Context: an optimization exercise on an open-source flow, tuned for small area, a short achievable clock period and few clock cycles per item. The choices shown serve that exercise and are no tape-out recipe.
At most, simulation tests tie the RTL to the original design; equivalence was not proved.
The series may have gaps, and a smaller design here may also do less where the tests do not look.
Only the layout flow was run in runs 4 to 7; the RTL was not checked for function there.

Run 1, finished layout with every layer on:
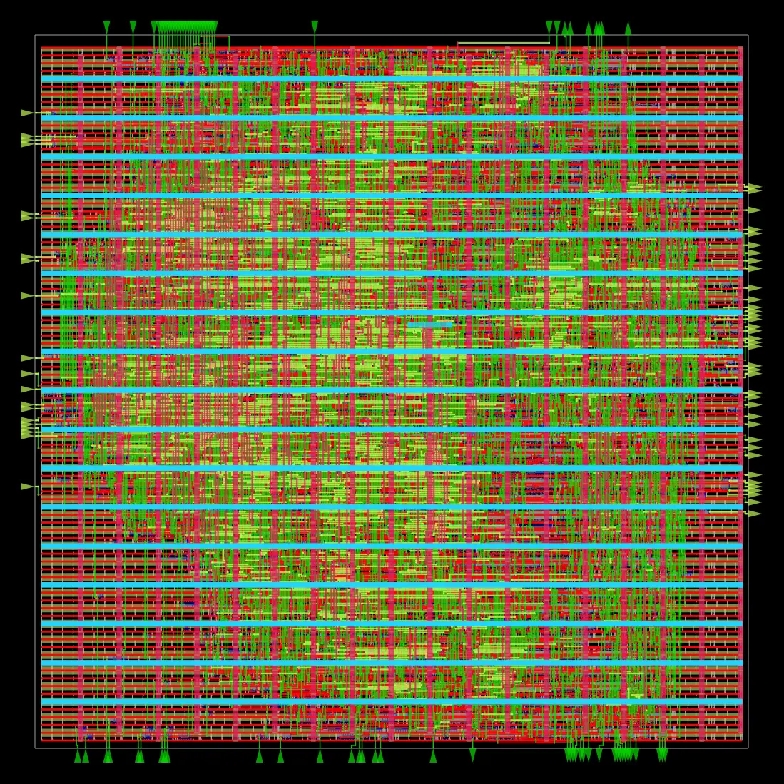
Run 1, metal layers overlaid:
Drawn at 1.5 px/um.
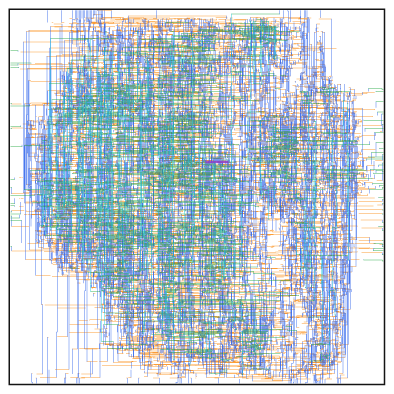
Run 1, clock distribution:
Drawn at 2 px/um.
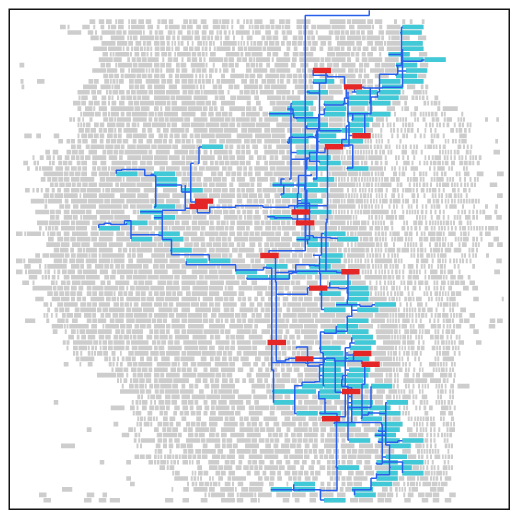
==> flow/design.v, too long to show whole: its modules and the start of the top module <==
// module add_sub: 7 lines
// module multi: 1738 lines
// module benc: 5 lines
// module fa: 4 lines
// module ha: 4 lines
module multi #(parameter N = 32) (a,b,clk,out,load,done);
  // ...
==> flow/run.sh <==
#!/bin/bash
# synth_recipe.tcl (not shown) runs the flow's synth.tcl, then flattens the netlist and writes it again
# the make line also repeats each setting of config.mk as NAME=value (left out here)
make -C /OpenROAD-flow-scripts/flow DESIGN_CONFIG=/design/flow/config.mk WORK_HOME=/design/flow/orfs CLKGATE_MAP_FILE= SYNTH_SCRIPT=/design/flow/synth_recipe.tcl finish
==> flow/config.mk <==
export PLATFORM = sky130hd
export DESIGN_NAME = multi
export DESIGN_NICKNAME = multi
export VERILOG_FILES = /design/flow/design.v
export SDC_FILE = /design/flow/constraint.sdc
export NUM_CORES = 4
export LEC_CHECK = 0
export ABC_AREA = 1
export CAP_MARGIN = 20
export CORE_MARGIN = 2
export CORE_UTILIZATION = 50
export PLACE_DENSITY = 0.75
export SETUP_SLACK_MARGIN = 0.1
export SLEW_MARGIN = 20
export SYNTH_HIERARCHICAL = 1
==> flow/constraint.sdc <==
create_clock -name core_clock -period 4.0 [get_ports {clk}]
set_input_delay 0.8000 -clock core_clock [delete_from_list [all_inputs] [get_ports {clk}]]
set_output_delay 0.8000 -clock core_clock [all_outputs]
set_load 0.01 [all_outputs]
==> metrics.cfg, run 1 <==
[finish]
largest_register_ff_count = 153
nNetsFinal = 4573
final-nonclk-buf-share_pct = 15.40
seq_share_pct = 11.69
multi_input_area_share_pct = 63.48
largest_class = multi-input combinational cells
instances_no_fill = 4756
fillers = 4265
multi_input_area_um2 = 24960
seq_cell_count = 153
areaGrowthSynthToFinish_pct = 30.73
num-nonclk-inverters = 548
nClkBuffers = 17
seqCellArea_um2 = 4594
post-route-cell-area_um2 = 39310
signal_buffers = 641
final_common_cell = nand2_1
final_core_util_pct = 66.36
drive_gt1_share_pct = 28.60
multi_input_gates = 2609
final_cell_mix = nand2_1, xor2_1, inv_1

[sta]
fmax_mhz = 248.6
drv_slew = 0
fin_tns_setup_ps = -30.17
fin_crit_sh_pct = 100.6
hold-worst-slack_ps = 858.2
worst_pin_slew_ps = 705.2
fin_ws_ps = -22.75
slew_headroom_pct = 52.98
setup_viol = 2
min_period_ps = 4023
final-hold-violation-count = 0

[die]
dieArea_um2 = 62120
io_pins = 131
num_rows = 89
n_tap_cell = 773
core-area_um2 = 59240
initial_core_util_pct = 50.76
die_w_um = 249.2

[job]
max_cap_violations = 0

[placement]
port_buffers = 129
dp_slack_ps = -915.4
placed_area_um2 = 35000
dp_cells = 4622
hpwlAfterDp_mm = 80.48
gp_congestion = 0.9904

[drt]
drc_errors = 0
ant_nets = 0
drt-pass1-iter-count = 7
drt-initial-drc-count = 3849
via_per_inst = 6.109

[worst_hold_path]
holdPathStages = 1
hold_path.class = in2reg

[clock_tree]
clock_path_buffers = 2
clock_sinks = 153
numCtsBuffers = 17
cts-htree-levels = 4
cts_tree = yes
clkTransAtPathRegs_ps = 70
cts_root_buffer = clkbuf_16
holdBufCountCts = 0

[synth]
avgSynthCellArea_um2 = 8.456
yosys.area_share.simple_pct = 12.37
synth_adder_area_share_pct = 32.96
ys_ff_latch = 153
synthXorXnorAreaFrac_pct = 17.21
synth_area_um2 = 30070
yosys_warnings = 7
synth_cell_types = 33
synth_mux_area_share_pct = 0
synthCells = 3556
synth_seq_area_share_pct = 15.28

[setup_path]
critPathMaxFanout = 15
required_ps = 4180
arrival_ps = 4200
crit_path_end_kind = register
critical_path_class = in2reg

[global_route]
grt_max_degree = 72
first_global_vias = 28290
grt-ovfl-total = 0
grt_pass1_wl_mm = 163.8
antenna_found_initial = 1

[status]
failed_layout_checks = setup timing
status = complete, but fails checks

Testbench counts for the RTL of run 1, summed over its fixed seeds: cycles 2,048, items 2,048.
Back to the opening pictures, 'finished layout with every layer on':
drt total wl: 114.8 mm
Die H: 249.2 um

Back to the opening pictures, 'metal layers overlaid':
green -> metal 3  # wire length 14700 um
blue -> metal 2  # wire length 51.4 mm
orange -> metal 1  # wire length 41.0 mm
cyan -> metal 4  # wire length 7680 um
purple -> metal 5  # wire length 13.8 um
routed via count: 29060
DR WL/cell: 24.14 um
total track usage: 34.39%

Back to the opening pictures, 'clock distribution':
cyan -> flip-flops  # count 153
red -> clock drivers  # count 17
blue -> clock wires  # length 2390 um
routed clock nets = 18

[run 1: metal layers]
layer	vias to the layer above	track usage (%)	routed length, um
li1	12240	-	-
met1	13900	43.01	40990
met2	2334	54.40	51440
met3	574	10.04	14670
met4	2	17.19	7676
met5	-	0.2317	13
[run 1: timing repair]
item | in CTS | in global routing
gates resized for setup | 406 | 425
buffers inserted | 52 | 36
pin swaps | 120 | 181
setup endpoints to repair | 146 | 97
gates cloned | 12 | 2
[run 1: worst max-delay path, stage by stage]
cell     delay [ps]
buf_4           140
inv_1            50
nand3_1          60
nand2_1         110
inv_1            80
buf_12          160
o22ai_4         160
xor2_2          330
fa_1            500
fa_1            530
fa_1            430
fa_2            360
fa_1            480
[run 1: logic make-up (layout without fill, tap and decap cells)]
kind of cell | after synthesis | after routing
simple gates | 905 | 905
buf+inv | 799 | 1221
xor+xnor | 591 | 591
compound gates | 569 | 569
fa+ha+maj | 537 | 537
flops | 153 | 153
other cells | 2 | 7
[run 1: cell usage after synthesis]
cell | n | area (um^2)
a21oi_1 | 45 | 225.2
and2_1 | 1 | 6.260
buf_1 | 26 | 97.59
buf_2 | 42 | 210.2
buf_4 | 33 | 247.7
clkbuf_1 | 155 | 581.8
clkinv_1 | 1 | 3.750
conb_1 | 2 | 7.510
edfxtp_1 | 153 | 4594
fa_1 | 425 | 8508
ha_1 | 112 | 1401
inv_1 | 536 | 2012
inv_2 | 6 | 22.52
nand2_1 | 642 | 2410
nand2_2 | 9 | 56.30
nand3_1 | 110 | 550.5
nand3_2 | 5 | 50.05
nand4_1 | 10 | 62.56
nor2_1 | 97 | 364.1
nor2_2 | 14 | 87.58
nor2_4 | 1 | 11.26
nor2b_1 | 1 | 6.260
nor3_1 | 9 | 45.04
nor3_2 | 3 | 30.03
nor4_1 | 1 | 6.260
nor4_2 | 1 | 12.51
nor4_4 | 1 | 21.27
o211ai_1 | 2 | 15.01
o21ai_0 | 21 | 105.1
o21bai_1 | 5 | 37.54
o22ai_1 | 496 | 3103
xnor2_1 | 20 | 175.2
xor2_1 | 571 | 5001
Run 1, a small window of the routed layout:
Region (100, 149) to (150, 199) um. Cells in grey, sequential cells in the stronger grey; small squares are vias.
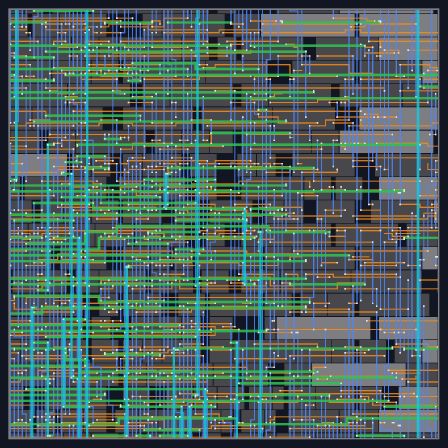

--- run 2 (diff from run 1) ---
--- a/flow/config.mk
+++ b/flow/config.mk
@@ -9,7 +9,6 @@
 export CAP_MARGIN = 20
 export CORE_MARGIN = 2
 export CORE_UTILIZATION = 50
-export PLACE_DENSITY = 0.75
 export SETUP_SLACK_MARGIN = 0.1
 export SLEW_MARGIN = 20
 export SYNTH_HIERARCHICAL = 1
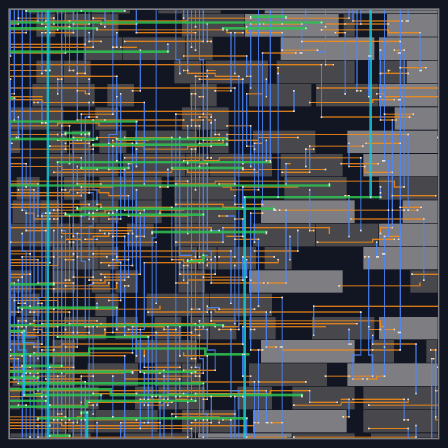
Run 2: a small window of the routed layout
Region (100, 149) to (150, 199) um. Cells in grey, sequential cells in the stronger grey; small squares are vias.
cyan -> metal 4
blue -> metal 2
orange -> metal 1
green -> metal 3
sequential cells in the window = 15
most frequent = fa_1 (26), xor2_1 (25), o22ai_1 (21)
cells with their middle in the window = 117

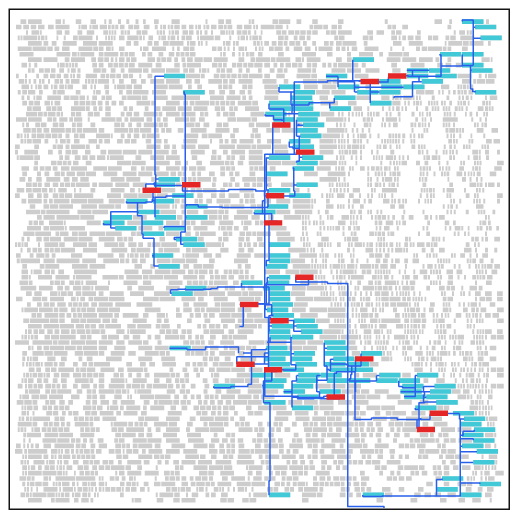
Run 2: clock distribution
Drawn at 2 px/um.
blue -> clock wires  # length 2220 um
cyan -> flip-flops  # count 153
red -> clock drivers  # count 17
routed clock nets = 18

==> run 2 against run 1 <==
Net effect:
- now clean on timing, DRC and antenna
- design area fell by 0.66%
- core utilization fell by 0.44 points
- critical path depth fell by 2
- synthesized cell count did not move
- non-clock buffer count rose by 12
- sequential cell count did not move
- clock-buffer cell count rose by 2
- largest cell class unchanged
==> metrics.cfg, run 2 <==
[status]
status = complete, no violations

[synth]
synth_common_cells = nand2_1, xor2_1, inv_1
synth_seq_area_share_pct = 15.28  ; unchanged
ys_ff_latch = 153  ; unchanged
synth_edf_count = 153  ; unchanged
synth_cell_types = 33  ; unchanged
synth_area_leaders = fa_1, xor2_1, edfxtp_1
yosys_warnings = 7  ; unchanged
synth_area_leader_cell = fa_1
synth_area_um2 = 30070  ; unchanged
synth_top_area_share_pct = 28.30  ; unchanged
synth-async-reset-ratio_pct = 0  ; unchanged
synthCells = 3556  ; unchanged
yosysMostFrequentCell = nand2_1
yosys_most_used_dff = edfxtp_1
avgSynthCellArea_um2 = 8.456  ; unchanged

[clock_tree]
cts-htree-levels = 4  ; unchanged
holdBufCountCts = 0  ; unchanged
clkTransAtPathRegs_ps = 70  ; about the same
cts_tree = yes
cts_root_buffer = clkbuf_16
clock_sinks = 153  ; unchanged
numCtsBuffers = 17  ; unchanged
clock_path_buffers = 2  ; unchanged

[drt]
ant_nets = 0  ; unchanged
totalWireLength_mm = 111.9  ; -2.5%
drt-initial-drc-count = 2380  ; -38%
wire_per_inst_um = 23.45  ; -2.8%
via_per_inst = 5.773  ; -5.5%
drt-pass1-iter-count = 5  ; -2
num_vias = 27540  ; -5.2%
drc_errors = 0  ; unchanged

[sta]
setup_viol = 0  ; -2
rsz0062_at_grt = true
fin_crit_sh_pct = 98.23  ; -2.3 points
drv_slew = 0  ; unchanged
min_period_ps = 3929  ; -93.52 ps
slew_headroom_pct = 38.63  ; -14 points
fmax_mhz = 254.5  ; +2.4%
fin_tns_setup_ps = 0  ; +30.17 ps
worst_pin_slew_ps = 920.6  ; +215.3 ps
fin_ws_ps = 70.77  ; +93.52 ps
final-hold-violation-count = 0  ; unchanged

[global_route]
grt-ovfl-total = 0  ; unchanged
grt_max_degree = 87  ; +21%
first_global_vias = 27770  ; -1.8%
grt_pass1_wl_mm = 167.4  ; +2.2%
antenna_found_initial = 2  ; +1
grt.total_usage_pct = 35.54  ; +1.1 points

[setup_path]
cpLargestDelayFamily = adder cells
arrival_ps = 4130  ; -70 ps
crit_chain = dlygate4sd2_1 > inv_2 > buf_12 > buf_6 > o22ai_4 > xor2_2 > fa_2 > fa_2 > fa_2 > fa_2 > fa_1
critical_path_depth = 11  ; -2
required_ps = 4200  ; +20 ps
cpMostUsedCell = fa_2
crit_path_start_kind = input pin
critPathMaxFanout = 6  ; -9
crit_path_end_kind = register
cp_slowest_cell = fa_2
path_buf_inv = 4  ; unchanged
max_stage_delay_ps = 600  ; +70 ps
critical_path_class = in2reg

[finish]
nNetsFinal = 4586  ; +0.28%
areaGrowthSynthToFinish_pct = 29.87
final_cell_mix = nand2_1, xor2_1, inv_1
drive_gt1_share_pct = 27.38  ; -1.2 points
final_common_cell = nand2_1
largest_register_ff_count = 153  ; unchanged

[die]
core-area_um2 = 59240  ; unchanged
die_h_um = 249.2  ; unchanged
die_w_um = 249.2  ; unchanged
initial_core_util_pct = 50.76  ; unchanged
num_rows = 89  ; unchanged
dieArea_um2 = 62120  ; unchanged
io_pins = 131  ; unchanged

[placement]
dp_slack_ps = -839.9  ; +75.47 ps
hpwlAfterDp_mm = 87.87  ; +9.2%
gp_congestion = 0.9867  ; -0.37%
port_buffers = 129  ; unchanged

[worst_hold_path]
hold_path.class = in2reg
holdPathStages = 1  ; unchanged

[job]
max_cap_violations = 0  ; unchanged

## run 2: cell counts after synthesis
Identical to the previous run, type by type.
## run 2: logic make-up (layout without fill, tap and decap cells)
logic type | after synthesis | in the layout | synth area share (%)
AND/OR/NAND/NOR | 905 | 905 | 12.37
AO/OA/AOI/OAI | 569 | 569 | 11.59
XOR/XNOR | 591 | 591 | 17.21
buffers and inverters | 799 | 1234 | 10.56
other | 2 | 9 | 0.02498
flip-flops | 153 | 153 | 15.28
adder cells (fa/ha/maj) | 537 | 537 | 32.96
## run 2: timing repair
item / CTS / global route
endpoints found under the setup margin: 135 / 103
gates resized for setup: 455 / 324
gates cloned: 11 / 2
buffers inserted: 69 / 21
pin swaps: 102 / 145
## run 2: area by class of cell
class	count	area, um^2
Timing Repair Buffer	653	6112
Antenna cell	2	5.005
Multi-Input combinational cell	2609	24650
Inverter	543	2095
Fill cell	4891	20190
Sequential cell	153	4594
Tap cell	773	967.2
Clock inverter	13	146.4
Clock buffer	19	432.9
Timing Repair inverter	6	46.29
## run 2: metal layers
metal / global-route usage [%] / up-vias / part of all wire [%]
met5: 0 / - / 0.012
met1: 48.60 / 13620 / 41
met2: 55.31 / 1374 / 45
met4: 14.17 / 2 / 4.4
li1: - / 12310 / -
met3: 7.440 / 236 / 9.7
## run 2: stage by stage
| stage | hold slack [ps] | util [%] | instance area [um^2] | cells |
|---|---|---|---|---|
| 6_report | 895.5 | 65.92 | 39050 | 4771 |
| 5_1_grt | 934.9 | 65.91 | 39050 | 4770 |
| 4_1_cts | 907.6 | 63.76 | 37770 | 4746 |
| 3_3_place_gp | 1387 | 59.22 | 35080 | 4634 |
| 3_5_place_dp | 1407 | 59.22 | 35080 | 4634 |
| 2_1_floorplan | 898.9 | - | 30320 | 3561 |
Run 2, finished layout with every layer on:
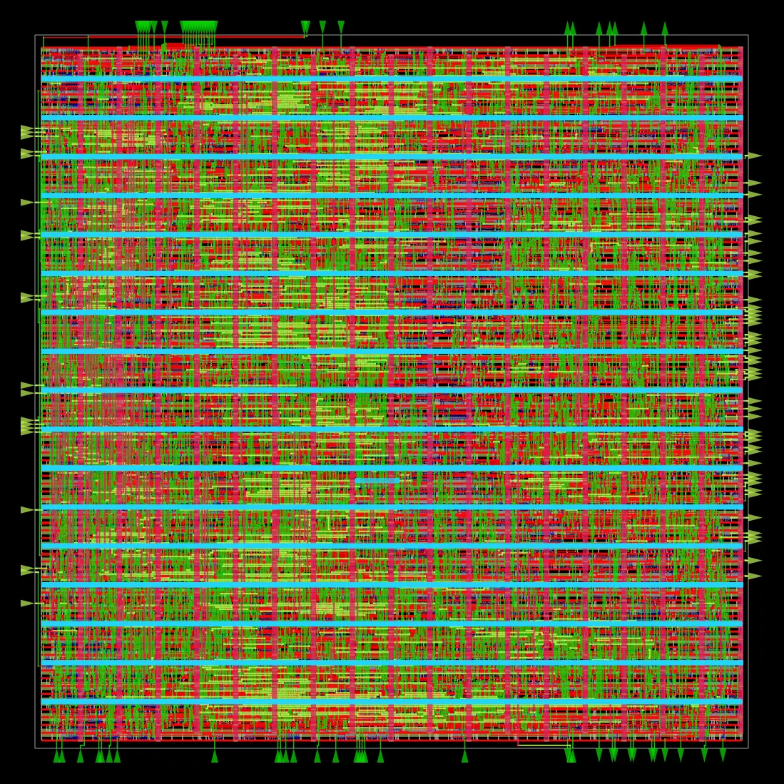

--- run 3 (diff from run 2) ---
--- a/flow/config.mk
+++ b/flow/config.mk
@@ -9,6 +9,6 @@
 export CAP_MARGIN = 20
 export CORE_MARGIN = 2
 export CORE_UTILIZATION = 50
-export SETUP_SLACK_MARGIN = 0.1
+export SETUP_SLACK_MARGIN = 0.05
 export SLEW_MARGIN = 20
 export SYNTH_HIERARCHICAL = 1
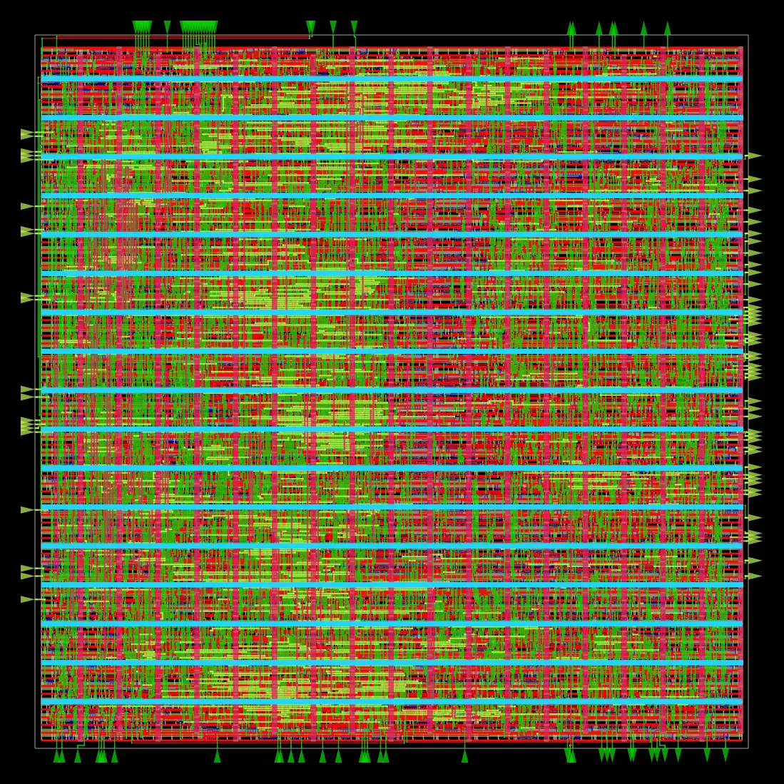
Run 3: finished layout with every layer on
die width: 249.2 um
Final Core Density: 65.46%
num rows: 89
drt total wl: 109.5 mm
Final Instance Area: 38780 um^2

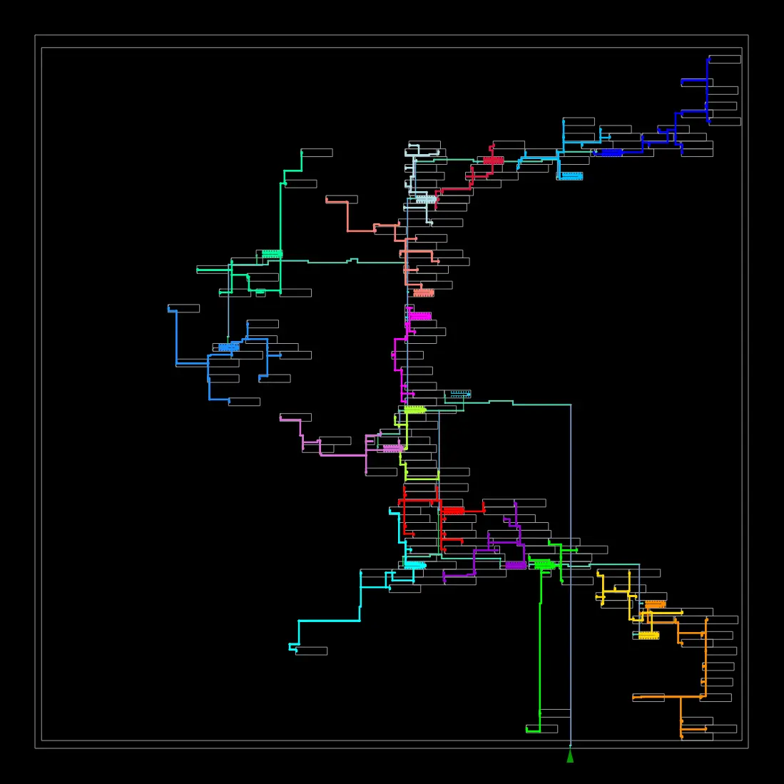
Run 3: CTS result over the die
CTS Root Cell: clkbuf_16
CTS sink count: 153

==> run 3 against run 2 <==
Net effect:
- sequential cell count unchanged
- clock-buffer cell count down 1
- still clean
- non-clock buffer count down 34
- die area unchanged
==> metrics.cfg, run 3 <==
[synth]
yosys_most_used_dff = edfxtp_1
synth_area_um2 = 30070  ; unchanged
yosysMostFrequentCell = nand2_1
synth_top_area_share_pct = 28.30  ; unchanged
synthCells = 3556  ; unchanged
ys_ff_latch = 153  ; unchanged
synth_seq_area_share_pct = 15.28  ; unchanged
yosys_warnings = 7  ; unchanged
synth_common_cells = nand2_1, xor2_1, inv_1
synth_area_leaders = fa_1, xor2_1, edfxtp_1
avgSynthCellArea_um2 = 8.456  ; unchanged
synth_cell_types = 33  ; unchanged
synth-async-reset-ratio_pct = 0  ; unchanged
synth_edf_count = 153  ; unchanged
synth_area_leader_cell = fa_1

[drt]
drc_errors = 0  ; unchanged
drt-initial-drc-count = 2404  ; +1.0%
num_vias = 27140  ; -1.5%
ant_nets = 0  ; unchanged
drt-pass1-iter-count = 6  ; +1
wire_per_inst_um = 23.15  ; -1.3%
via_per_inst = 5.737  ; -0.62%

[finish]
drive_gt1_share_pct = 26.26  ; -1.1 points
largest_register_ff_count = 153  ; unchanged
fillers = 4952  ; +1.2%
areaGrowthSynthToFinish_pct = 28.97
nNetsFinal = 4547  ; -0.85%
instances_no_fill = 4731  ; -0.84%
final_cell_mix = nand2_1, xor2_1, inv_1
final_common_cell = nand2_1

[setup_path]
required_ps = 4170  ; -30 ps
crit_path_start_kind = input pin
critical_path_class = in2reg
critPathMaxFanout = 13  ; +7
crit_path_end_kind = register
arrival_ps = 4100  ; -30 ps

[job]
max_cap_violations = 0  ; unchanged

[placement]
dp_slack_ps = -928.0  ; -88.08 ps
gp_congestion = 0.9778  ; -0.90%
port_buffers = 129  ; unchanged
dp_cells = 4616  ; -0.39%
hpwlAfterDp_mm = 88.36  ; +0.56%

[global_route]
grt_pass1_wl_mm = 165.2  ; -1.3%
grt-ovfl-total = 0  ; unchanged
antenna_found_initial = 1  ; -1
grt_max_degree = 66  ; -24%
grt.total_usage_pct = 34.97  ; -0.56 points
first_global_vias = 27420  ; -1.3%

[die]
core-area_um2 = 59240  ; unchanged
io_pins = 131  ; unchanged
dieArea_um2 = 62120  ; unchanged
initial_core_util_pct = 50.76  ; unchanged

[sta]
hold-worst-slack_ps = 825.3  ; -70.23 ps
rsz0062_at_grt = true
slew_headroom_pct = 49.42  ; +11 points
fmax_mhz = 254.2  ; -0.10%
drv_slew = 0  ; unchanged
fin_tns_setup_ps = 0  ; unchanged
final-hold-violation-count = 0  ; unchanged
fin_crit_sh_pct = 98.33  ; +0.10 points
fin_ws_ps = 66.75  ; -4.019 ps
worst_pin_slew_ps = 750.7  ; -169.8 ps
setup_viol = 0  ; unchanged
min_period_ps = 3933  ; +4.019 ps

[worst_hold_path]
holdPathStages = 1  ; unchanged
hold_path.class = in2reg

[clock_tree]
clkTransAtPathRegs_ps = 60  ; about the same
cts_tree = yes
cts-htree-levels = 4  ; unchanged
numCtsBuffers = 17  ; unchanged
clock_path_buffers = 2  ; unchanged

[status]
status = complete, no violations

-- run 3: cell counts after synthesis --
No cell type changed its count.
-- run 3: layout make-up --
type	instances	area, um^2	share of cell area [%]
inverters	543	2068	5.333
repair buffers	619	5898	15.21
clock inverters	14	147.6	0.3807
repair inverters	1	7.507	0.01936
well taps	773	967.2	2.494
flip-flops and latches	153	4594	11.85
clock buffers	18	429.2	1.107
diodes	1	2.502	0.006453
multi-input cells	2609	24660	63.60
-- run 3: critical path, cell delays in order --
cell and delay, ps:
clkdlybuf4s50_1 460, inv_1 60, buf_12 150, o22ai_1 190, xor2_1 240, fa_1 470, fa_1 510, fa_1 440
fa_2 360, fa_2 390
-- run 3: layer usage --
metal	global-route usage [%]	up-vias	wire, um
li1	-	12210	-
met1	49.35	13300	45740
met2	54.27	1413	49000
met3	6.552	228	10540
met4	11.64	0	4249
met5	0	-	0
-- run 3: timing repair --
action	4_1_cts	5_1_grt
buffers inserted	51	23
hold buffers	0	0
cloned	7	3
endpoints found under the setup margin	137	98
pin swaps	104	143
gates resized for setup	351	363
-- run 3: through the flow --
stage	area, um^2
2_1_floorplan	30320
3_3_place_gp	35000
3_5_place_dp	35000
4_1_cts	37220
5_1_grt	38780
6_report	38780
-- run 3: logic make-up (layout without fill, tap and decap cells) --
| logic type | Yosys count | in the layout | synth area share, % |
|---|---|---|---|
| simple gates | 905 | 905 | 12.37 |
| buf+inv | 799 | 1195 | 10.56 |
| xor+xnor | 591 | 591 | 17.21 |
| compound gates | 569 | 569 | 11.59 |
| fa+ha+maj | 537 | 537 | 32.96 |
| flops | 153 | 153 | 15.28 |
| other cells | 2 | 8 | 0.02498 |
Run 3, metal layers overlaid:
Drawn at 1.5 px/um.
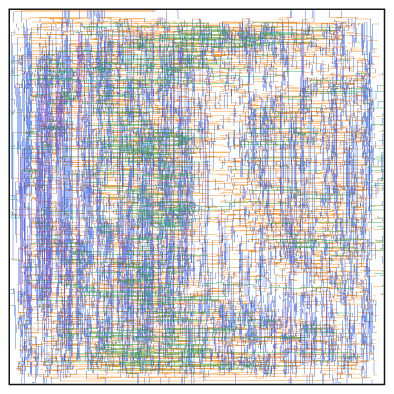

--- run 4 (diff from run 3) ---
--- a/flow/design.v
+++ b/flow/design.v
@@ -10,7 +10,7 @@
   input clk,load;
   output [2*N-1:0] out;
   output done;
-  reg [152:0] r;
+  reg [146:0] r;
   reg dn;
   wire neg0 = b[1];
   wire one0_0, two0_0, ng0_0;
@@ -1494,6 +1494,18 @@
   fa us871 (s755, s571, c754, s871, c872);
   wire s873, c874;
   fa us873 (s757, s575, c756, s873, c874);
+  wire s875, c876;
+  fa us875 (s759, s579, c758, s875, c876);
+  wire s877, c878;
+  fa us877 (s761, s583, c760, s877, c878);
+  wire s879, c880;
+  fa us879 (s763, s587, c762, s879, c880);
+  wire s925, c926;
+  fa us925 (c808, s679, s809, s925, c926);
+  wire s929, c930;
+  fa us929 (c812, s687, s813, s929, c930);
+  wire s931, c932;
+  fa us931 (s815, s691, c814, s931, c932);
   wire s933, c934;
   fa us933 (c816, c692, s817, s933, c934);
   wire s935, c936;
@@ -1523,223 +1535,205 @@
   always @(posedge clk) begin
     if (load) begin
       dn <= 1'b1;
-      r[0] <= s579;
-      r[1] <= c758;
-      r[2] <= s759;
-      r[3] <= s583;
-      r[4] <= c760;
-      r[5] <= s761;
-      r[6] <= s587;
-      r[7] <= c762;
-      r[8] <= s763;
-      r[9] <= s591;
-      r[10] <= c764;
-      r[11] <= s765;
-      r[12] <= s595;
-      r[13] <= c766;
-      r[14] <= s767;
-      r[15] <= s599;
-      r[16] <= c768;
-      r[17] <= s769;
-      r[18] <= s603;
-      r[19] <= c770;
-      r[20] <= s771;
-      r[21] <= s607;
-      r[22] <= c772;
-      r[23] <= s773;
-      r[24] <= s611;
-      r[25] <= c774;
-      r[26] <= s775;
-      r[27] <= s615;
-      r[28] <= c776;
-      r[29] <= s777;
-      r[30] <= s619;
-      r[31] <= c778;
-      r[32] <= s779;
-      r[33] <= s623;
-      r[34] <= c780;
-      r[35] <= s781;
-      r[36] <= s627;
-      r[37] <= c782;
-      r[38] <= s783;
-      r[39] <= s631;
-      r[40] <= c784;
-      r[41] <= s785;
-      r[42] <= s635;
-      r[43] <= c786;
-      r[44] <= s787;
-      r[45] <= s639;
-      r[46] <= c788;
-      r[47] <= s789;
-      r[48] <= s643;
-      r[49] <= c790;
-      r[50] <= s791;
-      r[51] <= s647;
-      r[52] <= c792;
-      r[53] <= s793;
-      r[54] <= s651;
-      r[55] <= c794;
-      r[56] <= s795;
-      r[57] <= s655;
-      r[58] <= c796;
-      r[59] <= s797;
-      r[60] <= c656;
-      r[61] <= s799;
-      r[62] <= c798;
-      r[63] <= s663;
-      r[64] <= s801;
-      r[65] <= c800;
-      r[66] <= s667;
-      r[67] <= c802;
-      r[68] <= s803;
-      r[69] <= s671;
-      r[70] <= c804;
-      r[71] <= s805;
-      r[72] <= s675;
-      r[73] <= c806;
-      r[74] <= s807;
-      r[75] <= s679;
-      r[76] <= s809;
-      r[77] <= c808;
-      r[78] <= s683;
-      r[79] <= c810;
-      r[80] <= s811;
-      r[81] <= s687;
-      r[82] <= s813;
-      r[83] <= c812;
-      r[84] <= s691;
-      r[85] <= c814;
-      r[86] <= s815;
-      r[87] <= p15_31;
-      r[88] <= neg0;
-      r[89] <= p0_0;
-      r[90] <= p0_1;
-      r[91] <= s841;
-      r[92] <= p1_0;
-      r[93] <= c842;
-      r[94] <= s843;
-      r[95] <= c844;
-      r[96] <= s845;
-      r[97] <= c846;
-      r[98] <= s847;
-      r[99] <= c848;
-      r[100] <= s849;
-      r[101] <= c850;
-      r[102] <= s851;
-      r[103] <= c852;
-      r[104] <= s853;
-      r[105] <= c854;
-      r[106] <= s855;
-      r[107] <= c856;
-      r[108] <= s857;
-      r[109] <= c858;
-      r[110] <= s859;
-      r[111] <= c860;
-      r[112] <= s861;
-      r[113] <= c862;
-      r[114] <= s863;
-      r[115] <= c864;
-      r[116] <= s865;
-      r[117] <= c866;
-      r[118] <= s867;
-      r[119] <= c868;
-      r[120] <= s869;
-      r[121] <= c870;
-      r[122] <= s871;
-      r[123] <= c872;
-      r[124] <= s873;
-      r[125] <= c874;
-      r[126] <= s933;
-      r[127] <= c934;
-      r[128] <= s935;
-      r[129] <= c936;
-      r[130] <= s937;
-      r[131] <= c938;
-      r[132] <= s939;
-      r[133] <= c940;
-      r[134] <= s941;
-      r[135] <= c942;
-      r[136] <= s943;
-      r[137] <= c944;
-      r[138] <= s945;
-      r[139] <= c946;
-      r[140] <= s947;
-      r[141] <= c948;
-      r[142] <= s949;
-      r[143] <= c950;
-      r[144] <= s951;
-      r[145] <= c952;
-      r[146] <= s953;
-      r[147] <= c954;
-      r[148] <= s955;
-      r[149] <= c956;
-      r[150] <= s957;
-      r[151] <= c958;
-      r[152] <= p15_32;
+      r[0] <= s591;
+      r[1] <= c764;
+      r[2] <= s765;
+      r[3] <= s595;
+      r[4] <= c766;
+      r[5] <= s767;
+      r[6] <= s599;
+      r[7] <= c768;
+      r[8] <= s769;
+      r[9] <= s603;
+      r[10] <= c770;
+      r[11] <= s771;
+      r[12] <= s607;
+      r[13] <= c772;
+      r[14] <= s773;
+      r[15] <= s611;
+      r[16] <= c774;
+      r[17] <= s775;
+      r[18] <= s615;
+      r[19] <= c776;
+      r[20] <= s777;
+      r[21] <= s619;
+      r[22] <= c778;
+      r[23] <= s779;
+      r[24] <= s623;
+      r[25] <= c780;
+      r[26] <= s781;
+      r[27] <= s627;
+      r[28] <= c782;
+      r[29] <= s783;
+      r[30] <= s631;
+      r[31] <= c784;
+      r[32] <= s785;
+      r[33] <= s635;
+      r[34] <= c786;
+      r[35] <= s787;
+      r[36] <= s639;
+      r[37] <= c788;
+      r[38] <= s789;
+      r[39] <= s643;
+      r[40] <= c790;
+      r[41] <= s791;
+      r[42] <= s647;
+      r[43] <= c792;
+      r[44] <= s793;
+      r[45] <= s651;
+      r[46] <= c794;
+      r[47] <= s795;
+      r[48] <= s655;
+      r[49] <= c796;
+      r[50] <= s797;
+      r[51] <= c656;
+      r[52] <= s799;
+      r[53] <= c798;
+      r[54] <= s663;
+      r[55] <= s801;
+      r[56] <= c800;
+      r[57] <= s667;
+      r[58] <= c802;
+      r[59] <= s803;
+      r[60] <= s671;
+      r[61] <= c804;
+      r[62] <= s805;
+      r[63] <= s675;
+      r[64] <= c806;
+      r[65] <= s807;
+      r[66] <= s683;
+      r[67] <= c810;
+      r[68] <= s811;
+      r[69] <= p15_31;
+      r[70] <= neg0;
+      r[71] <= p0_0;
+      r[72] <= p0_1;
+      r[73] <= s841;
+      r[74] <= p1_0;
+      r[75] <= c842;
+      r[76] <= s843;
+      r[77] <= c844;
+      r[78] <= s845;
+      r[79] <= c846;
+      r[80] <= s847;
+      r[81] <= c848;
+      r[82] <= s849;
+      r[83] <= c850;
+      r[84] <= s851;
+      r[85] <= c852;
+      r[86] <= s853;
+      r[87] <= c854;
+      r[88] <= s855;
+      r[89] <= c856;
+      r[90] <= s857;
+      r[91] <= c858;
+      r[92] <= s859;
+      r[93] <= c860;
+      r[94] <= s861;
+      r[95] <= c862;
+      r[96] <= s863;
+      r[97] <= c864;
+      r[98] <= s865;
+      r[99] <= c866;
+      r[100] <= s867;
+      r[101] <= c868;
+      r[102] <= s869;
+      r[103] <= c870;
+      r[104] <= s871;
+      r[105] <= c872;
+      r[106] <= s873;
+      r[107] <= c874;
+      r[108] <= s875;
+      r[109] <= c876;
+      r[110] <= s877;
+      r[111] <= c878;
+      r[112] <= s879;
+      r[113] <= c880;
+      r[114] <= s925;
+      r[115] <= c926;
+      r[116] <= s929;
+      r[117] <= c930;
+      r[118] <= s931;
+      r[119] <= c932;
+      r[120] <= s933;
+      r[121] <= c934;
+      r[122] <= s935;
+      r[123] <= c936;
+      r[124] <= s937;
+      r[125] <= c938;
+      r[126] <= s939;
+      r[127] <= c940;
+      r[128] <= s941;
+      r[129] <= c942;
+      r[130] <= s943;
+      r[131] <= c944;
+      r[132] <= s945;
+      r[133] <= c946;
+      r[134] <= s947;
+      r[135] <= c948;
+      r[136] <= s949;
+      r[137] <= c950;
+      r[138] <= s951;
+      r[139] <= c952;
+      r[140] <= s953;
+      r[141] <= c954;
+      r[142] <= s955;
+      r[143] <= c956;
+      r[144] <= s957;
+      r[145] <= c958;
+      r[146] <= p15_32;
     end
   end
-  wire s875, c876;
-  fa us875 (r[2], r[0], r[1], s875, c876);
-  wire s877, c878;
-  fa us877 (r[5], r[3], r[4], s877, c878);
-  wire s879, c880;
-  fa us879 (r[8], r[6], r[7], s879, c880);
   wire s881, c882;
-  fa us881 (r[11], r[9], r[10], s881, c882);
+  fa us881 (r[2], r[0], r[1], s881, c882);
   wire s883, c884;
-  fa us883 (r[14], r[12], r[13], s883, c884);
+  fa us883 (r[5], r[3], r[4], s883, c884);
   wire s885, c886;
-  fa us885 (r[17], r[15], r[16], s885, c886);
+  fa us885 (r[8], r[6], r[7], s885, c886);
   wire s887, c888;
-  fa us887 (r[20], r[18], r[19], s887, c888);
+  fa us887 (r[11], r[9], r[10], s887, c888);
   wire s889, c890;
-  fa us889 (r[23], r[21], r[22], s889, c890);
+  fa us889 (r[14], r[12], r[13], s889, c890);
   wire s891, c892;
-  fa us891 (r[26], r[24], r[25], s891, c892);
+  fa us891 (r[17], r[15], r[16], s891, c892);
   wire s893, c894;
-  fa us893 (r[29], r[27], r[28], s893, c894);
+  fa us893 (r[20], r[18], r[19], s893, c894);
   wire s895, c896;
-  fa us895 (r[32], r[30], r[31], s895, c896);
+  fa us895 (r[23], r[21], r[22], s895, c896);
   wire s897, c898;
-  fa us897 (r[35], r[33], r[34], s897, c898);
+  fa us897 (r[26], r[24], r[25], s897, c898);
   wire s899, c900;
-  fa us899 (r[38], r[36], r[37], s899, c900);
+  fa us899 (r[29], r[27], r[28], s899, c900);
   wire s901, c902;
-  fa us901 (r[41], r[39], r[40], s901, c902);
+  fa us901 (r[32], r[30], r[31], s901, c902);
   wire s903, c904;
-  fa us903 (r[44], r[42], r[43], s903, c904);
+  fa us903 (r[35], r[33], r[34], s903, c904);
   wire s905, c906;
-  fa us905 (r[47], r[45], r[46], s905, c906);
+  fa us905 (r[38], r[36], r[37], s905, c906);
   wire s907, c908;
-  fa us907 (r[50], r[48], r[49], s907, c908);
+  fa us907 (r[41], r[39], r[40], s907, c908);
   wire s909, c910;
-  fa us909 (r[53], r[51], r[52], s909, c910);
+  fa us909 (r[44], r[42], r[43], s909, c910);
   wire s911, c912;
-  fa us911 (r[56], r[54], r[55], s911, c912);
+  fa us911 (r[47], r[45], r[46], s911, c912);
   wire s913, c914;
-  fa us913 (r[59], r[57], r[58], s913, c914);
+  fa us913 (r[50], r[48], r[49], s913, c914);
   wire s915, c916;
-  fa us915 (r[62], r[60], r[61], s915, c916);
+  fa us915 (r[53], r[51], r[52], s915, c916);
   wire s917, c918;
-  fa us917 (r[65], r[63], r[64], s917, c918);
+  fa us917 (r[56], r[54], r[55], s917, c918);
   wire s919, c920;
-  fa us919 (r[68], r[66], r[67], s919, c920);
+  fa us919 (r[59], r[57], r[58], s919, c920);
   wire s921, c922;
-  fa us921 (r[71], r[69], r[70], s921, c922);
+  fa us921 (r[62], r[60], r[61], s921, c922);
   wire s923, c924;
-  fa us923 (r[74], r[72], r[73], s923, c924);
-  wire s925, c926;
-  fa us925 (r[77], r[75], r[76], s925, c926);
+  fa us923 (r[65], r[63], r[64], s923, c924);
   wire s927, c928;
-  fa us927 (r[80], r[78], r[79], s927, c928);
-  wire s929, c930;
-  fa us929 (r[83], r[81], r[82], s929, c930);
-  wire s931, c932;
-  fa us931 (r[86], r[84], r[85], s931, c932);
-  wire s959 = ~r[87];
-  wire c960 = r[87];
-  wire [2*N-1:0] x0 = {1'b1, c960, r[151], r[149], r[147], r[145], r[143], r[141], r[139], r[137], r[135], r[133], r[131], r[129], r[127], c932, c930, c928, c926, c924, c922, c920, c918, c916, c914, c912, c910, c908, c906, c904, c902, c900, c898, c896, c894, c892, c890, c888, c886, c884, c882, c880, c878, c876, r[125], r[123], r[121], r[119], r[117], r[115], r[113], r[111], r[109], r[107], r[105], r[103], r[101], r[99], r[97], r[95], r[93], r[91], r[90], r[88]};
-  wire [2*N-1:0] x1 = {1'b0, r[152], s959, r[150], r[148], r[146], r[144], r[142], r[140], r[138], r[136], r[134], r[132], r[130], r[128], r[126], s931, s929, s927, s925, s923, s921, s919, s917, s915, s913, s911, s909, s907, s905, s903, s901, s899, s897, s895, s893, s891, s889, s887, s885, s883, s881, s879, s877, s875, r[124], r[122], r[120], r[118], r[116], r[114], r[112], r[110], r[108], r[106], r[104], r[102], r[100], r[98], r[96], r[94], r[92], 1'b0, r[89]};
+  fa us927 (r[68], r[66], r[67], s927, c928);
+  wire s959 = ~r[69];
+  wire c960 = r[69];
+  wire [2*N-1:0] x0 = {1'b1, c960, r[145], r[143], r[141], r[139], r[137], r[135], r[133], r[131], r[129], r[127], r[125], r[123], r[121], r[119], r[117], c928, r[115], c924, c922, c920, c918, c916, c914, c912, c910, c908, c906, c904, c902, c900, c898, c896, c894, c892, c890, c888, c886, c884, c882, r[113], r[111], r[109], r[107], r[105], r[103], r[101], r[99], r[97], r[95], r[93], r[91], r[89], r[87], r[85], r[83], r[81], r[79], r[77], r[75], r[73], r[72], r[70]};
+  wire [2*N-1:0] x1 = {1'b0, r[146], s959, r[144], r[142], r[140], r[138], r[136], r[134], r[132], r[130], r[128], r[126], r[124], r[122], r[120], r[118], r[116], s927, r[114], s923, s921, s919, s917, s915, s913, s911, s909, s907, s905, s903, s901, s899, s897, s895, s893, s891, s889, s887, s885, s883, s881, r[112], r[110], r[108], r[106], r[104], r[102], r[100], r[98], r[96], r[94], r[92], r[90], r[88], r[86], r[84], r[82], r[80], r[78], r[76], r[74], 1'b0, r[71]};
   assign out = x0 + x1;
   assign done = dn;
 endmodule
--- a/flow/config.mk
+++ b/flow/config.mk
@@ -9,6 +9,6 @@
 export CAP_MARGIN = 20
 export CORE_MARGIN = 2
 export CORE_UTILIZATION = 50
-export SETUP_SLACK_MARGIN = 0.05
+export SETUP_SLACK_MARGIN = 0.1
 export SLEW_MARGIN = 20
 export SYNTH_HIERARCHICAL = 1
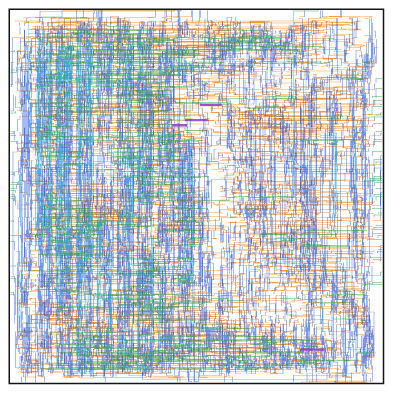
Run 4: metal layers overlaid
Drawn at 1.5 px/um.
cyan -> metal 4  # wire length 5650 um
purple -> metal 5  # wire length 48.8 um
orange -> metal 1  # wire length 46.8 mm
blue -> metal 2  # wire length 51.0 mm
green -> metal 3  # wire length 12700 um

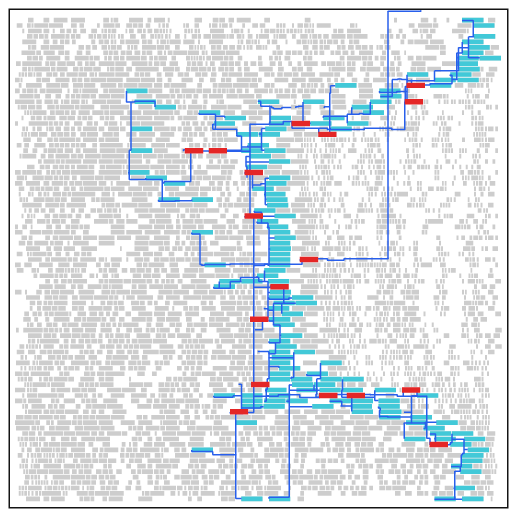
Run 4: clock distribution
Drawn at 2 px/um.
red -> clock drivers  # count 17
blue -> clock wires  # length 2040 um
cyan -> flip-flops  # count 147
routed clock nets = 18

==> run 4 against run 3 <==
Net effect:
- now fails the layout checks on setup timing
- sequential cell count shrank 6
- via count grew 3.3%
- setup slack lost 140 ps
- synthesized cell count decreased by 0.17%
- clock-buffer cell count decreased by 1
- global-route usage grew 1.9 points
- core utilization grew 2.7 points
- sequential share of layout area down 0.87 points
==> metrics.cfg, run 4 <==
[synth]
synth_top_area_share_pct = 28.47  ; +0.17 points
yosys_most_used_dff = edfxtp_1
synth_area_leader_cell = fa_1
synth_edf_count = 147  ; -3.9%
synth_area_leaders = fa_1, xor2_1, edfxtp_1
synth_common_cells = nand2_1, xor2_1, inv_1
yosysMostFrequentCell = nand2_1
synthCells = 3550  ; -0.17%
avgSynthCellArea_um2 = 8.419  ; -0.43%
synth_seq_area_share_pct = 14.77  ; -0.51 points
ys_ff_latch = 147  ; -3.9%
yosys_warnings = 7  ; unchanged
synth_area_um2 = 29890  ; -0.60%
synth-async-reset-ratio_pct = 0  ; unchanged
synth_cell_types = 33  ; unchanged

[sta]
fmax_mhz = 245.8  ; -3.3%
fin_crit_sh_pct = 101.7  ; +3.4 points
slew_headroom_pct = 45.16  ; -4.3 points
hold-worst-slack_ps = 864.2  ; +38.89 ps
fin_ws_ps = -68.57  ; -135.3 ps
min_period_ps = 4069  ; +135.3 ps
drv_slew = 0  ; unchanged
rsz0062_at_grt = true
worst_pin_slew_ps = 822.6  ; +71.86 ps
setup_viol = 7  ; +7
final-hold-violation-count = 0  ; unchanged

[drt]
wire_per_inst_um = 24.18  ; +4.5%
totalWireLength_mm = 116.2  ; +6.1%
drc_errors = 0  ; unchanged
drt-pass1-iter-count = 6  ; unchanged
num_vias = 28040  ; +3.3%
drt-initial-drc-count = 2918  ; +21%
ant_nets = 0  ; unchanged
via_per_inst = 5.836  ; +1.7%

[die]
num_rows = 89  ; unchanged
core-area_um2 = 59020  ; -0.38%
io_pins = 131  ; unchanged
initial_core_util_pct = 50.64  ; -0.11 points
die_w_um = 248.5  ; -0.29%
dieArea_um2 = 61750  ; -0.59%

[global_route]
grt.total_usage_pct = 36.89  ; +1.9 points
grt_pass1_wl_mm = 172.8  ; +4.5%
grt_max_degree = 78  ; +18%
first_global_vias = 28210  ; +2.9%
gr-usage-met2_pct = 56.02  ; +1.7 points
antenna_found_initial = 6  ; +5
grt-ovfl-total = 0  ; unchanged
met3_usage_pct = 7.526  ; +0.97 points
busiest_layer = met2
use_met1_pct = 51.57  ; +2.2 points

[status]
status = complete, but fails checks
failed_layout_checks = setup timing

[finish]
drive_gt1_share_pct = 31.23  ; +5.0 points
final_cell_mix = nand2_1, xor2_1, inv_1
nNetsFinal = 4622  ; +1.6%
largest_register_ff_count = 147  ; -3.9%
final_common_cell = nand2_1
fillers = 4670  ; -5.7%

[clock_tree]
cts_root_buffer = clkbuf_16
clock_path_buffers = 2  ; unchanged
clock_sinks = 147  ; -3.9%
cts-htree-levels = 4  ; unchanged
cts_tree = yes
numCtsBuffers = 17  ; unchanged
clkTransAtPathRegs_ps = 60  ; about the same
holdBufCountCts = 0  ; unchanged

[placement]
dp_slack_ps = -903.1  ; +24.84 ps
gp_congestion = 0.9966  ; +1.9%
hpwlAfterDp_mm = 88.32  ; about the same
port_buffers = 129  ; unchanged

[job]
max_cap_violations = 0  ; unchanged

[worst_hold_path]
holdPathStages = 1  ; unchanged
hold_path.class = in2reg

[setup_path]
cpMostUsedCell = fa_2
max_stage_delay_ps = 560  ; +50 ps
arrival_ps = 4250  ; +150 ps
critical_path_class = in2reg
crit_path_end_kind = register
crit_chain = buf_8 > buf_8 > xor2_4 > clkinvlp_4 > o22ai_2 > xor2_1 > fa_1 > fa_2 > fa_1 > fa_2 > fa_2
crit_path_start_kind = input pin
critPathMaxFanout = 5  ; -8
required_ps = 4180  ; about the same
cp_slowest_cell = fa_2

-- run 4: cell count changes after synthesis, sizes merged --
cell | previous run | this run
edfxtp | 153 | 147
-- run 4: cell families after synthesis --
kind of cell	synth area share (%)
AOI/OAI and AO/OA	11.66
buffers and inverters	10.62
xor gates and xnor gates	17.32
other	0.02513
DFF	14.77
and+or+nand+nor	12.45
adders and majority gates	33.15
-- run 4: layout make-up --
class | count | area, um^2 | share of cell area, %
multi-input combinational | 2609 | 25220 | 62.70
timing repair buffer | 695 | 6839 | 17.00
sequential | 147 | 4414 | 10.97
inverter | 543 | 2125 | 5.282
tap | 773 | 967.2 | 2.404
clock buffer | 17 | 425.4 | 1.058
clock inverter | 14 | 186.4 | 0.4635
timing repair inverter | 6 | 45.04 | 0.1120
antenna | 1 | 2.502 | 0.006221
-- run 4: critical path, delay by kind of cell --
kind | cells | cell delay [ps]
adders and majority gates | 5 | 2280
xor gates and xnor gates | 2 | 510
buffers and inverters | 3 | 480
AOI/OAI and AO/OA | 1 | 190
-- run 4: routing by layer --
layer | wire length [um] | part of all wire [%]
met1 | 46790 | 40
met2 | 50980 | 44
met3 | 12730 | 11
met4 | 5647 | 4.9
met5 | 48 | 0.041
-- run 4: timing repair --
action,in CTS,in global routing
endpoints found under the setup margin,136,102
gates cloned,20,4
pin swaps,144,176
resized for setup,502,415
setup buffers,109,37
-- run 4: metrics by stage --
| stage | cell area (um^2) | cells | util (%) | TNS (ps) |
|---|---|---|---|---|
| after detailed placement | 34880 | 4604 | 59.11 | -64280 |
| after floorplan | 30480 | 3555 | - | -6.173 |
| final | 40220 | 4805 | 68.16 | -191.8 |
| after global routing | 40220 | 4804 | 68.15 | -256.8 |
| after global placement | 34880 | 4604 | 59.11 | -58800 |
| after CTS | 38420 | 4764 | 65.10 | 0 |
Run 4, finished layout with every layer on:
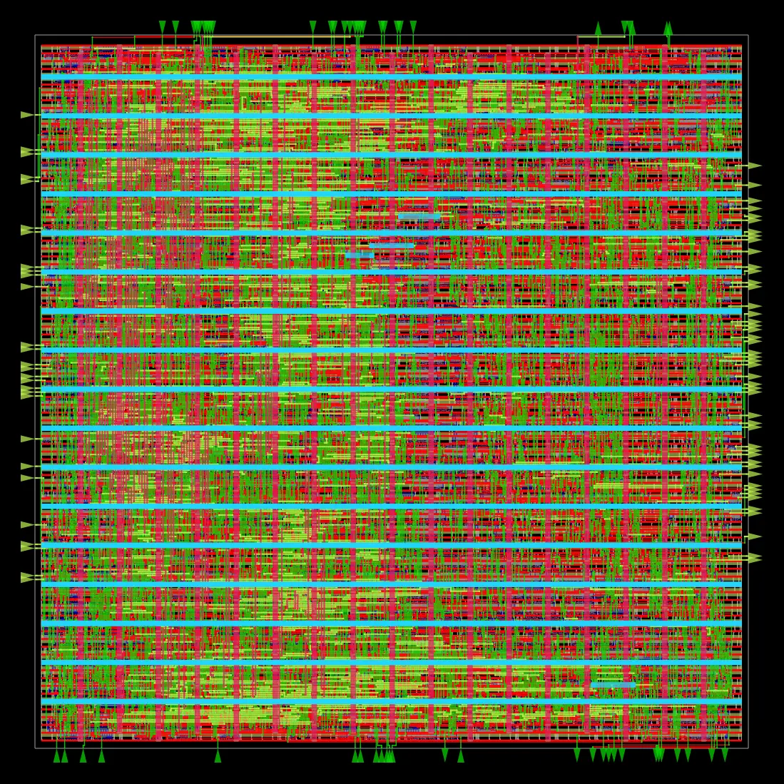

--- run 5: outline of the changes from run 4 ---
flow/design.v: 1752 -> 2113 lines; modules unchanged: 4
  multi: edited, 1732 -> 2093 lines
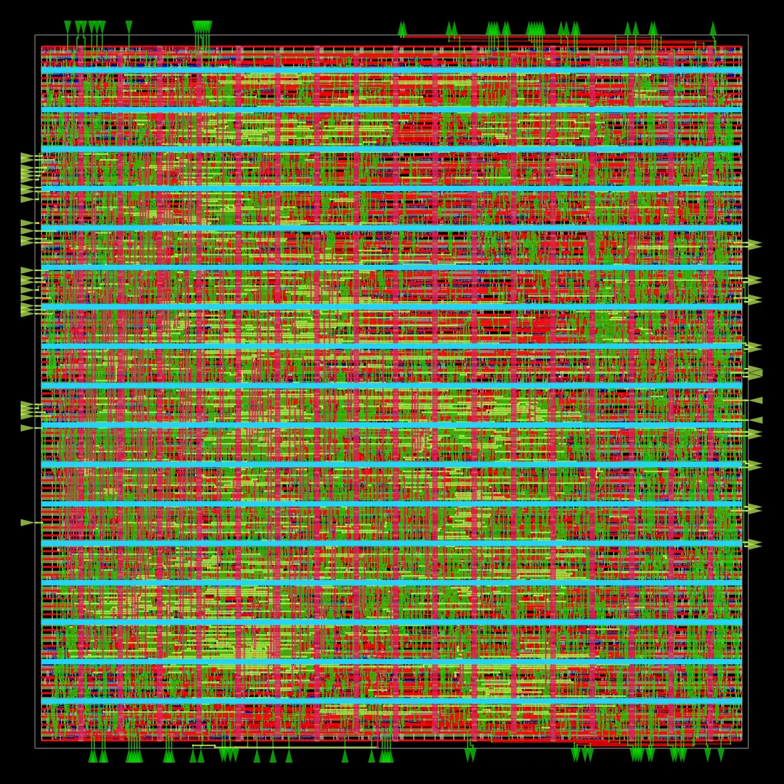
Run 5: finished layout with every layer on
Final Instance Area: 40020 um^2
drt total wl: 115.7 mm
num rows: 88
Die H: 246.1 um
Final Core Density: 69.23%

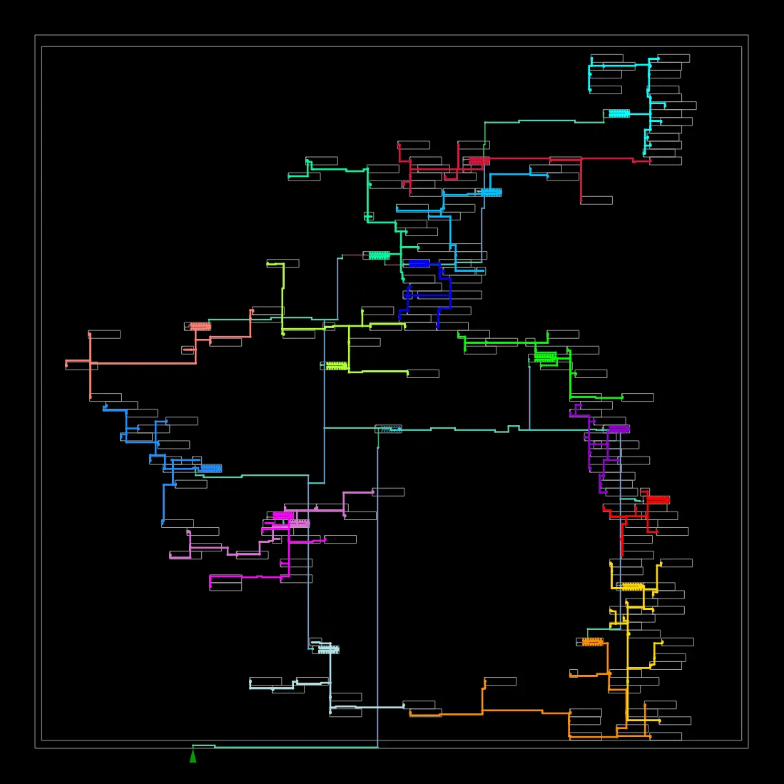
Run 5: CTS result over the die
Seq cells: 153
CTS Buf Count: 17
H-tree levels: 4

==> run 5 against run 4 <==
Net effect:
- still fails the layout checks on setup timing
- design area shrank 0.52%
- die area shrank 1.9%
- clock-buffer cell count is the same
==> metrics.cfg, run 5 <==
[synth]
synth_area_leaders = fa_1, xor2_1, edfxtp_1
synth-async-reset-ratio_pct = 0  ; unchanged
yosysMostFrequentCell = xor2_1
synthCells = 3187  ; -10%
synth_edf_count = 153  ; +4.1%
synth_cell_types = 43  ; +30%
synth_area_leader_cell = fa_1
synth_seq_area_share_pct = 15.68  ; +0.91 points
ys_ff_latch = 153  ; +4.1%
yosys_warnings = 7  ; unchanged
yosys_most_used_dff = edfxtp_1
synth_area_um2 = 29300  ; -2.0%
synth_common_cells = xor2_1, o22ai_1, inv_1
avgSynthCellArea_um2 = 9.194  ; +9.2%
synth_top_area_share_pct = 29.04  ; +0.57 points

[worst_hold_path]
hold_path.class = in2reg
holdPathStages = 1  ; unchanged

[global_route]
first_global_vias = 26860  ; -4.8%
grt.total_usage_pct = 36.94  ; +0.050 points
antenna_found_initial = 0  ; -6
grt_max_degree = 83  ; +6.4%
grt-ovfl-total = 0  ; unchanged
grt_pass1_wl_mm = 165.1  ; -4.4%

[drt]
ant_nets = 0  ; unchanged
wire_per_inst_um = 25.89  ; +7.1%
drt-pass1-iter-count = 6  ; unchanged
num_vias = 26340  ; -6.1%
drt-initial-drc-count = 2742  ; -6.0%
drc_errors = 0  ; unchanged
via_per_inst = 5.894  ; +1.0%

[clock_tree]
cts_tree = yes
clock_path_buffers = 2  ; unchanged
clkTransAtPathRegs_ps = 70  ; about the same
cts_root_buffer = clkbuf_16
clock_sinks = 153  ; +4.1%

[die]
io_pins = 131  ; unchanged
die_w_um = 246.1  ; -0.97%
initial_core_util_pct = 50.69  ; about the same
dieArea_um2 = 60560  ; -1.9%
core-area_um2 = 57810  ; -2.1%

[sta]
hold-worst-slack_ps = 908.1  ; +43.92 ps
slew_headroom_pct = 41.90  ; -3.3 points
final-hold-violation-count = 0  ; unchanged
fin_ws_ps = -64.10  ; +4.469 ps
fmax_mhz = 246.1  ; +0.11%
worst_pin_slew_ps = 871.6  ; +49.00 ps
fin_crit_sh_pct = 101.6  ; -0.11 points
drv_slew = 0  ; unchanged
min_period_ps = 4064  ; -4.469 ps
fin_tns_setup_ps = -245.5  ; -53.69 ps
rsz0062_at_grt = true
setup_viol = 9  ; +2

[setup_path]
max_stage_delay_ps = 720  ; +160 ps
cp_slowest_cell = fa_2
crit_chain = fa_2 > inv_2 > ha_4 > nand2_4 > nor2_4 > inv_2 > nor2_4 > inv_2 > nor2_4 > and2_4 > nand2_4 > nand2_4 > xor2_2 > buf_2
required_ps = 3200  ; -980 ps
critPathMaxFanout = 3  ; -2
critical_path_class = reg2out
arrival_ps = 3260  ; -990 ps
crit_path_end_kind = output port
crit_path_start_kind = register

[finish]
nNetsFinal = 4326  ; -6.4%
areaGrowthSynthToFinish_pct = 36.56
largest_register_ff_count = 153  ; +4.1%
fillers = 4364  ; -6.6%
final_cell_mix = xor2_1, buf_4, o22ai_1
drive_gt1_share_pct = 37.42  ; +6.2 points
final_common_cell = xor2_1
diodes = 0  ; -1

[placement]
port_buffers = 129  ; unchanged
hpwlAfterDp_mm = 87.82  ; -0.57%
gp_congestion = 0.9879  ; -0.87%
dp_slack_ps = -881.1  ; +22.06 ps

[job]
max_cap_violations = 0  ; unchanged

[status]
status = complete, but fails checks
failed_layout_checks = setup timing

## run 5: changes by cell type after synthesis, moves of 8 or more
cell and change:
buf_2 -10, nor3_1 -8, nor2_1 -63, a21oi_1 -23
nand2_4 +9, inv_1 -78, nand2_1 -311, nand3b_1 +11
xnor2_1 +10, ha_1 +31, clkbuf_1 +12, nand2_2 +33
## run 5: area by class of cell
type	count	area, um^2	area share (%)
multi-input combinational	2313	24950	62.34
timing repair buffer	735	7064	17.65
sequential	153	4594	11.48
inverter	469	1877	4.690
tap	765	957.2	2.392
clock buffer	17	425.4	1.063
clock inverter	14	128.9	0.3221
timing repair inverter	3	22.52	0.05628
## run 5: through the flow
step	instances	instance area, um^2
after floorplan	3192	29700
after global placement	4337	35130
after detailed placement	4337	35130
after CTS	4418	37690
after global routing	4469	40020
final	4469	40020
## run 5: kinds of logic (layout without fill, tap and decap cells)
group           count (synthesis)  in the layout  share of synthesized area, %
compound gates                562            562                         11.91
fa+ha+maj                     568            568                         35.14
simple gates                  572            572                         9.317
buf+inv                       726           1238                         9.872
flops                         153            153                         15.68
xor+xnor                      604            604                         18.05
other cells                     2              7                       0.02563
## run 5: what timing repair did
action	CTS	global route
buffers inserted	46	46
pin swaps	208	241
gates cloned	5	7
hold buffers	0	0
setup endpoints to repair	141	103
gates resized for setup	636	431
## run 5: critical path, delay by kind of cell (launching register included)
kind	cells	cell delay, ps
AND/OR/NAND/NOR	7	790
buffers and inverters	4	410
XOR/XNOR	1	180
adder cells (fa/ha/maj)	2	1010
flip-flops	1	410
## run 5: layer usage
| metal | vias to the layer above | global-route usage [%] | part of all wire (%) |
|---|---|---|---|
| met1 | 13090 | 50.74 | 40 |
| met2 | 1561 | 56.82 | 44 |
| met5 | - | 0 | 0 |
| met3 | 344 | 8.017 | 9.8 |
| met4 | 0 | 14.90 | 6.2 |
| li1 | 11350 | - | - |
Run 5, clock distribution:
Drawn at 2 px/um.
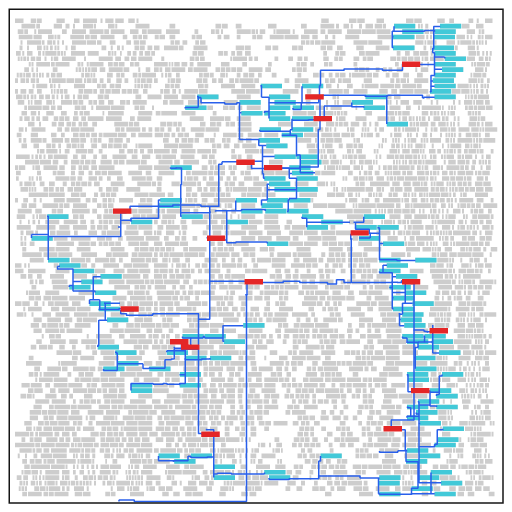

## Run 6: large edit since run 5, in outline
flow/design.v: 2113 -> 1777 lines; modules unchanged: 3
  multi: edited, 2093 -> 1754 lines
  benc: edited, 5 -> 5 lines
  ainv: new, 3 lines
==> module benc as of run 6 <==
module benc (input b1, input b0, input bm1, output onen, output twon, output neg);
  assign onen = ~(b0 ^ bm1);
  assign twon = ~((b1 & ~b0 & ~bm1) | (~b1 & b0 & bm1));
  assign neg = b1;
endmodule
==> module ainv as of run 6 <==
module ainv #(parameter W = 32) (input [W-1:0] x, output [W-1:0] y);
  assign y = ~x;
endmodule
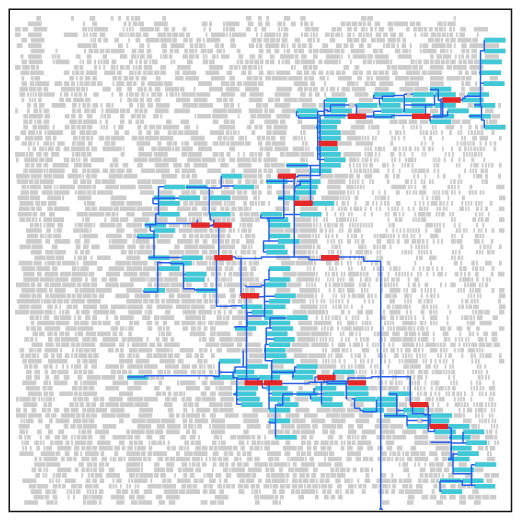
Run 6: clock distribution
Drawn at 2 px/um.
cyan -> flip-flops  # count 153
red -> clock drivers  # count 17
blue -> clock wires  # length 1900 um
routed clock nets = 18

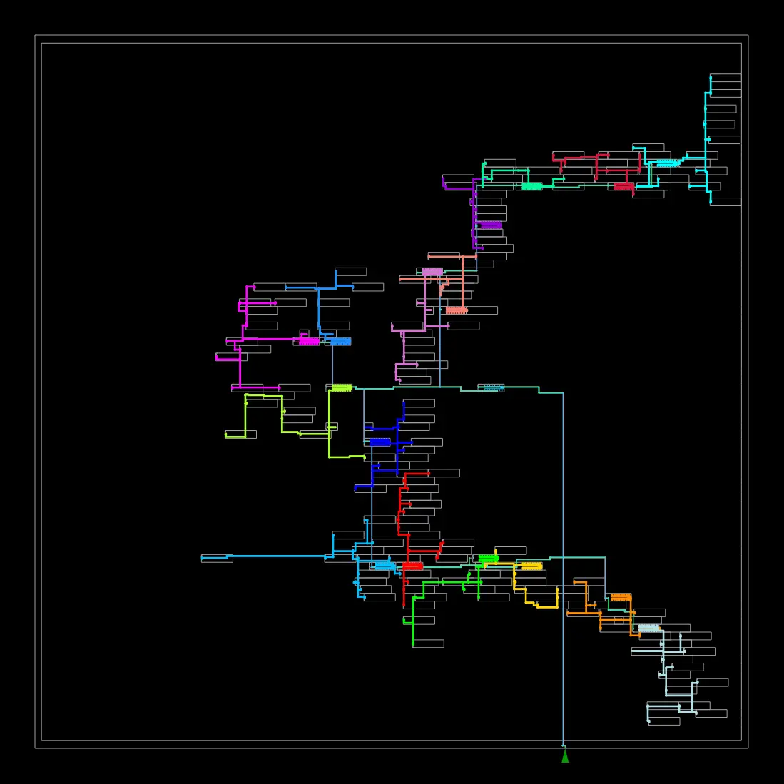
Run 6: CTS result over the die

==> run 6 against run 5 <==
Net effect:
- the run now finishes clean
- area after synthesis grew 3.6%
- global-route usage is 4.1 points lower
- design area down 2.0%
- wire length down 11%
- clock-buffer cell count did not move
- via count up 2.7%
- cell count up 9.2%
- sequential share of layout area rose by 0.24 points
- critical path depth decreased by 3
- critical path type is now in2reg
- highest routed layer unchanged
==> metrics.cfg, run 6 <==
[finish]
multi_input_area_um2 = 24810  ; -0.55%
seqCellArea_um2 = 4594  ; unchanged
final_cell_mix = nand2_1, inv_1, xor2_1
largest_register_ff_count = 153  ; unchanged
areaGrowthSynthToFinish_pct = 29.21
drive_gt1_share_pct = 25.68  ; -12 points
final_common_cell = nand2_1
instances_no_fill = 4880  ; +9.2%
fillers = 4967  ; +14%

[setup_path]
critical_path_class = in2reg
max_stage_delay_ps = 620  ; -100 ps
crit_path_start_kind = input pin
arrival_ps = 4090  ; +830 ps
crit_path_end_kind = register
crit_chain = buf_2 > o21ai_2 > nand2_2 > buf_12 > o22ai_2 > xor2_1 > fa_1 > fa_2 > fa_2 > fa_2 > fa_1
cp_slowest_cell = fa_2
required_ps = 4190  ; +990 ps
critPathMaxFanout = 5  ; +2

[drt]
ant_nets = 0  ; unchanged
drt-pass1-iter-count = 7  ; +1
drc_errors = 0  ; unchanged
totalWireLength_mm = 103.0  ; -11%
num_vias = 27070  ; +2.7%
wire_per_inst_um = 21.11  ; -18%

[die]
num_rows = 90  ; +2.3%
die_h_um = 250.4  ; +1.7%
dieArea_um2 = 62680  ; +3.5%
initial_core_util_pct = 50.46  ; -0.23 points
core-area_um2 = 60130  ; +4.0%
io_pins = 131  ; unchanged
die_w_um = 250.4  ; +1.7%

[clock_tree]
holdBufCountCts = 0  ; unchanged
cts-htree-levels = 4  ; unchanged
cts_root_buffer = clkbuf_16
numCtsBuffers = 17  ; unchanged
clock_path_buffers = 2  ; unchanged
clkTransAtPathRegs_ps = 70  ; about the same
clock_sinks = 153  ; unchanged
cts_tree = yes

[sta]
drv_slew = 0  ; unchanged
rsz0062_at_grt = true
fin_tns_setup_ps = 0  ; +245.5 ps
min_period_ps = 3895  ; -169.5 ps
fin_crit_sh_pct = 97.36  ; -4.2 points
setup_viol = 0  ; -9
worst_pin_slew_ps = 750.0  ; -121.6 ps
slew_headroom_pct = 49.64  ; +7.7 points
fmax_mhz = 256.8  ; +4.4%
final-hold-violation-count = 0  ; unchanged

[synth]
synth-async-reset-ratio_pct = 0  ; unchanged
synth_area_leader_cell = fa_1
synth_cell_types = 31  ; -28%
ys_ff_latch = 153  ; unchanged
synth_common_cells = nand2_1, inv_1, xor2_1
avgSynthCellArea_um2 = 8.307  ; -9.7%
yosys_warnings = 7  ; unchanged
yosysMostFrequentCell = nand2_1
synth_seq_area_share_pct = 15.14  ; -0.54 points
synth_top_area_share_pct = 28.04  ; -1.0 points
yosys_most_used_dff = edfxtp_1
synth_edf_count = 153  ; unchanged
synth_area_leaders = fa_1, xor2_1, edfxtp_1
synthCells = 3653  ; +15%

[global_route]
busiest_layer = met2
grt_pass1_wl_mm = 157.8  ; -4.4%
gr-usage-met2_pct = 50.90  ; -5.9 points
grt_max_degree = 66  ; -20%
use_met1_pct = 45.55  ; -5.2 points
antenna_found_initial = 0  ; unchanged
grt.total_usage_pct = 32.87  ; -4.1 points
first_global_vias = 27930  ; +4.0%
met3_usage_pct = 7.763  ; -0.25 points
grt-ovfl-total = 0  ; unchanged

[job]
max_cap_violations = 0  ; unchanged

[placement]
dp_cells = 4788  ; +10%
hpwlAfterDp_mm = 86.66  ; -1.3%
gp_congestion = 0.9783  ; -0.97%
port_buffers = 129  ; unchanged

[status]
status = complete, no violations

[worst_hold_path]
hold_path.class = in2reg

## run 6: cell count changes in the layout (fill, tap and decap cells not counted), moves of 29 or more
cell / delta
nand2_4: -35
o22ai_1: +30
nand2_1: +397
inv_2: -57
inv_1: +250
ha_1: -36
nor2_1: +64
a21oi_1: +29
buf_4: -34
nand3_1: -38
nand2_2: -42
buf_6: -69
## run 6: worst max-delay path, delay by kind of cell
family	cells	cell delay, ps
buffers and inverters	2	320
XOR/XNOR	1	220
AO/OA/AOI/OAI	2	270
AND/OR/NAND/NOR	1	150
adder cells (fa/ha/maj)	5	2320
## run 6: final cells by class
class | count | share of cell area (%)
clock buffer | 17 | 1.085
sequential | 153 | 11.72
inverter | 639 | 6.239
tap | 782 | 2.496
timing repair buffer | 632 | 14.71
multi-input combinational | 2641 | 63.28
clock inverter | 15 | 0.4659
antenna | 1 | 0.006382
## run 6: logic make-up (layout without fill, tap and decap cells)
family	count (synthesis)	in the layout	synth area share [%]
DFF	153	153	15.14
AOI/OAI and AO/OA	601	601	12.02
other	2	8	0.02475
and+or+nand+nor	905	905	11.84
xor gates and xnor gates	591	591	17.06
buffers and inverters	864	1303	11.27
adders and majority gates	537	537	32.66
## run 6: metal layers
layer / vias to the layer above / wire (um)
met2: 1191 / 45910
met3: 181 / 9262
met5: - / 0
met4: 0 / 3498
met1: 13210 / 44340
li1: 12480 / -
## run 6: what timing repair did
item                       in CTS  in global routing
gates cloned                    4                  3
setup endpoints to repair     130                100
pin swaps                     105                145
gates resized for setup       390                340
buffers inserted               33                 21
## run 6: stage by stage
step / utilization [%] / setup WS (ps) / area [um^2] / hold slack [ps]
after floorplan: - / 18.25 / 30780 / 898.9
after global placement: 59.40 / -773.5 / 35720 / 1333
after detailed placement: 59.40 / -831.0 / 35720 / 1343
after CTS: 63.04 / -94.85 / 37910 / 862.0
after global routing: 65.20 / 34.54 / 39210 / 804.9
final: 65.20 / 105.4 / 39210 / 820.9
Run 6, a small window of the routed layout:
Region (100, 150) to (150, 200) um. Cells in grey, sequential cells in the stronger grey; small squares are vias.
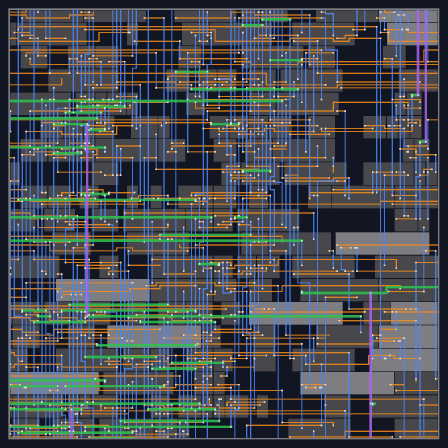

## Run 7: large edit since run 6, in outline
flow/design.v: 1777 -> 1833 lines; modules unchanged: 5
  multi: edited, 1754 -> 1810 lines
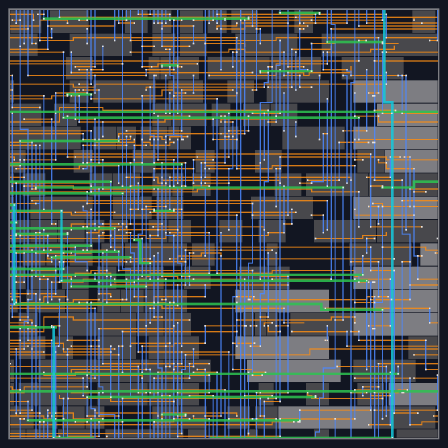
Run 7: a small window of the routed layout
Region (103, 154) to (153, 204) um. Cells in grey, sequential cells in the stronger grey; small squares are vias.
blue -> metal 2
orange -> metal 1
green -> metal 3
cyan -> metal 4
cells with their middle in the window = 144
sequential cells in the window = 13
most frequent = buf_4 (28), xor2_1 (25), o22ai_1 (23)

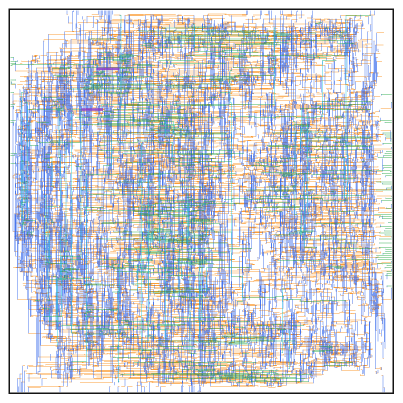
Run 7: metal layers overlaid
Drawn at 1.5 px/um.
cyan -> metal 4  # wire length 2680 um
orange -> metal 1  # wire length 46.1 mm
green -> metal 3  # wire length 8860 um
blue -> metal 2  # wire length 47.4 mm
purple -> metal 5  # wire length 26.7 um
DR WL/cell: 20.55 um
routed via count: 27780

==> run 7 against run 6 <==
Net effect:
- setup slack lost 17 ps
- sequential share of layout area shrank 0.44 points
- critical path depth shrank 3
==> metrics.cfg, run 7 <==
[sta]
min_period_ps = 3912  ; +16.92 ps
fin_crit_sh_pct = 97.79  ; +0.42 points
setup_viol = 0  ; unchanged
final-hold-violation-count = 0  ; unchanged
worst_pin_slew_ps = 575.1  ; -174.9 ps
fmax_mhz = 255.7  ; -0.43%
hold-worst-slack_ps = 699.4  ; -121.5 ps
slew_headroom_pct = 61.66  ; +12 points
fin_ws_ps = 88.50  ; -16.92 ps
rsz0062_at_grt = true
drv_slew = 0  ; unchanged

[drt]
via_per_inst = 5.437
drt-pass1-iter-count = 6  ; -1
ant_nets = 0  ; unchanged
drc_errors = 0  ; unchanged
drt-initial-drc-count = 2650
totalWireLength_mm = 105.0  ; +2.0%

[placement]
hpwlAfterDp_mm = 86.86  ; +0.23%
port_buffers = 129  ; unchanged
dp_cells = 4995  ; +4.3%
gp_congestion = 0.9707  ; -0.78%
dp_slack_ps = -801.0  ; +29.97 ps

[global_route]
grt.total_usage_pct = 32.10  ; -0.78 points
antenna_found_initial = 2  ; +2
grt_pass1_wl_mm = 156.5  ; -0.87%
grt-ovfl-total = 0  ; unchanged
grt_max_degree = 86  ; +30%
first_global_vias = 26670  ; -4.5%

[synth]
synth-async-reset-ratio_pct = 0  ; unchanged
yosys_most_used_dff = edfxtp_1
yosys_warnings = 7  ; unchanged
ys_ff_latch = 153  ; unchanged
synth_top_area_share_pct = 27.00  ; -1.0 points
synth_common_cells = nand2_1, xor2_1, inv_1
avgSynthCellArea_um2 = 8.127  ; -2.2%
synth_cell_types = 35  ; +13%
synth_area_leaders = fa_1, xor2_1, edfxtp_1
synth_area_leader_cell = fa_1
synth_seq_area_share_pct = 14.58  ; -0.56 points
synth_edf_count = 153  ; unchanged
synthCells = 3877  ; +6.1%
yosysMostFrequentCell = nand2_1
synth_area_um2 = 31510

[clock_tree]
cts_root_buffer = clkbuf_16
clock_sinks = 153  ; unchanged
holdBufCountCts = 0  ; unchanged
cts_tree = yes
cts-htree-levels = 4  ; unchanged
numCtsBuffers = 17  ; unchanged
clkTransAtPathRegs_ps = 80  ; about the same
clock_path_buffers = 2  ; unchanged

[status]
status = complete, no violations

[die]
core-area_um2 = 62740  ; +4.3%
initial_core_util_pct = 50.23  ; -0.24 points
dieArea_um2 = 65040  ; +3.8%
die_w_um = 255.0  ; +1.9%
die_h_um = 255.0  ; +1.9%
num_rows = 92  ; +2.2%
io_pins = 131  ; unchanged

[finish]
drive_gt1_share_pct = 28.14  ; +2.5 points
largest_register_ff_count = 153  ; unchanged
final_core_util_pct = 64.93  ; -0.27 points
final_common_cell = nand2_1
final_cell_mix = nand2_1, xor2_1, buf_4
instances_no_fill = 5110  ; +4.7%
diodes = 0  ; -1
nNetsFinal = 4854
areaGrowthSynthToFinish_pct = 29.28  ; about the same

[setup_path]
required_ps = 4220  ; +30 ps
arrival_ps = 4140  ; +50 ps
crit_path_start_kind = input pin
critPathMaxFanout = 8  ; +3
crit_path_end_kind = register
critical_path_class = in2reg

[job]
max_cap_violations = 0  ; unchanged

[worst_hold_path]
holdPathStages = 1
hold_path.class = in2reg

run 7: cell families (layout without fill, tap and decap cells):
family | count (synthesis) | count (layout) | synth area share, %
AO/OA/AOI/OAI | 633 | 633 | 12.08
XOR/XNOR | 623 | 623 | 17.32
other | 2 | 13 | 0.02383
adder cells (fa/ha/maj) | 537 | 537 | 31.45
flip-flops | 153 | 153 | 14.58
AND/OR/NAND/NOR | 1001 | 1001 | 12.68
buffers and inverters | 928 | 1304 | 11.87
run 7: area by class of cell:
class	instances	area [um^2]
multi-input cells	2807	26020
flip-flops and latches	153	4594
repair buffers	729	6356
fillers	5336	22000
well taps	846	1059
inverters	543	2092
clock buffers	17	425.4
clock inverters	15	188.9
run 7: per-stage QoR:
| stage | area, um^2 | setup TNS, ps |
|---|---|---|
| floorplan | 31610 | 0 |
| global placement | 36410 | -57010 |
| detailed placement | 36410 | -59580 |
| CTS | 38990 | -180.9 |
| global route | 40730 | 0 |
| finish | 40730 | 0 |
run 7: timing repair:
item | CTS | global route
pin swaps | 144 | 215
endpoints found under the setup margin | 126 | 108
resized for setup | 460 | 421
gates cloned | 1 | 3
buffers inserted | 50 | 31
endpoints found under the hold margin | 0 | 0
run 7: per-layer routing:
layer | global-route usage (%) | vias up | wire, um
met5 | 0 | - | 26
met4 | 6.750 | 4 | 2679
met3 | 5.593 | 147 | 8859
met2 | 50.63 | 1165 | 47350
met1 | 46.43 | 13430 | 46110
li1 | - | 13040 | -
run 7: worst max-delay path, stage by stage:
cell,delay [ps]
clkdlybuf4s50_1,650
inv_2,170
o22ai_1,230
xor2_1,330
fa_1,480
fa_1,460
fa_1,580
fa_1,430
Run 7, finished layout with every layer on:
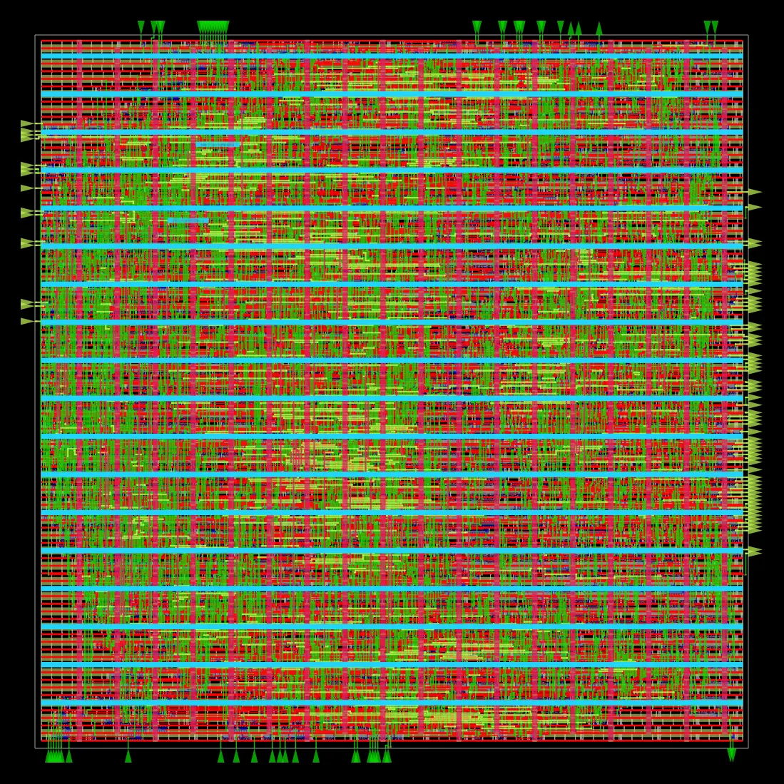

## Run 8: large edit since run 7, in outline
flow/design.v: 1833 -> 1769 lines; modules unchanged: 5
  multi: edited, 1810 -> 1746 lines
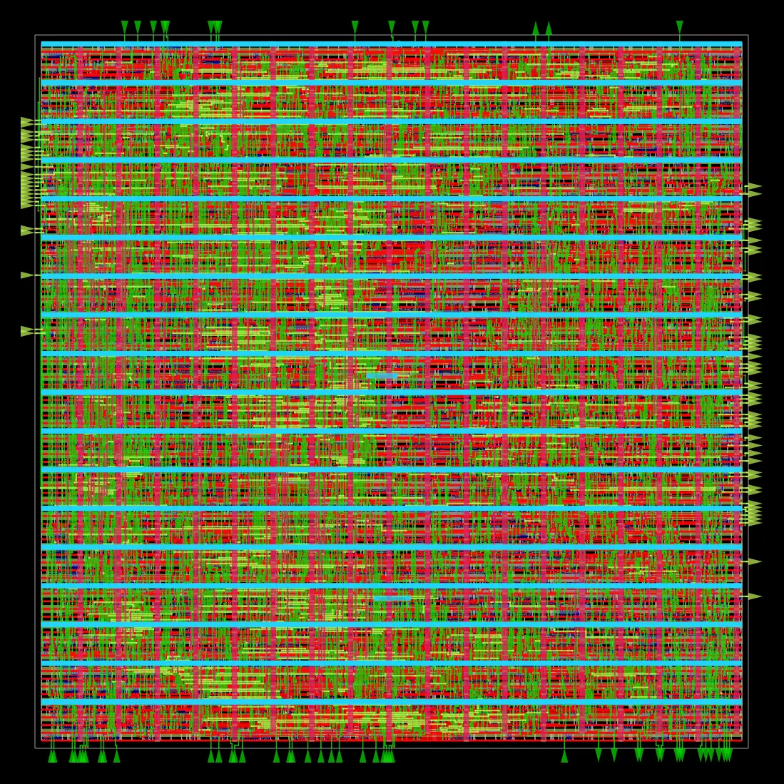
Run 8: finished layout with every layer on
Final Instance Area: 38360 um^2
die width: 250.7 um
Die ar.: 62840 um^2
Final Core Density: 63.67%
Die H: 250.7 um

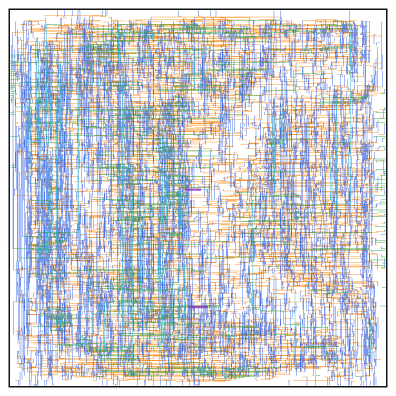
Run 8: metal layers overlaid
Drawn at 1.5 px/um.
drt total wl: 105.8 mm
DR WL/cell: 22.18 um
total track usage: 33.97%
routed via count: 27020

==> run 8 against run 7 <==
Net effect:
- die area is 3.4% lower
- design area is 5.8% lower
- non-clock buffer count is 78 lower
- sequential share of layout area is 0.70 points higher
- via count is 2.8% lower
- global-route usage is 1.9 points higher
- largest cell class unchanged
- highest routed layer unchanged
==> metrics.cfg, run 8 <==
[global_route]
first_global_vias = 27630  ; +3.6%
grt-ovfl-total = 0  ; unchanged
antenna_found_initial = 4  ; +2
grt_pass1_wl_mm = 162.7  ; +4.0%
grt_max_degree = 94  ; +9.3%

[synth]
synth_edf_count = 153  ; unchanged
synth_cell_types = 33  ; -5.7%
synthCells = 3653  ; -5.8%
synth-async-reset-ratio_pct = 0  ; unchanged
synth_top_area_share_pct = 27.97  ; +0.96 points
synth_common_cells = nand2_1, xor2_1, inv_1
yosys_warnings = 7  ; unchanged
yosysMostFrequentCell = nand2_1
synth_seq_area_share_pct = 15.10  ; +0.52 points
ys_ff_latch = 153  ; unchanged
synth_area_leaders = fa_1, xor2_1, edfxtp_1
yosys_most_used_dff = edfxtp_1
synth_area_leader_cell = fa_1

[sta]
rsz0062_at_grt = true
slew_headroom_pct = 62.51  ; +0.85 points
fmax_mhz = 257.0  ; +0.52%
setup_viol = 0  ; unchanged
fin_crit_sh_pct = 97.29  ; -0.50 points
fin_tns_setup_ps = 0  ; unchanged
final-hold-violation-count = 0  ; unchanged
drv_slew = 0  ; unchanged
min_period_ps = 3891  ; -20.07 ps

[job]
max_cap_violations = 0  ; unchanged

[die]
io_pins = 131  ; unchanged
initial_core_util_pct = 50.50  ; +0.27 points
num_rows = 90  ; -2.2%
core-area_um2 = 60250  ; -4.0%

[placement]
gp_congestion = 0.9701  ; about the same
hpwlAfterDp_mm = 89.69  ; +3.3%
dp_cells = 4660  ; -6.7%
placed_area_um2 = 35120  ; -3.5%
port_buffers = 129  ; unchanged

[finish]
instances_no_fill = 4771  ; -6.6%
drive_gt1_share_pct = 25.58  ; -2.6 points
final_common_cell = nand2_1
areaGrowthSynthToFinish_pct = 26.09
largest_register_ff_count = 153  ; unchanged
final_cell_mix = nand2_1, xor2_1, inv_1
fillers = 5129  ; -3.9%

[clock_tree]
numCtsBuffers = 17  ; unchanged
clock_sinks = 153  ; unchanged
clkTransAtPathRegs_ps = 60  ; -20 ps
clock_path_buffers = 2  ; unchanged
cts_tree = yes

[worst_hold_path]
hold_path.class = in2reg

[drt]
drc_errors = 0  ; unchanged
drt-initial-drc-count = 2452  ; -7.5%
via_per_inst = 5.663  ; +4.2%
drt-pass1-iter-count = 6  ; unchanged
wl_met1_mm = 45.52  ; -1.3%
ant_nets = 0  ; unchanged
met2_length_mm = 48.41  ; +2.2%
wl_met3_mm = 8.007  ; -9.6%

[setup_path]
required_ps = 4190  ; -30 ps
crit_path_start_kind = input pin
critical_path_class = in2reg
crit_path_end_kind = register
critPathMaxFanout = 5  ; -3

[status]
status = complete, no violations

Testbench counts for the RTL of run 8, summed over its fixed seeds: cycles 2,048, items 2,048.
run 8: metrics by stage:
| stage | hold slack (ps) | utilization (%) | worst slack, ps |
|---|---|---|---|
| finish | 752.1 | 63.67 | 108.6 |
| global placement | 1208 | 58.30 | -769.6 |
| detailed placement | 1228 | 58.30 | -782.8 |
| CTS | 749.3 | 61.54 | 65.92 |
| global route | 754.3 | 63.67 | 6.411 |
| floorplan | 898.9 | - | 21.14 |
run 8: kinds of logic (layout without fill, tap and decap cells):
group / Yosys count / after routing / synth area share [%]
AND/OR/NAND/NOR: 905 / 905 / 11.81
buffers and inverters: 864 / 1194 / 11.49
AO/OA/AOI/OAI: 601 / 601 / 11.98
XOR/XNOR: 591 / 591 / 17.01
adder cells (fa/ha/maj): 537 / 537 / 32.57
flip-flops: 153 / 153 / 15.10
other: 2 / 8 / 0.02469
run 8: cell type report:
| cell class | instances | area, um^2 | share of cell area (%) |
|---|---|---|---|
| antenna | 1 | 2.502 | 0.006523 |
| inverter | 511 | 1971 | 5.137 |
| tap | 782 | 978.4 | 2.551 |
| clock inverter | 15 | 142.6 | 0.3718 |
| multi-input combinational | 2641 | 24420 | 63.66 |
| timing repair buffer | 651 | 5824 | 15.18 |
| clock buffer | 17 | 425.4 | 1.109 |
| sequential | 153 | 4594 | 11.98 |
run 8: worst max-delay path: stages:
cell and delay (ps):
buf_4 150, buf_4 140, o21ai_1 80, nand2_2 90, buf_12 140, buf_12 130, buf_12 120, o22ai_4 140
xor2_2 90, fa_2 360, fa_1 480, fa_1 530, fa_2 380, fa_1 460
run 8: metal layers:
layer	track usage, %	vias up
met5	0	-
met4	10.83	4
met3	4.791	197
met2	54.64	1246
met1	47.54	13320
li1	-	12250
run 8: what timing repair did:
action                                  4_1_cts  5_1_grt
resized for setup                           369      310
gates cloned                                  0        1
pin swaps                                    82      146
endpoints found under the setup margin      134      103
buffers inserted                             46       31
Run 8, placement by cell class:
Drawn at 2 px/um.
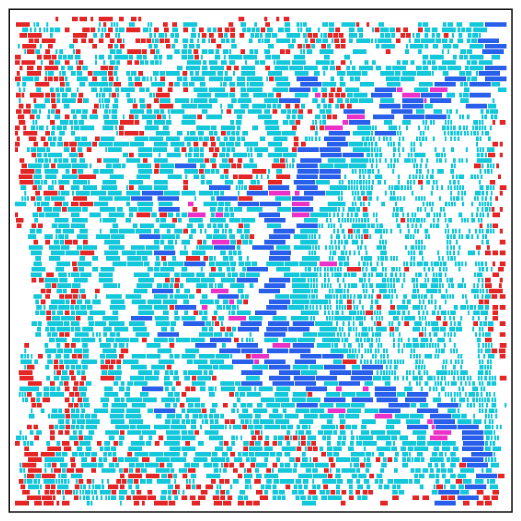

--- run 9: outline of the changes from run 8 ---
flow/design.v: 1769 -> 1765 lines; modules unchanged: 5
  multi: edited, 1746 -> 1742 lines
--- a/flow/config.mk
+++ b/flow/config.mk
@@ -9,5 +9,5 @@
 export CAP_MARGIN = 20
 export CORE_MARGIN = 2
-export CORE_UTILIZATION = 50
+export CORE_UTILIZATION = 57
 export SETUP_SLACK_MARGIN = 0.1
 export SLEW_MARGIN = 20
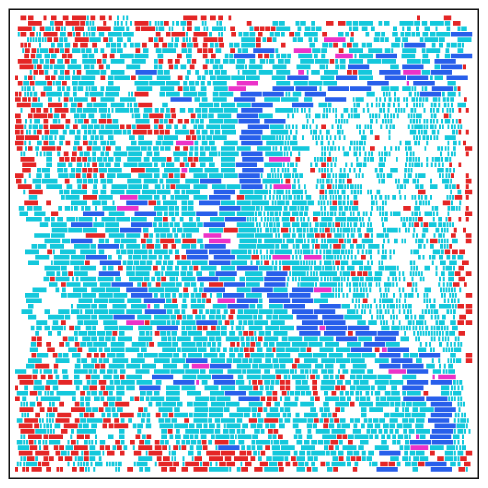
Run 9: placement by cell class
Drawn at 2 px/um.
magenta -> clock drivers and dummy loads  # cells 31, share of their area 1.7%
blue -> flops  # cells 153, share of their area 12%
red -> other buffers and delay cells  # cells 618, share of their area 15%
cyan -> combinational and other logic  # cells 3088, share of their area 71%

==> run 9 against run 8 <==
Net effect:
- still clean
- non-clock buffer count fell by 33
- setup slack got worse by 60 ps
- sequential share of layout area rose by 0.11 points
- critical endpoint is now out[48]
- highest routed layer is now met4
==> metrics.cfg, run 9 <==
[drt]
drt-pass1-iter-count = 10  ; +4
totalWireLength_mm = 106.4  ; +0.56%
wire_per_inst_um = 23.25  ; +4.8%
num_vias = 27880  ; +3.2%
ant_nets = 0  ; unchanged
via_per_inst = 6.090  ; +7.5%
drt-initial-drc-count = 3144  ; +28%
drc_errors = 0  ; unchanged

[clock_tree]
clock_path_buffers = 2  ; unchanged
numCtsBuffers = 17  ; unchanged
cts_tree = yes
cts-htree-levels = 4
cts_root_buffer = clkbuf_16
clkTransAtPathRegs_ps = 70  ; about the same
holdBufCountCts = 0
clock_sinks = 153  ; unchanged

[placement]
dp_cells = 4484  ; -3.8%
gp_congestion = 1.021  ; +5.2%
port_buffers = 129  ; unchanged
hpwlAfterDp_mm = 83.10  ; -7.4%

[synth]
synthCells = 3589  ; -1.8%
yosys_warnings = 7  ; unchanged
synth_area_leader_cell = fa_1
avgSynthCellArea_um2 = 8.387
synth_area_leaders = fa_1, xor2_1, edfxtp_1
synth_area_um2 = 30100
synth_cell_types = 31  ; -6.1%
synth_edf_count = 153  ; unchanged
synth_seq_area_share_pct = 15.26  ; +0.16 points
synth_common_cells = nand2_1, xor2_1, o22ai_1
synth-async-reset-ratio_pct = 0  ; unchanged
yosys_most_used_dff = edfxtp_1
yosysMostFrequentCell = nand2_1
ys_ff_latch = 153  ; unchanged
synth_top_area_share_pct = 28.27  ; +0.30 points

[sta]
final-hold-violation-count = 0  ; unchanged
drv_slew = 0  ; unchanged
min_period_ps = 3951  ; +59.93 ps
setup_viol = 0  ; unchanged
worst_pin_slew_ps = 1056
rsz0062_at_grt = true
fin_crit_sh_pct = 98.78  ; +1.5 points
fmax_mhz = 253.1  ; -1.5%
slew_headroom_pct = 29.62  ; -33 points

[die]
initial_core_util_pct = 57.51  ; +7.0 points
io_pins = 131  ; unchanged
dieArea_um2 = 54660  ; -13%
die_h_um = 233.8  ; -6.7%
core-area_um2 = 52340  ; -13%
die_w_um = 233.8  ; -6.7%
num_rows = 84  ; -6.7%

[global_route]
first_global_vias = 27710  ; +0.26%
gr-usage-met2_pct = 61.09  ; +6.4 points
met3_usage_pct = 8.986  ; +4.2 points
grt_pass1_wl_mm = 158.5  ; -2.6%
grt_max_degree = 95  ; +1.1%
use_met1_pct = 50.84  ; +3.3 points
busiest_layer = met2
grt-ovfl-total = 0  ; unchanged
antenna_found_initial = 0  ; -4
grt.total_usage_pct = 38.66  ; +4.7 points

[finish]
areaGrowthSynthToFinish_pct = 26.31
nNetsFinal = 4481
largest_register_ff_count = 153  ; unchanged
drive_gt1_share_pct = 26.40  ; +0.82 points
final_common_cell = nand2_1
final_cell_mix = nand2_1, xor2_1, o22ai_1
instances_no_fill = 4578  ; -4.0%
diodes = 0  ; -1

[status]
status = complete, no violations

[setup_path]
critical_path_depth = 14  ; unchanged
arrival_ps = 3150
critical_path_class = reg2out
required_ps = 3200  ; -990 ps
cpLargestDelayFamily = adder cells
crit_path_start_kind = register
crit_path_end_kind = output port
max_stage_delay_ps = 610  ; +80 ps
cp_slowest_cell = fa_1
critPathMaxFanout = 4  ; -1
crit_chain = fa_1 > ha_4 > nand2_2 > nand2_2 > inv_1 > nand2_1 > nand2_1 > nand2_1 > o21bai_2 > nand2_2 > nand3_1 > nand2_1 > nand2_2 > clkdlybuf4s15_2
path_buf_inv = 2  ; -3

[worst_hold_path]
holdPathStages = 1
hold_path.class = in2reg

[job]
max_cap_violations = 0  ; unchanged

Testbench counts for the RTL of run 9, summed over its fixed seeds: cycles 2,048, items 2,048.
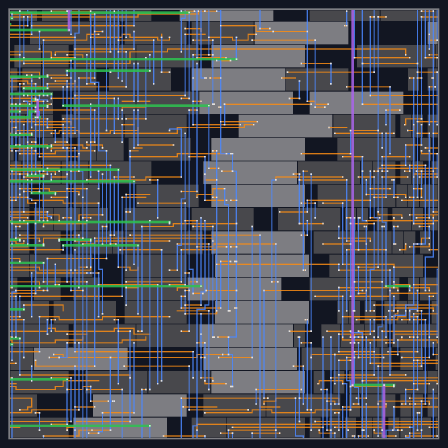
Run 9: a small window of the routed layout
Region (92, 139) to (142, 189) um. Cells in grey, sequential cells in the stronger grey; small squares are vias.
orange -> metal 1
blue -> metal 2
green -> metal 3
purple -> metal 4
most frequent = fa_1 (34), nand2_1 (28), inv_1 (20)
sequential cells in the window = 19
cells with their middle in the window = 153

## run 9: cell types whose count changed after synthesis, sizes merged
cell and change:
inv -64, buf -10, clkbuf +10
## run 9: through the flow
step | hold slack, ps | area [um^2] | setup TNS [ps] | utilization (%) | setup WS [ps]
after global placement | 1416 | 34860 | -65300 | 66.60 | -972.1
after floorplan | 898.9 | 30600 | 0 | - | 18.09
after detailed placement | 1429 | 34860 | -70280 | 66.60 | -1063
after global routing | 908.3 | 38020 | -82.33 | 72.64 | -41.38
final | 854.2 | 38020 | 0 | 72.64 | 48.64
after CTS | 927.2 | 36760 | 0 | 70.23 | 48.51
## run 9: kinds of logic (layout without fill, tap and decap cells)
family / Yosys count / in the layout / synth area share, %
adders and majority gates: 537 / 537 / 32.92
other: 2 / 7 / 0.02495
AOI/OAI and AO/OA: 601 / 601 / 12.11
xor gates and xnor gates: 591 / 591 / 17.20
buffers and inverters: 800 / 1096 / 10.59
and+or+nand+nor: 905 / 905 / 11.89
DFF: 153 / 153 / 15.26
## run 9: layer usage
layer / up-vias / share of wire, %
met5: - / 0
met4: 0 / 5.8
met3: 450 / 11
met2: 1794 / 45
met1: 13550 / 39
li1: 12090 / -
## run 9: final cells by class
class	count	area [um^2]
multi-input cells	2641	24500
fillers	3888	14320
repair buffers	618	5718
flip-flops and latches	153	4594
inverters	447	1714
well taps	688	860.8
clock buffers	18	429.2
clock inverters	13	202.7
## run 9: what timing repair did
action                                  4_1_cts  5_1_grt
hold endpoints to repair                      0        0
buffers inserted                             20       42
cloned                                        2        0
resized for setup                           411      330
endpoints found under the setup margin      137      100
pin swaps                                    92      177
Run 9, metal layers overlaid:
Drawn at 1.5 px/um.
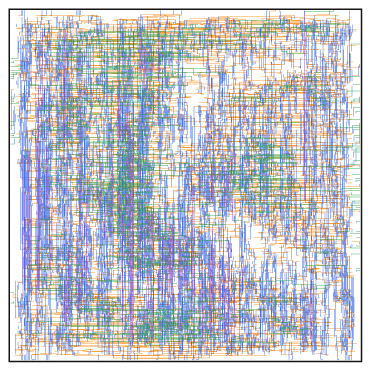

--- run 10 (diff from run 9) ---
--- a/flow/config.mk
+++ b/flow/config.mk
@@ -8,7 +8,7 @@
 export ABC_AREA = 1
 export CAP_MARGIN = 20
 export CORE_MARGIN = 2
-export CORE_UTILIZATION = 57
+export CORE_UTILIZATION = 50
 export SETUP_SLACK_MARGIN = 0.1
 export SLEW_MARGIN = 20
 export SYNTH_HIERARCHICAL = 1
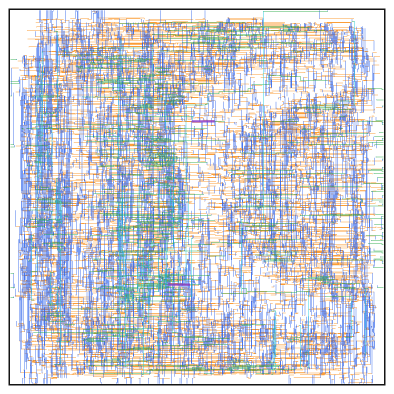
Run 10: metal layers overlaid
Drawn at 1.5 px/um.
purple -> metal 5  # wire length 26.7 um
blue -> metal 2  # wire length 45.8 mm
cyan -> metal 4  # wire length 2440 um
orange -> metal 1  # wire length 44.5 mm
green -> metal 3  # wire length 7640 um

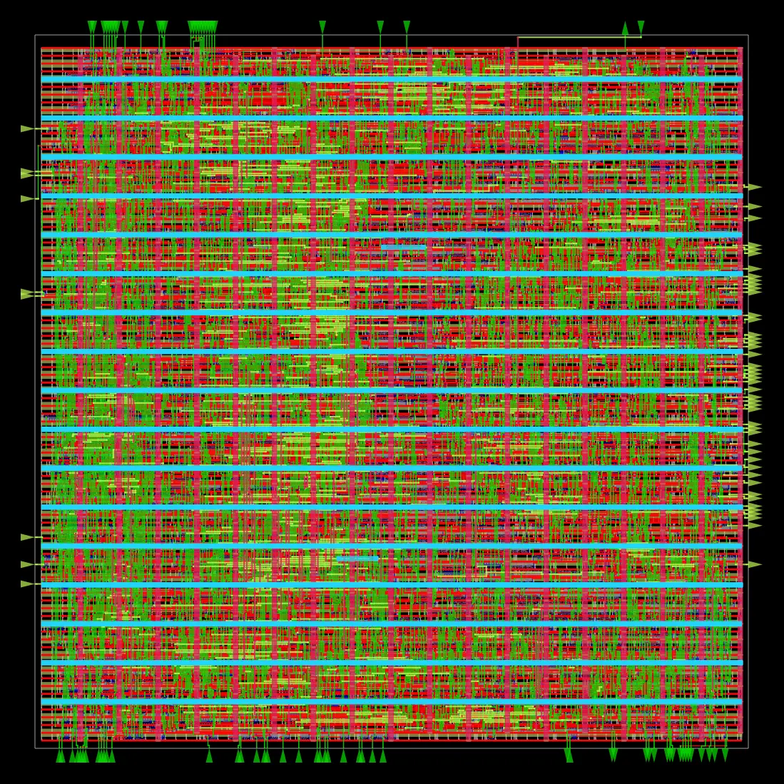
Run 10: finished layout with every layer on
Ports: 131
drt total wl: 100.4 mm
Final Instance Area: 37440 um^2
Die H: 249.4 um
die width: 249.4 um

==> run 10 against run 9 <==
Net effect:
- via count shrank 5.3%
- critical path type is now in2reg
- hold slack lost 100 ps
- core utilization shrank 9.4 points
- design area shrank 1.5%
- still clean on timing, DRC and antenna
- area after synthesis is the same
- largest cell class unchanged
- sequential cell count is the same
- non-clock buffer count shrank 38
==> metrics.cfg, run 10 <==
[status]
status = complete, no violations

[global_route]
grt.total_usage_pct = 32.21  ; -6.5 points
first_global_vias = 26440  ; -4.6%
antenna_found_initial = 2  ; +2
grt-ovfl-total = 0  ; unchanged
grt_pass1_wl_mm = 154.8  ; -2.3%
grt_max_degree = 96  ; +1.1%

[synth]
synthCells = 3589  ; unchanged
ys_ff_latch = 153  ; unchanged
synth-compound-area-share_pct = 12.11  ; unchanged
synth_top_family_by_area = adder cells
synth_top_area_share_pct = 28.27  ; unchanged
synth_cell_types = 31  ; unchanged
synth_mux_area_share_pct = 0  ; unchanged
yosysMostFrequentCell = nand2_1
synth_adder_area_share_pct = 32.92  ; unchanged
synth_area_leader_cell = fa_1
synthXorXnorAreaFrac_pct = 17.20  ; unchanged
avgSynthCellArea_um2 = 8.387  ; unchanged
yosys.area_share.simple_pct = 11.89  ; unchanged
yosys_most_used_dff = edfxtp_1
synth-async-reset-ratio_pct = 0  ; unchanged
synth_area_um2 = 30100  ; unchanged
yosys_warnings = 7  ; unchanged
synth_edf_count = 153  ; unchanged
synth_area_leaders = fa_1, xor2_1, edfxtp_1
synth_common_cells = nand2_1, xor2_1, o22ai_1

[finish]
final_cell_mix = nand2_1, xor2_1, o22ai_1
seqCellArea_um2 = 4594  ; unchanged
largest_register_ff_count = 153  ; unchanged
areaGrowthSynthToFinish_pct = 24.40
diodes = 0  ; unchanged
final_common_cell = nand2_1
nNetsFinal = 4443  ; -0.85%
multi_input_area_um2 = 24200  ; -1.2%
drive_gt1_share_pct = 24.14  ; -2.3 points
fillers = 5129  ; +32%

[drt]
wl_met1_mm = 44.47  ; +7.8%
drt-pass1-iter-count = 7  ; -3
drc_errors = 0  ; unchanged
ant_nets = 0  ; unchanged
highest_layer = met5
num_vias = 26400  ; -5.3%
wire_per_inst_um = 21.71  ; -6.6%
met2_length_mm = 45.84  ; -3.8%
wl_met3_mm = 7.642  ; -33%
via_per_inst = 5.706  ; -6.3%
drt-initial-drc-count = 2312  ; -26%

[setup_path]
critPathMaxFanout = 8  ; +4
crit_path_start_kind = input pin
crit_path_end_kind = register
required_ps = 4190  ; +990 ps
critical_path_class = in2reg
arrival_ps = 4080  ; +930 ps

[clock_tree]
numCtsBuffers = 17  ; unchanged
cts_tree = yes
clkTransAtPathRegs_ps = 60  ; about the same
cts-htree-levels = 4  ; unchanged
clock_path_buffers = 2  ; unchanged
cts_root_buffer = clkbuf_16

[sta]
hold-worst-slack_ps = 754.3  ; -99.89 ps
min_period_ps = 3892  ; -59.76 ps
fin_crit_sh_pct = 97.29  ; -1.5 points
rsz0062_at_grt = true
drv_slew = 0  ; unchanged
slew_headroom_pct = 62.65  ; +33 points
fmax_mhz = 257.0  ; +1.5%
setup_viol = 0  ; unchanged
worst_pin_slew_ps = 560.3  ; -495.4 ps
final-hold-violation-count = 0  ; unchanged

[placement]
gp_congestion = 0.9846  ; -3.5%
placed_area_um2 = 34630  ; -0.66%
port_buffers = 129  ; unchanged

[die]
dieArea_um2 = 62180  ; +14%
core-area_um2 = 59240  ; +13%
initial_core_util_pct = 50.81  ; -6.7 points
num_rows = 89  ; +6.0%

[job]
max_cap_violations = 0  ; unchanged

[worst_hold_path]
hold_path.class = in2reg
holdPathStages = 1  ; unchanged

run 10: cell counts after synthesis:
Identical to the previous run, type by type.
run 10: repair_timing:
item / 4_1_cts / 5_1_grt
hold endpoints to repair: 0 / 0
endpoints found under the setup margin: 134 / 114
hold buffers: 0 / 0
pin swaps: 59 / 128
gates resized for setup: 328 / 328
buffers inserted: 25 / 22
cloned: 3 / 0
run 10: metrics by stage:
step	setup TNS (ps)	std cells	util (%)	worst slack, ps
after CTS	-109.9	4604	61.53	-109.9
after floorplan	0	3594	-	18.09
after global routing	0	4626	63.20	32.88
after detailed placement	-60730	4544	58.45	-815.1
final	0	4626	63.20	108.4
after global placement	-57050	4544	58.45	-732.0
run 10: cells by family (layout without fill, tap and decap cells):
logic type	count (synthesis)	after routing
simple gates	905	905
buf+inv	800	1059
compound gates	601	601
xor+xnor	591	591
fa+ha+maj	537	537
flops	153	153
other cells	2	7
run 10: final cells by class:
cell class / instances / share of cell area [%]
clock buffers: 19 / 1.156
clock inverters: 13 / 0.5179
inverters: 447 / 4.628
multi-input cells: 2641 / 64.64
flip-flops and latches: 153 / 12.27
well taps: 773 / 2.583
repair buffers: 580 / 14.21
run 10: layer usage:
metal  vias up  global-route usage (%)
li1      12020                       -
met1     13070                   46.72
met2      1145                   50.70
met3       164                   4.796
met4         4                   7.986
met5         -                       0
run 10: worst max-delay path: stages:
cell             delay, ps
clkdlybuf4s50_1        510
inv_2                   80
buf_12                 150
buf_4                  140
o22ai_1                140
xor2_1                 270
fa_1                   540
fa_1                   530
fa_1                   450
fa_1                   460
Run 10, clock distribution:
Drawn at 2 px/um.
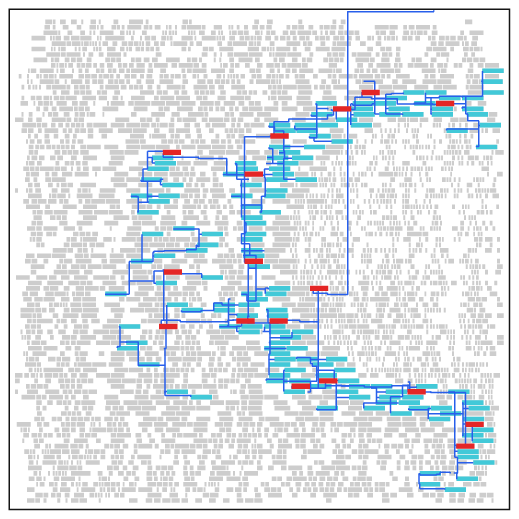

--- run 11 (diff from run 10) ---
--- a/flow/config.mk
+++ b/flow/config.mk
@@ -5,7 +5,7 @@
 export SDC_FILE = /design/flow/constraint.sdc
 export NUM_CORES = 4
 export LEC_CHECK = 0
-export ABC_AREA = 1
+export ABC_AREA = 0
 export CAP_MARGIN = 20
 export CORE_MARGIN = 2
 export CORE_UTILIZATION = 50
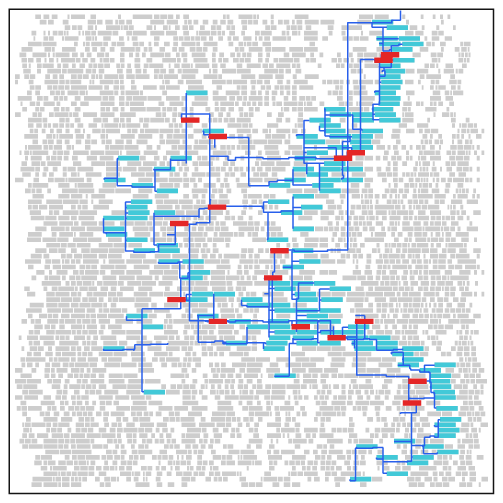
Run 11: clock distribution
Drawn at 2 px/um.
red -> clock drivers  # count 17
blue -> clock wires  # length 2240 um
cyan -> flip-flops  # count 153
routed clock nets = 18

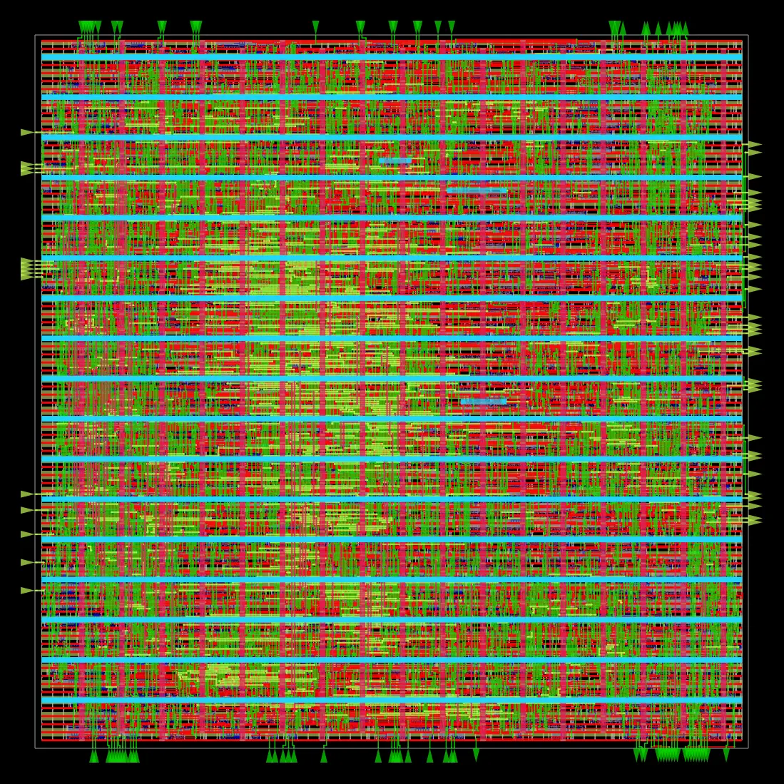
Run 11: finished layout with every layer on
Final Instance Area: 38140 um^2
drt total wl: 100.6 mm

==> run 11 against run 10 <==
Net effect:
- the layout now fails its checks (setup timing)
- core utilization increased by 4.8 points
- sequential cell count stayed put
- via count decreased by 6.6%
- area after synthesis decreased by 6.4%
- fmax is 20% lower
- design area rose by 1.9%
- critical path depth increased by 5
- non-clock buffer count increased by 249
==> metrics.cfg, run 11 <==
[status]
status = complete, but fails checks
failed_layout_checks = setup timing

[setup_path]
critical_path_class = reg2out
required_ps = 3200  ; -990 ps
arrival_ps = 4060  ; -20 ps
crit_path_start_kind = register
max_stage_delay_ps = 500  ; -40 ps
cp_slowest_cell = edfxtp_1
crit_path_end_kind = output port
critPathMaxFanout = 2  ; -6
crit_chain = fa_2 > ha_4 > buf_6 > nand4_1 > nor3_2 > nand3_1 > a211oi_2 > buf_4 > o21ai_4 > o211ai_1 > a31o_2 > buf_6 > a311oi_2 > a221oi_2 > buf_2
cpMostUsedCell = buf_6

[sta]
rsz0062_at_grt = true
fin_ws_ps = -860.5  ; -968.9 ps
fin_tns_setup_ps = -19320  ; -19320 ps
setup_viol = 41  ; +41
fmax_mhz = 205.7  ; -20%
slew_headroom_pct = 51.56  ; -11 points
final-hold-violation-count = 0  ; unchanged
worst_pin_slew_ps = 726.6  ; +166.3 ps
fin_crit_sh_pct = 121.5  ; +24 points
min_period_ps = 4861  ; +968.9 ps
drv_slew = 0  ; unchanged

[global_route]
busiest_layer = met2
grt_max_degree = 73  ; -24%
gr-usage-met2_pct = 52.49  ; +1.8 points
met3_usage_pct = 6.894  ; +2.1 points
grt-ovfl-total = 0  ; unchanged
grt_pass1_wl_mm = 150.0  ; -3.1%
use_met1_pct = 49.15  ; +2.4 points
antenna_found_initial = 4  ; +2
first_global_vias = 24990  ; -5.5%

[synth]
synthCells = 2826  ; -21%
synth_common_cells = xor2_1, o22ai_1, fa_1
yosysMostFrequentCell = xor2_1
synth_area_leader_cell = fa_1
avgSynthCellArea_um2 = 9.969  ; +19%
synth_area_um2 = 28170  ; -6.4%
synth_area_leaders = fa_1, edfxtp_1, xor2_1
yosys_most_used_dff = edfxtp_1
synth_seq_area_share_pct = 16.31
synth-async-reset-ratio_pct = 0  ; unchanged
synth_top_area_share_pct = 30.20  ; +1.9 points
synth_edf_count = 153  ; unchanged
ys_ff_latch = 153  ; unchanged

[clock_tree]
clock_path_buffers = 2  ; unchanged
cts_tree = yes
cts_root_buffer = clkbuf_16
clkTransAtPathRegs_ps = 70  ; about the same
cts-htree-levels = 4  ; unchanged
numCtsBuffers = 17  ; unchanged

[drt]
drc_errors = 0  ; unchanged
drt-pass1-iter-count = 5  ; -2
wire_per_inst_um = 24.75  ; +14%
drt-initial-drc-count = 2133  ; -7.7%
via_per_inst = 6.067  ; +6.3%
num_vias = 24660  ; -6.6%
ant_nets = 0  ; unchanged

[finish]
largest_register_ff_count = 153  ; unchanged
final_common_cell = buf_4
nNetsFinal = 3899  ; -12%
diodes = 0  ; unchanged
instances_no_fill = 4065  ; -12%
areaGrowthSynthToFinish_pct = 35.38
drive_gt1_share_pct = 38.08  ; +14 points
final_cell_mix = buf_4, xor2_1, o22ai_1
fillers = 4254  ; -17%

[placement]
dp_cells = 3919  ; -14%
placed_area_um2 = 34110  ; -1.5%
port_buffers = 129  ; unchanged
gp_congestion = 0.9843  ; about the same
dp_slack_ps = -1073  ; -257.6 ps

[die]
die_w_um = 241.4  ; -3.2%
initial_core_util_pct = 50.26  ; -0.55 points
io_pins = 131  ; unchanged
core-area_um2 = 56060  ; -5.4%
dieArea_um2 = 58260  ; -6.3%
num_rows = 87  ; -2.2%
die_h_um = 241.4  ; -3.2%

[worst_hold_path]
hold_path.class = in2reg
holdPathStages = 1  ; unchanged

[job]
max_cap_violations = 0  ; unchanged

## run 11: per-layer routing
metal  part of all wire (%)  wire length, um  vias up
li1                       -                -    10720
met1                     42            42750    12440
met2                     45            45440     1277
met3                    9.0             9062      223
met4                    3.3             3335        6
met5                  0.041               41        -
## run 11: logic make-up (layout without fill, tap and decap cells)
logic type      count (synthesis)  after routing  share of synthesized area (%)
mux                             1              1                        0.03553
fa+ha+maj                     537            537                          35.17
simple gates                  261            261                          4.614
xor+xnor                      615            615                          19.12
buf+inv                       487            965                          7.101
other cells                     2              7                        0.02666
flops                         153            153                          16.31
compound gates                770            770                          17.62
## run 11: cell type report
cell class              instances  area, um^2  area share [%]
clock buffers                  19       432.9           1.135
flip-flops and latches        153        4594           12.05
repair inverters                2       12.51         0.03280
well taps                     756       945.9           2.480
inverters                     102       424.2           1.112
clock inverters                13       167.7          0.4396
repair buffers                829        7545           19.78
multi-input cells            2191       24020           62.97
## run 11: repair_timing
action,CTS,global route
setup endpoints to repair,156,115
buffers inserted,76,44
endpoints found under the hold margin,0,0
hold buffers,0,0
pin swaps,155,186
gates resized for setup,537,306
cloned,5,3
## run 11: metrics by stage
| step | utilization, % | hold slack [ps] |
|---|---|---|
| 4_1_cts | 65.20 | 886.2 |
| 2_1_floorplan | - | 898.9 |
| 3_3_place_gp | 60.85 | 1348 |
| 6_report | 68.04 | 868.1 |
| 3_5_place_dp | 60.85 | 1368 |
| 5_1_grt | 68.04 | 903.2 |
## run 11: worst max-delay path: cells and delay by family (launching register included)
family	cells	cell delay [ps]
AOI/OAI and AO/OA	6	1180
adders and majority gates	2	810
buffers and inverters	4	570
DFF	1	500
and+or+nand+nor	3	540
Run 11, placement by cell class:
Drawn at 2 px/um.
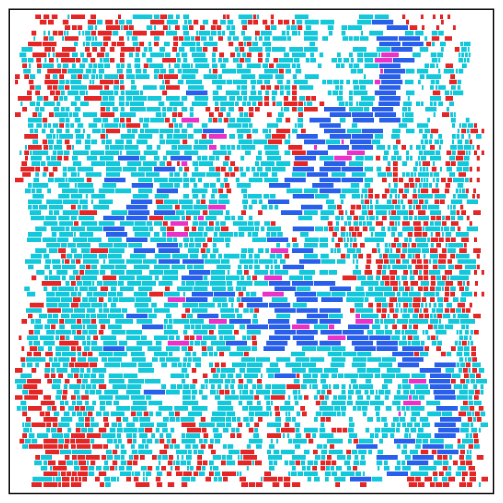

--- run 12 (diff from run 11) ---
==> flow/flow/run.sh (new file) <==
#!/bin/bash
# The standard layout (standard.sh, every step from synthesis to finish) with one change:
# the buffers that ORFS's buffer_ports puts on every input and output port are
# sky130_fd_sc_hd__buf_2 instead of the tool's default choice, a slow delay cell
# (clkdlybuf4s50_1) that adds about 0.4 ns to the port paths.
set -euo pipefail
export BUFFER_PORTS_ARGS="-buffer_cell sky130_fd_sc_hd__buf_2"
bash standard.sh > standard.log 2>&1
==> flow/standard.sh (new file) <==
#!/bin/bash
# synth_recipe.tcl (not shown) runs the flow's synth.tcl, then flattens the netlist and writes it again
# the make line also repeats each setting of config.mk as NAME=value (left out here)
make -C /OpenROAD-flow-scripts/flow DESIGN_CONFIG=/design/flow/config.mk WORK_HOME=/design/flow/orfs CLKGATE_MAP_FILE= SYNTH_SCRIPT=/design/flow/synth_recipe.tcl "${@:-finish}"
--- a/flow/config.mk
+++ b/flow/config.mk
@@ -5,7 +5,7 @@
 export SDC_FILE = /design/flow/constraint.sdc
 export NUM_CORES = 4
 export LEC_CHECK = 0
-export ABC_AREA = 0
+export ABC_AREA = 1
 export CAP_MARGIN = 20
 export CORE_MARGIN = 2
 export CORE_UTILIZATION = 50
removed: flow/run.sh
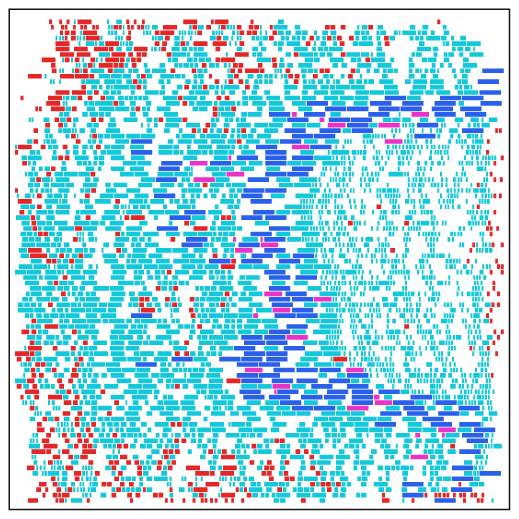
Run 12: placement by cell class
Drawn at 2 px/um.
red -> other buffers and delay cells  # cells 517, share of their area 13%
blue -> flops  # cells 153, share of their area 13%
cyan -> combinational and other logic  # cells 3089, share of their area 73%
magenta -> clock drivers and dummy loads  # cells 31, share of their area 1.7%

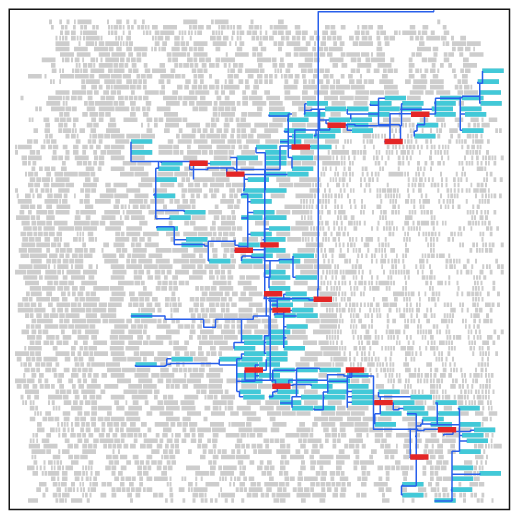
Run 12: clock distribution
Drawn at 2 px/um.
red -> clock drivers  # count 17
blue -> clock wires  # length 2060 um
cyan -> flip-flops  # count 153
routed clock nets = 18

==> run 12 against run 11 <==
Net effect:
- now clean on timing, DRC and antenna
- core utilization is 7.5 points lower
- non-clock buffer count is 312 lower
- largest cell class unchanged
- clock-buffer cell count is 1 lower
- cell count is 12% higher
- design area is 6.0% lower
- critical path type is now in2reg
- setup slack better by 940 ps
- highest routed layer unchanged
- hold slack worse by 74 ps
- critical path depth is 4 lower
- area after synthesis is 6.8% higher
==> metrics.cfg, run 12 <==
[status]
status = complete, no violations

[die]
dieArea_um2 = 62180  ; +6.7%
die_w_um = 249.4  ; +3.3%
num_rows = 89  ; +2.3%
initial_core_util_pct = 50.81  ; +0.55 points
core-area_um2 = 59240  ; +5.7%
io_pins = 131  ; unchanged
die_h_um = 249.4  ; +3.3%

[synth]
synthCells = 3589  ; +27%
synth-async-reset-ratio_pct = 0  ; unchanged
synth_seq_area_share_pct = 15.26  ; -1.0 points
synth_area_leader_cell = fa_1
yosys_most_used_dff = edfxtp_1
synth_edf_count = 153  ; unchanged
avgSynthCellArea_um2 = 8.387  ; -16%
synth_top_area_share_pct = 28.27  ; -1.9 points
ys_ff_latch = 153  ; unchanged
yosysMostFrequentCell = nand2_1
synth_area_um2 = 30100  ; +6.8%
synth_area_leaders = fa_1, xor2_1, edfxtp_1
synth_common_cells = nand2_1, xor2_1, o22ai_1

[finish]
largest_register_ff_count = 153  ; unchanged
final_core_util_pct = 60.54  ; -7.5 points
post-route-cell-area_um2 = 35860  ; -6.0%
nNetsFinal = 4381  ; +12%
drive_gt1_share_pct = 20.95  ; -17 points
final_cell_mix = nand2_1, xor2_1, o22ai_1
diodes = 0  ; unchanged
areaGrowthSynthToFinish_pct = 19.15
final_common_cell = nand2_1

[global_route]
first_global_vias = 25960  ; +3.9%
antenna_found_initial = 1  ; -3
grt_max_degree = 98  ; +34%
grt-ovfl-total = 0  ; unchanged
grt_pass1_wl_mm = 150.2  ; about the same

[clock_tree]
cts_root_buffer = clkbuf_16
clock_path_buffers = 2  ; unchanged
holdBufCountCts = 0  ; unchanged
clkTransAtPathRegs_ps = 60  ; about the same
numCtsBuffers = 17  ; unchanged
cts_tree = yes
cts-htree-levels = 4  ; unchanged

[drt]
drc_errors = 0  ; unchanged
via_per_inst = 5.693  ; -6.2%
drt-pass1-iter-count = 8  ; +3
ant_nets = 0  ; unchanged
num_vias = 25980  ; +5.3%
wire_per_inst_um = 21.52  ; -13%
drt-initial-drc-count = 2210  ; +3.6%
totalWireLength_mm = 98.18  ; -2.4%

[sta]
fin_ws_ps = 80.08  ; +940.6 ps
setup_viol = 0  ; -100%
final-hold-violation-count = 0  ; unchanged
slew_headroom_pct = 62.15  ; +11 points
fin_tns_setup_ps = 0  ; +19320 ps
fin_crit_sh_pct = 98.00  ; -24 points
drv_slew = 0  ; unchanged
fmax_mhz = 255.1  ; +24%
rsz0062_at_grt = true
worst_pin_slew_ps = 567.8  ; -158.8 ps
min_period_ps = 3920  ; -940.6 ps

[setup_path]
critical_path_class = in2reg
crit_path_start_kind = input pin
critPathMaxFanout = 9  ; +7
required_ps = 4180  ; +980 ps
crit_path_end_kind = register
arrival_ps = 4100  ; +40 ps

[placement]
placed_area_um2 = 33810  ; -0.89%
port_buffers = 129  ; unchanged
dp_slack_ps = -452.3  ; +620.3 ps
gp_congestion = 0.9653  ; -1.9%

[worst_hold_path]
holdPathStages = 1  ; unchanged
hold_path.class = in2reg

[job]
max_cap_violations = 0  ; unchanged

-- run 12: cell count changes after synthesis, sizes merged, moves of 9 or more --
cell    previous run  this run
a21o              34         0
o31ai              9         0
xnor2             99        39
buf               60        81
a31oi              9         0
inv              102       447
nor2              90       128
nand2             59       699
and3b             32         0
a21oi            121        61
clkbuf           325       272
xor2             516       552
nand3             23        51
-- run 12: logic make-up (layout without fill, tap and decap cells) --
logic type      after synthesis  count (layout)  synth area share (%)
simple gates                905             906                 11.89
buf+inv                     800             995                 10.59
compound gates              601             601                 12.11
xor+xnor                    591             591                 17.20
fa+ha+maj                   537             537                 32.92
flops                       153             153                 15.26
other cells                   2               7               0.02495
-- run 12: worst max-delay path: stages --
cell	delay, ps
clkbuf_4	160
xnor2_2	150
buf_6	150
buf_4	150
o22ai_2	160
xor2_1	220
fa_2	490
fa_2	580
fa_2	450
fa_2	390
fa_2	410
-- run 12: per-stage QoR --
step / cells / hold WS [ps]
detailed placement: 4510 / 1254
global route: 4563 / 792.8
global placement: 4510 / 1243
CTS: 4542 / 781.6
floorplan: 3594 / 898.9
finish: 4563 / 793.9
-- run 12: what timing repair did --
action,in CTS,in global routing
gates cloned,0,2
endpoints found under the setup margin,21,78
endpoints found under the hold margin,0,0
gates resized for setup,32,249
buffers inserted,1,19
pin swaps,5,70
-- run 12: per-layer routing --
metal	vias up	track usage [%]	wire length [um]	share of wire (%)
li1	11890	-	-	-
met4	2	7.590	2582	2.6
met2	1130	48.72	44070	45
met5	-	0	13	0.013
met3	184	5.977	8057	8.2
met1	12770	44.68	43460	44
-- run 12: final cells by class --
class,instances,area [um^2]
sequential,153,4594
clock buffer,18,429.2
tap,773,967.2
multi-input combinational,2642,23620
timing repair buffer,517,4394
inverter,447,1678
fill,5304,23380
clock inverter,13,177.7

==> port drivers added, routing unchanged <==
How much do the figures lean on ideal ports? The routed layouts below were timed once more, with nothing changed but the port constraints. Step 1 sets driving cells, clkbuf_16 on the clock port and buf_2 on the other inputs (assumed; they add their load-dependent delay and slew). Step 2 also shifts input and output timing later by t, the mid clock arrival at the registers, as if the neighbouring blocks saw the same clock. a / b / c = ideal / step 1 / step 2; a / b = the first two.
| run | t, ns | slack for setup (ns) | slew at the worst register clock pin (ns) | worst data-port slew with drivers (ns) | cell pins on the clock port's net |
|---|---|---|---|---|---|
| run 1 | 0.499 | -0.023 / -0.001 / -0.500 | 0.08 / 0.08 | 0.07 | 1 |
| run 2 | 0.500 | 0.071 / 0.028 / -0.472 | 0.07 / 0.07 | 0.13 | 1 |
| run 3 | 0.494 | 0.067 / 0.054 / -0.440 | 0.07 / 0.07 | 0.07 | 1 |
| run 4 | 0.495 | -0.069 / -0.054 / -0.549 | 0.07 / 0.07 | 0.13 | 1 |
| run 5 | 0.530 | -0.064 / -0.115 / -0.501 | 0.08 / 0.08 | 0.08 | 1 |
| run 6 | 0.493 | 0.105 / 0.132 / -0.357 | 0.07 / 0.07 | 0.06 | 1 |
| run 7 | 0.534 | 0.088 / 0.119 / -0.414 | 0.08 / 0.08 | 0.11 | 1 |
| run 8 | 0.506 | 0.109 / 0.065 / -0.370 | 0.07 / 0.07 | 0.06 | 1 |
| run 9 | 0.543 | 0.049 / -0.015 / -0.423 | 0.07 / 0.07 | 0.05 | 1 |
| run 10 | 0.515 | 0.108 / 0.108 / -0.374 | 0.07 / 0.07 | 0.05 | 1 |
| run 11 | 0.510 | -0.861 / -0.916 / -0.486 | 0.07 / 0.07 | 0.14 | 1 |
| run 12 | 0.492 | 0.080 / 0.113 / -0.380 | 0.07 / 0.07 | 0.09 | 1 |
Met with ideal ports but missed after step 2: setup timing in 8 of these runs. The setup slack of run 2, which loses most, moves by -0.043 ns with the drivers and by -0.543 ns with both steps.
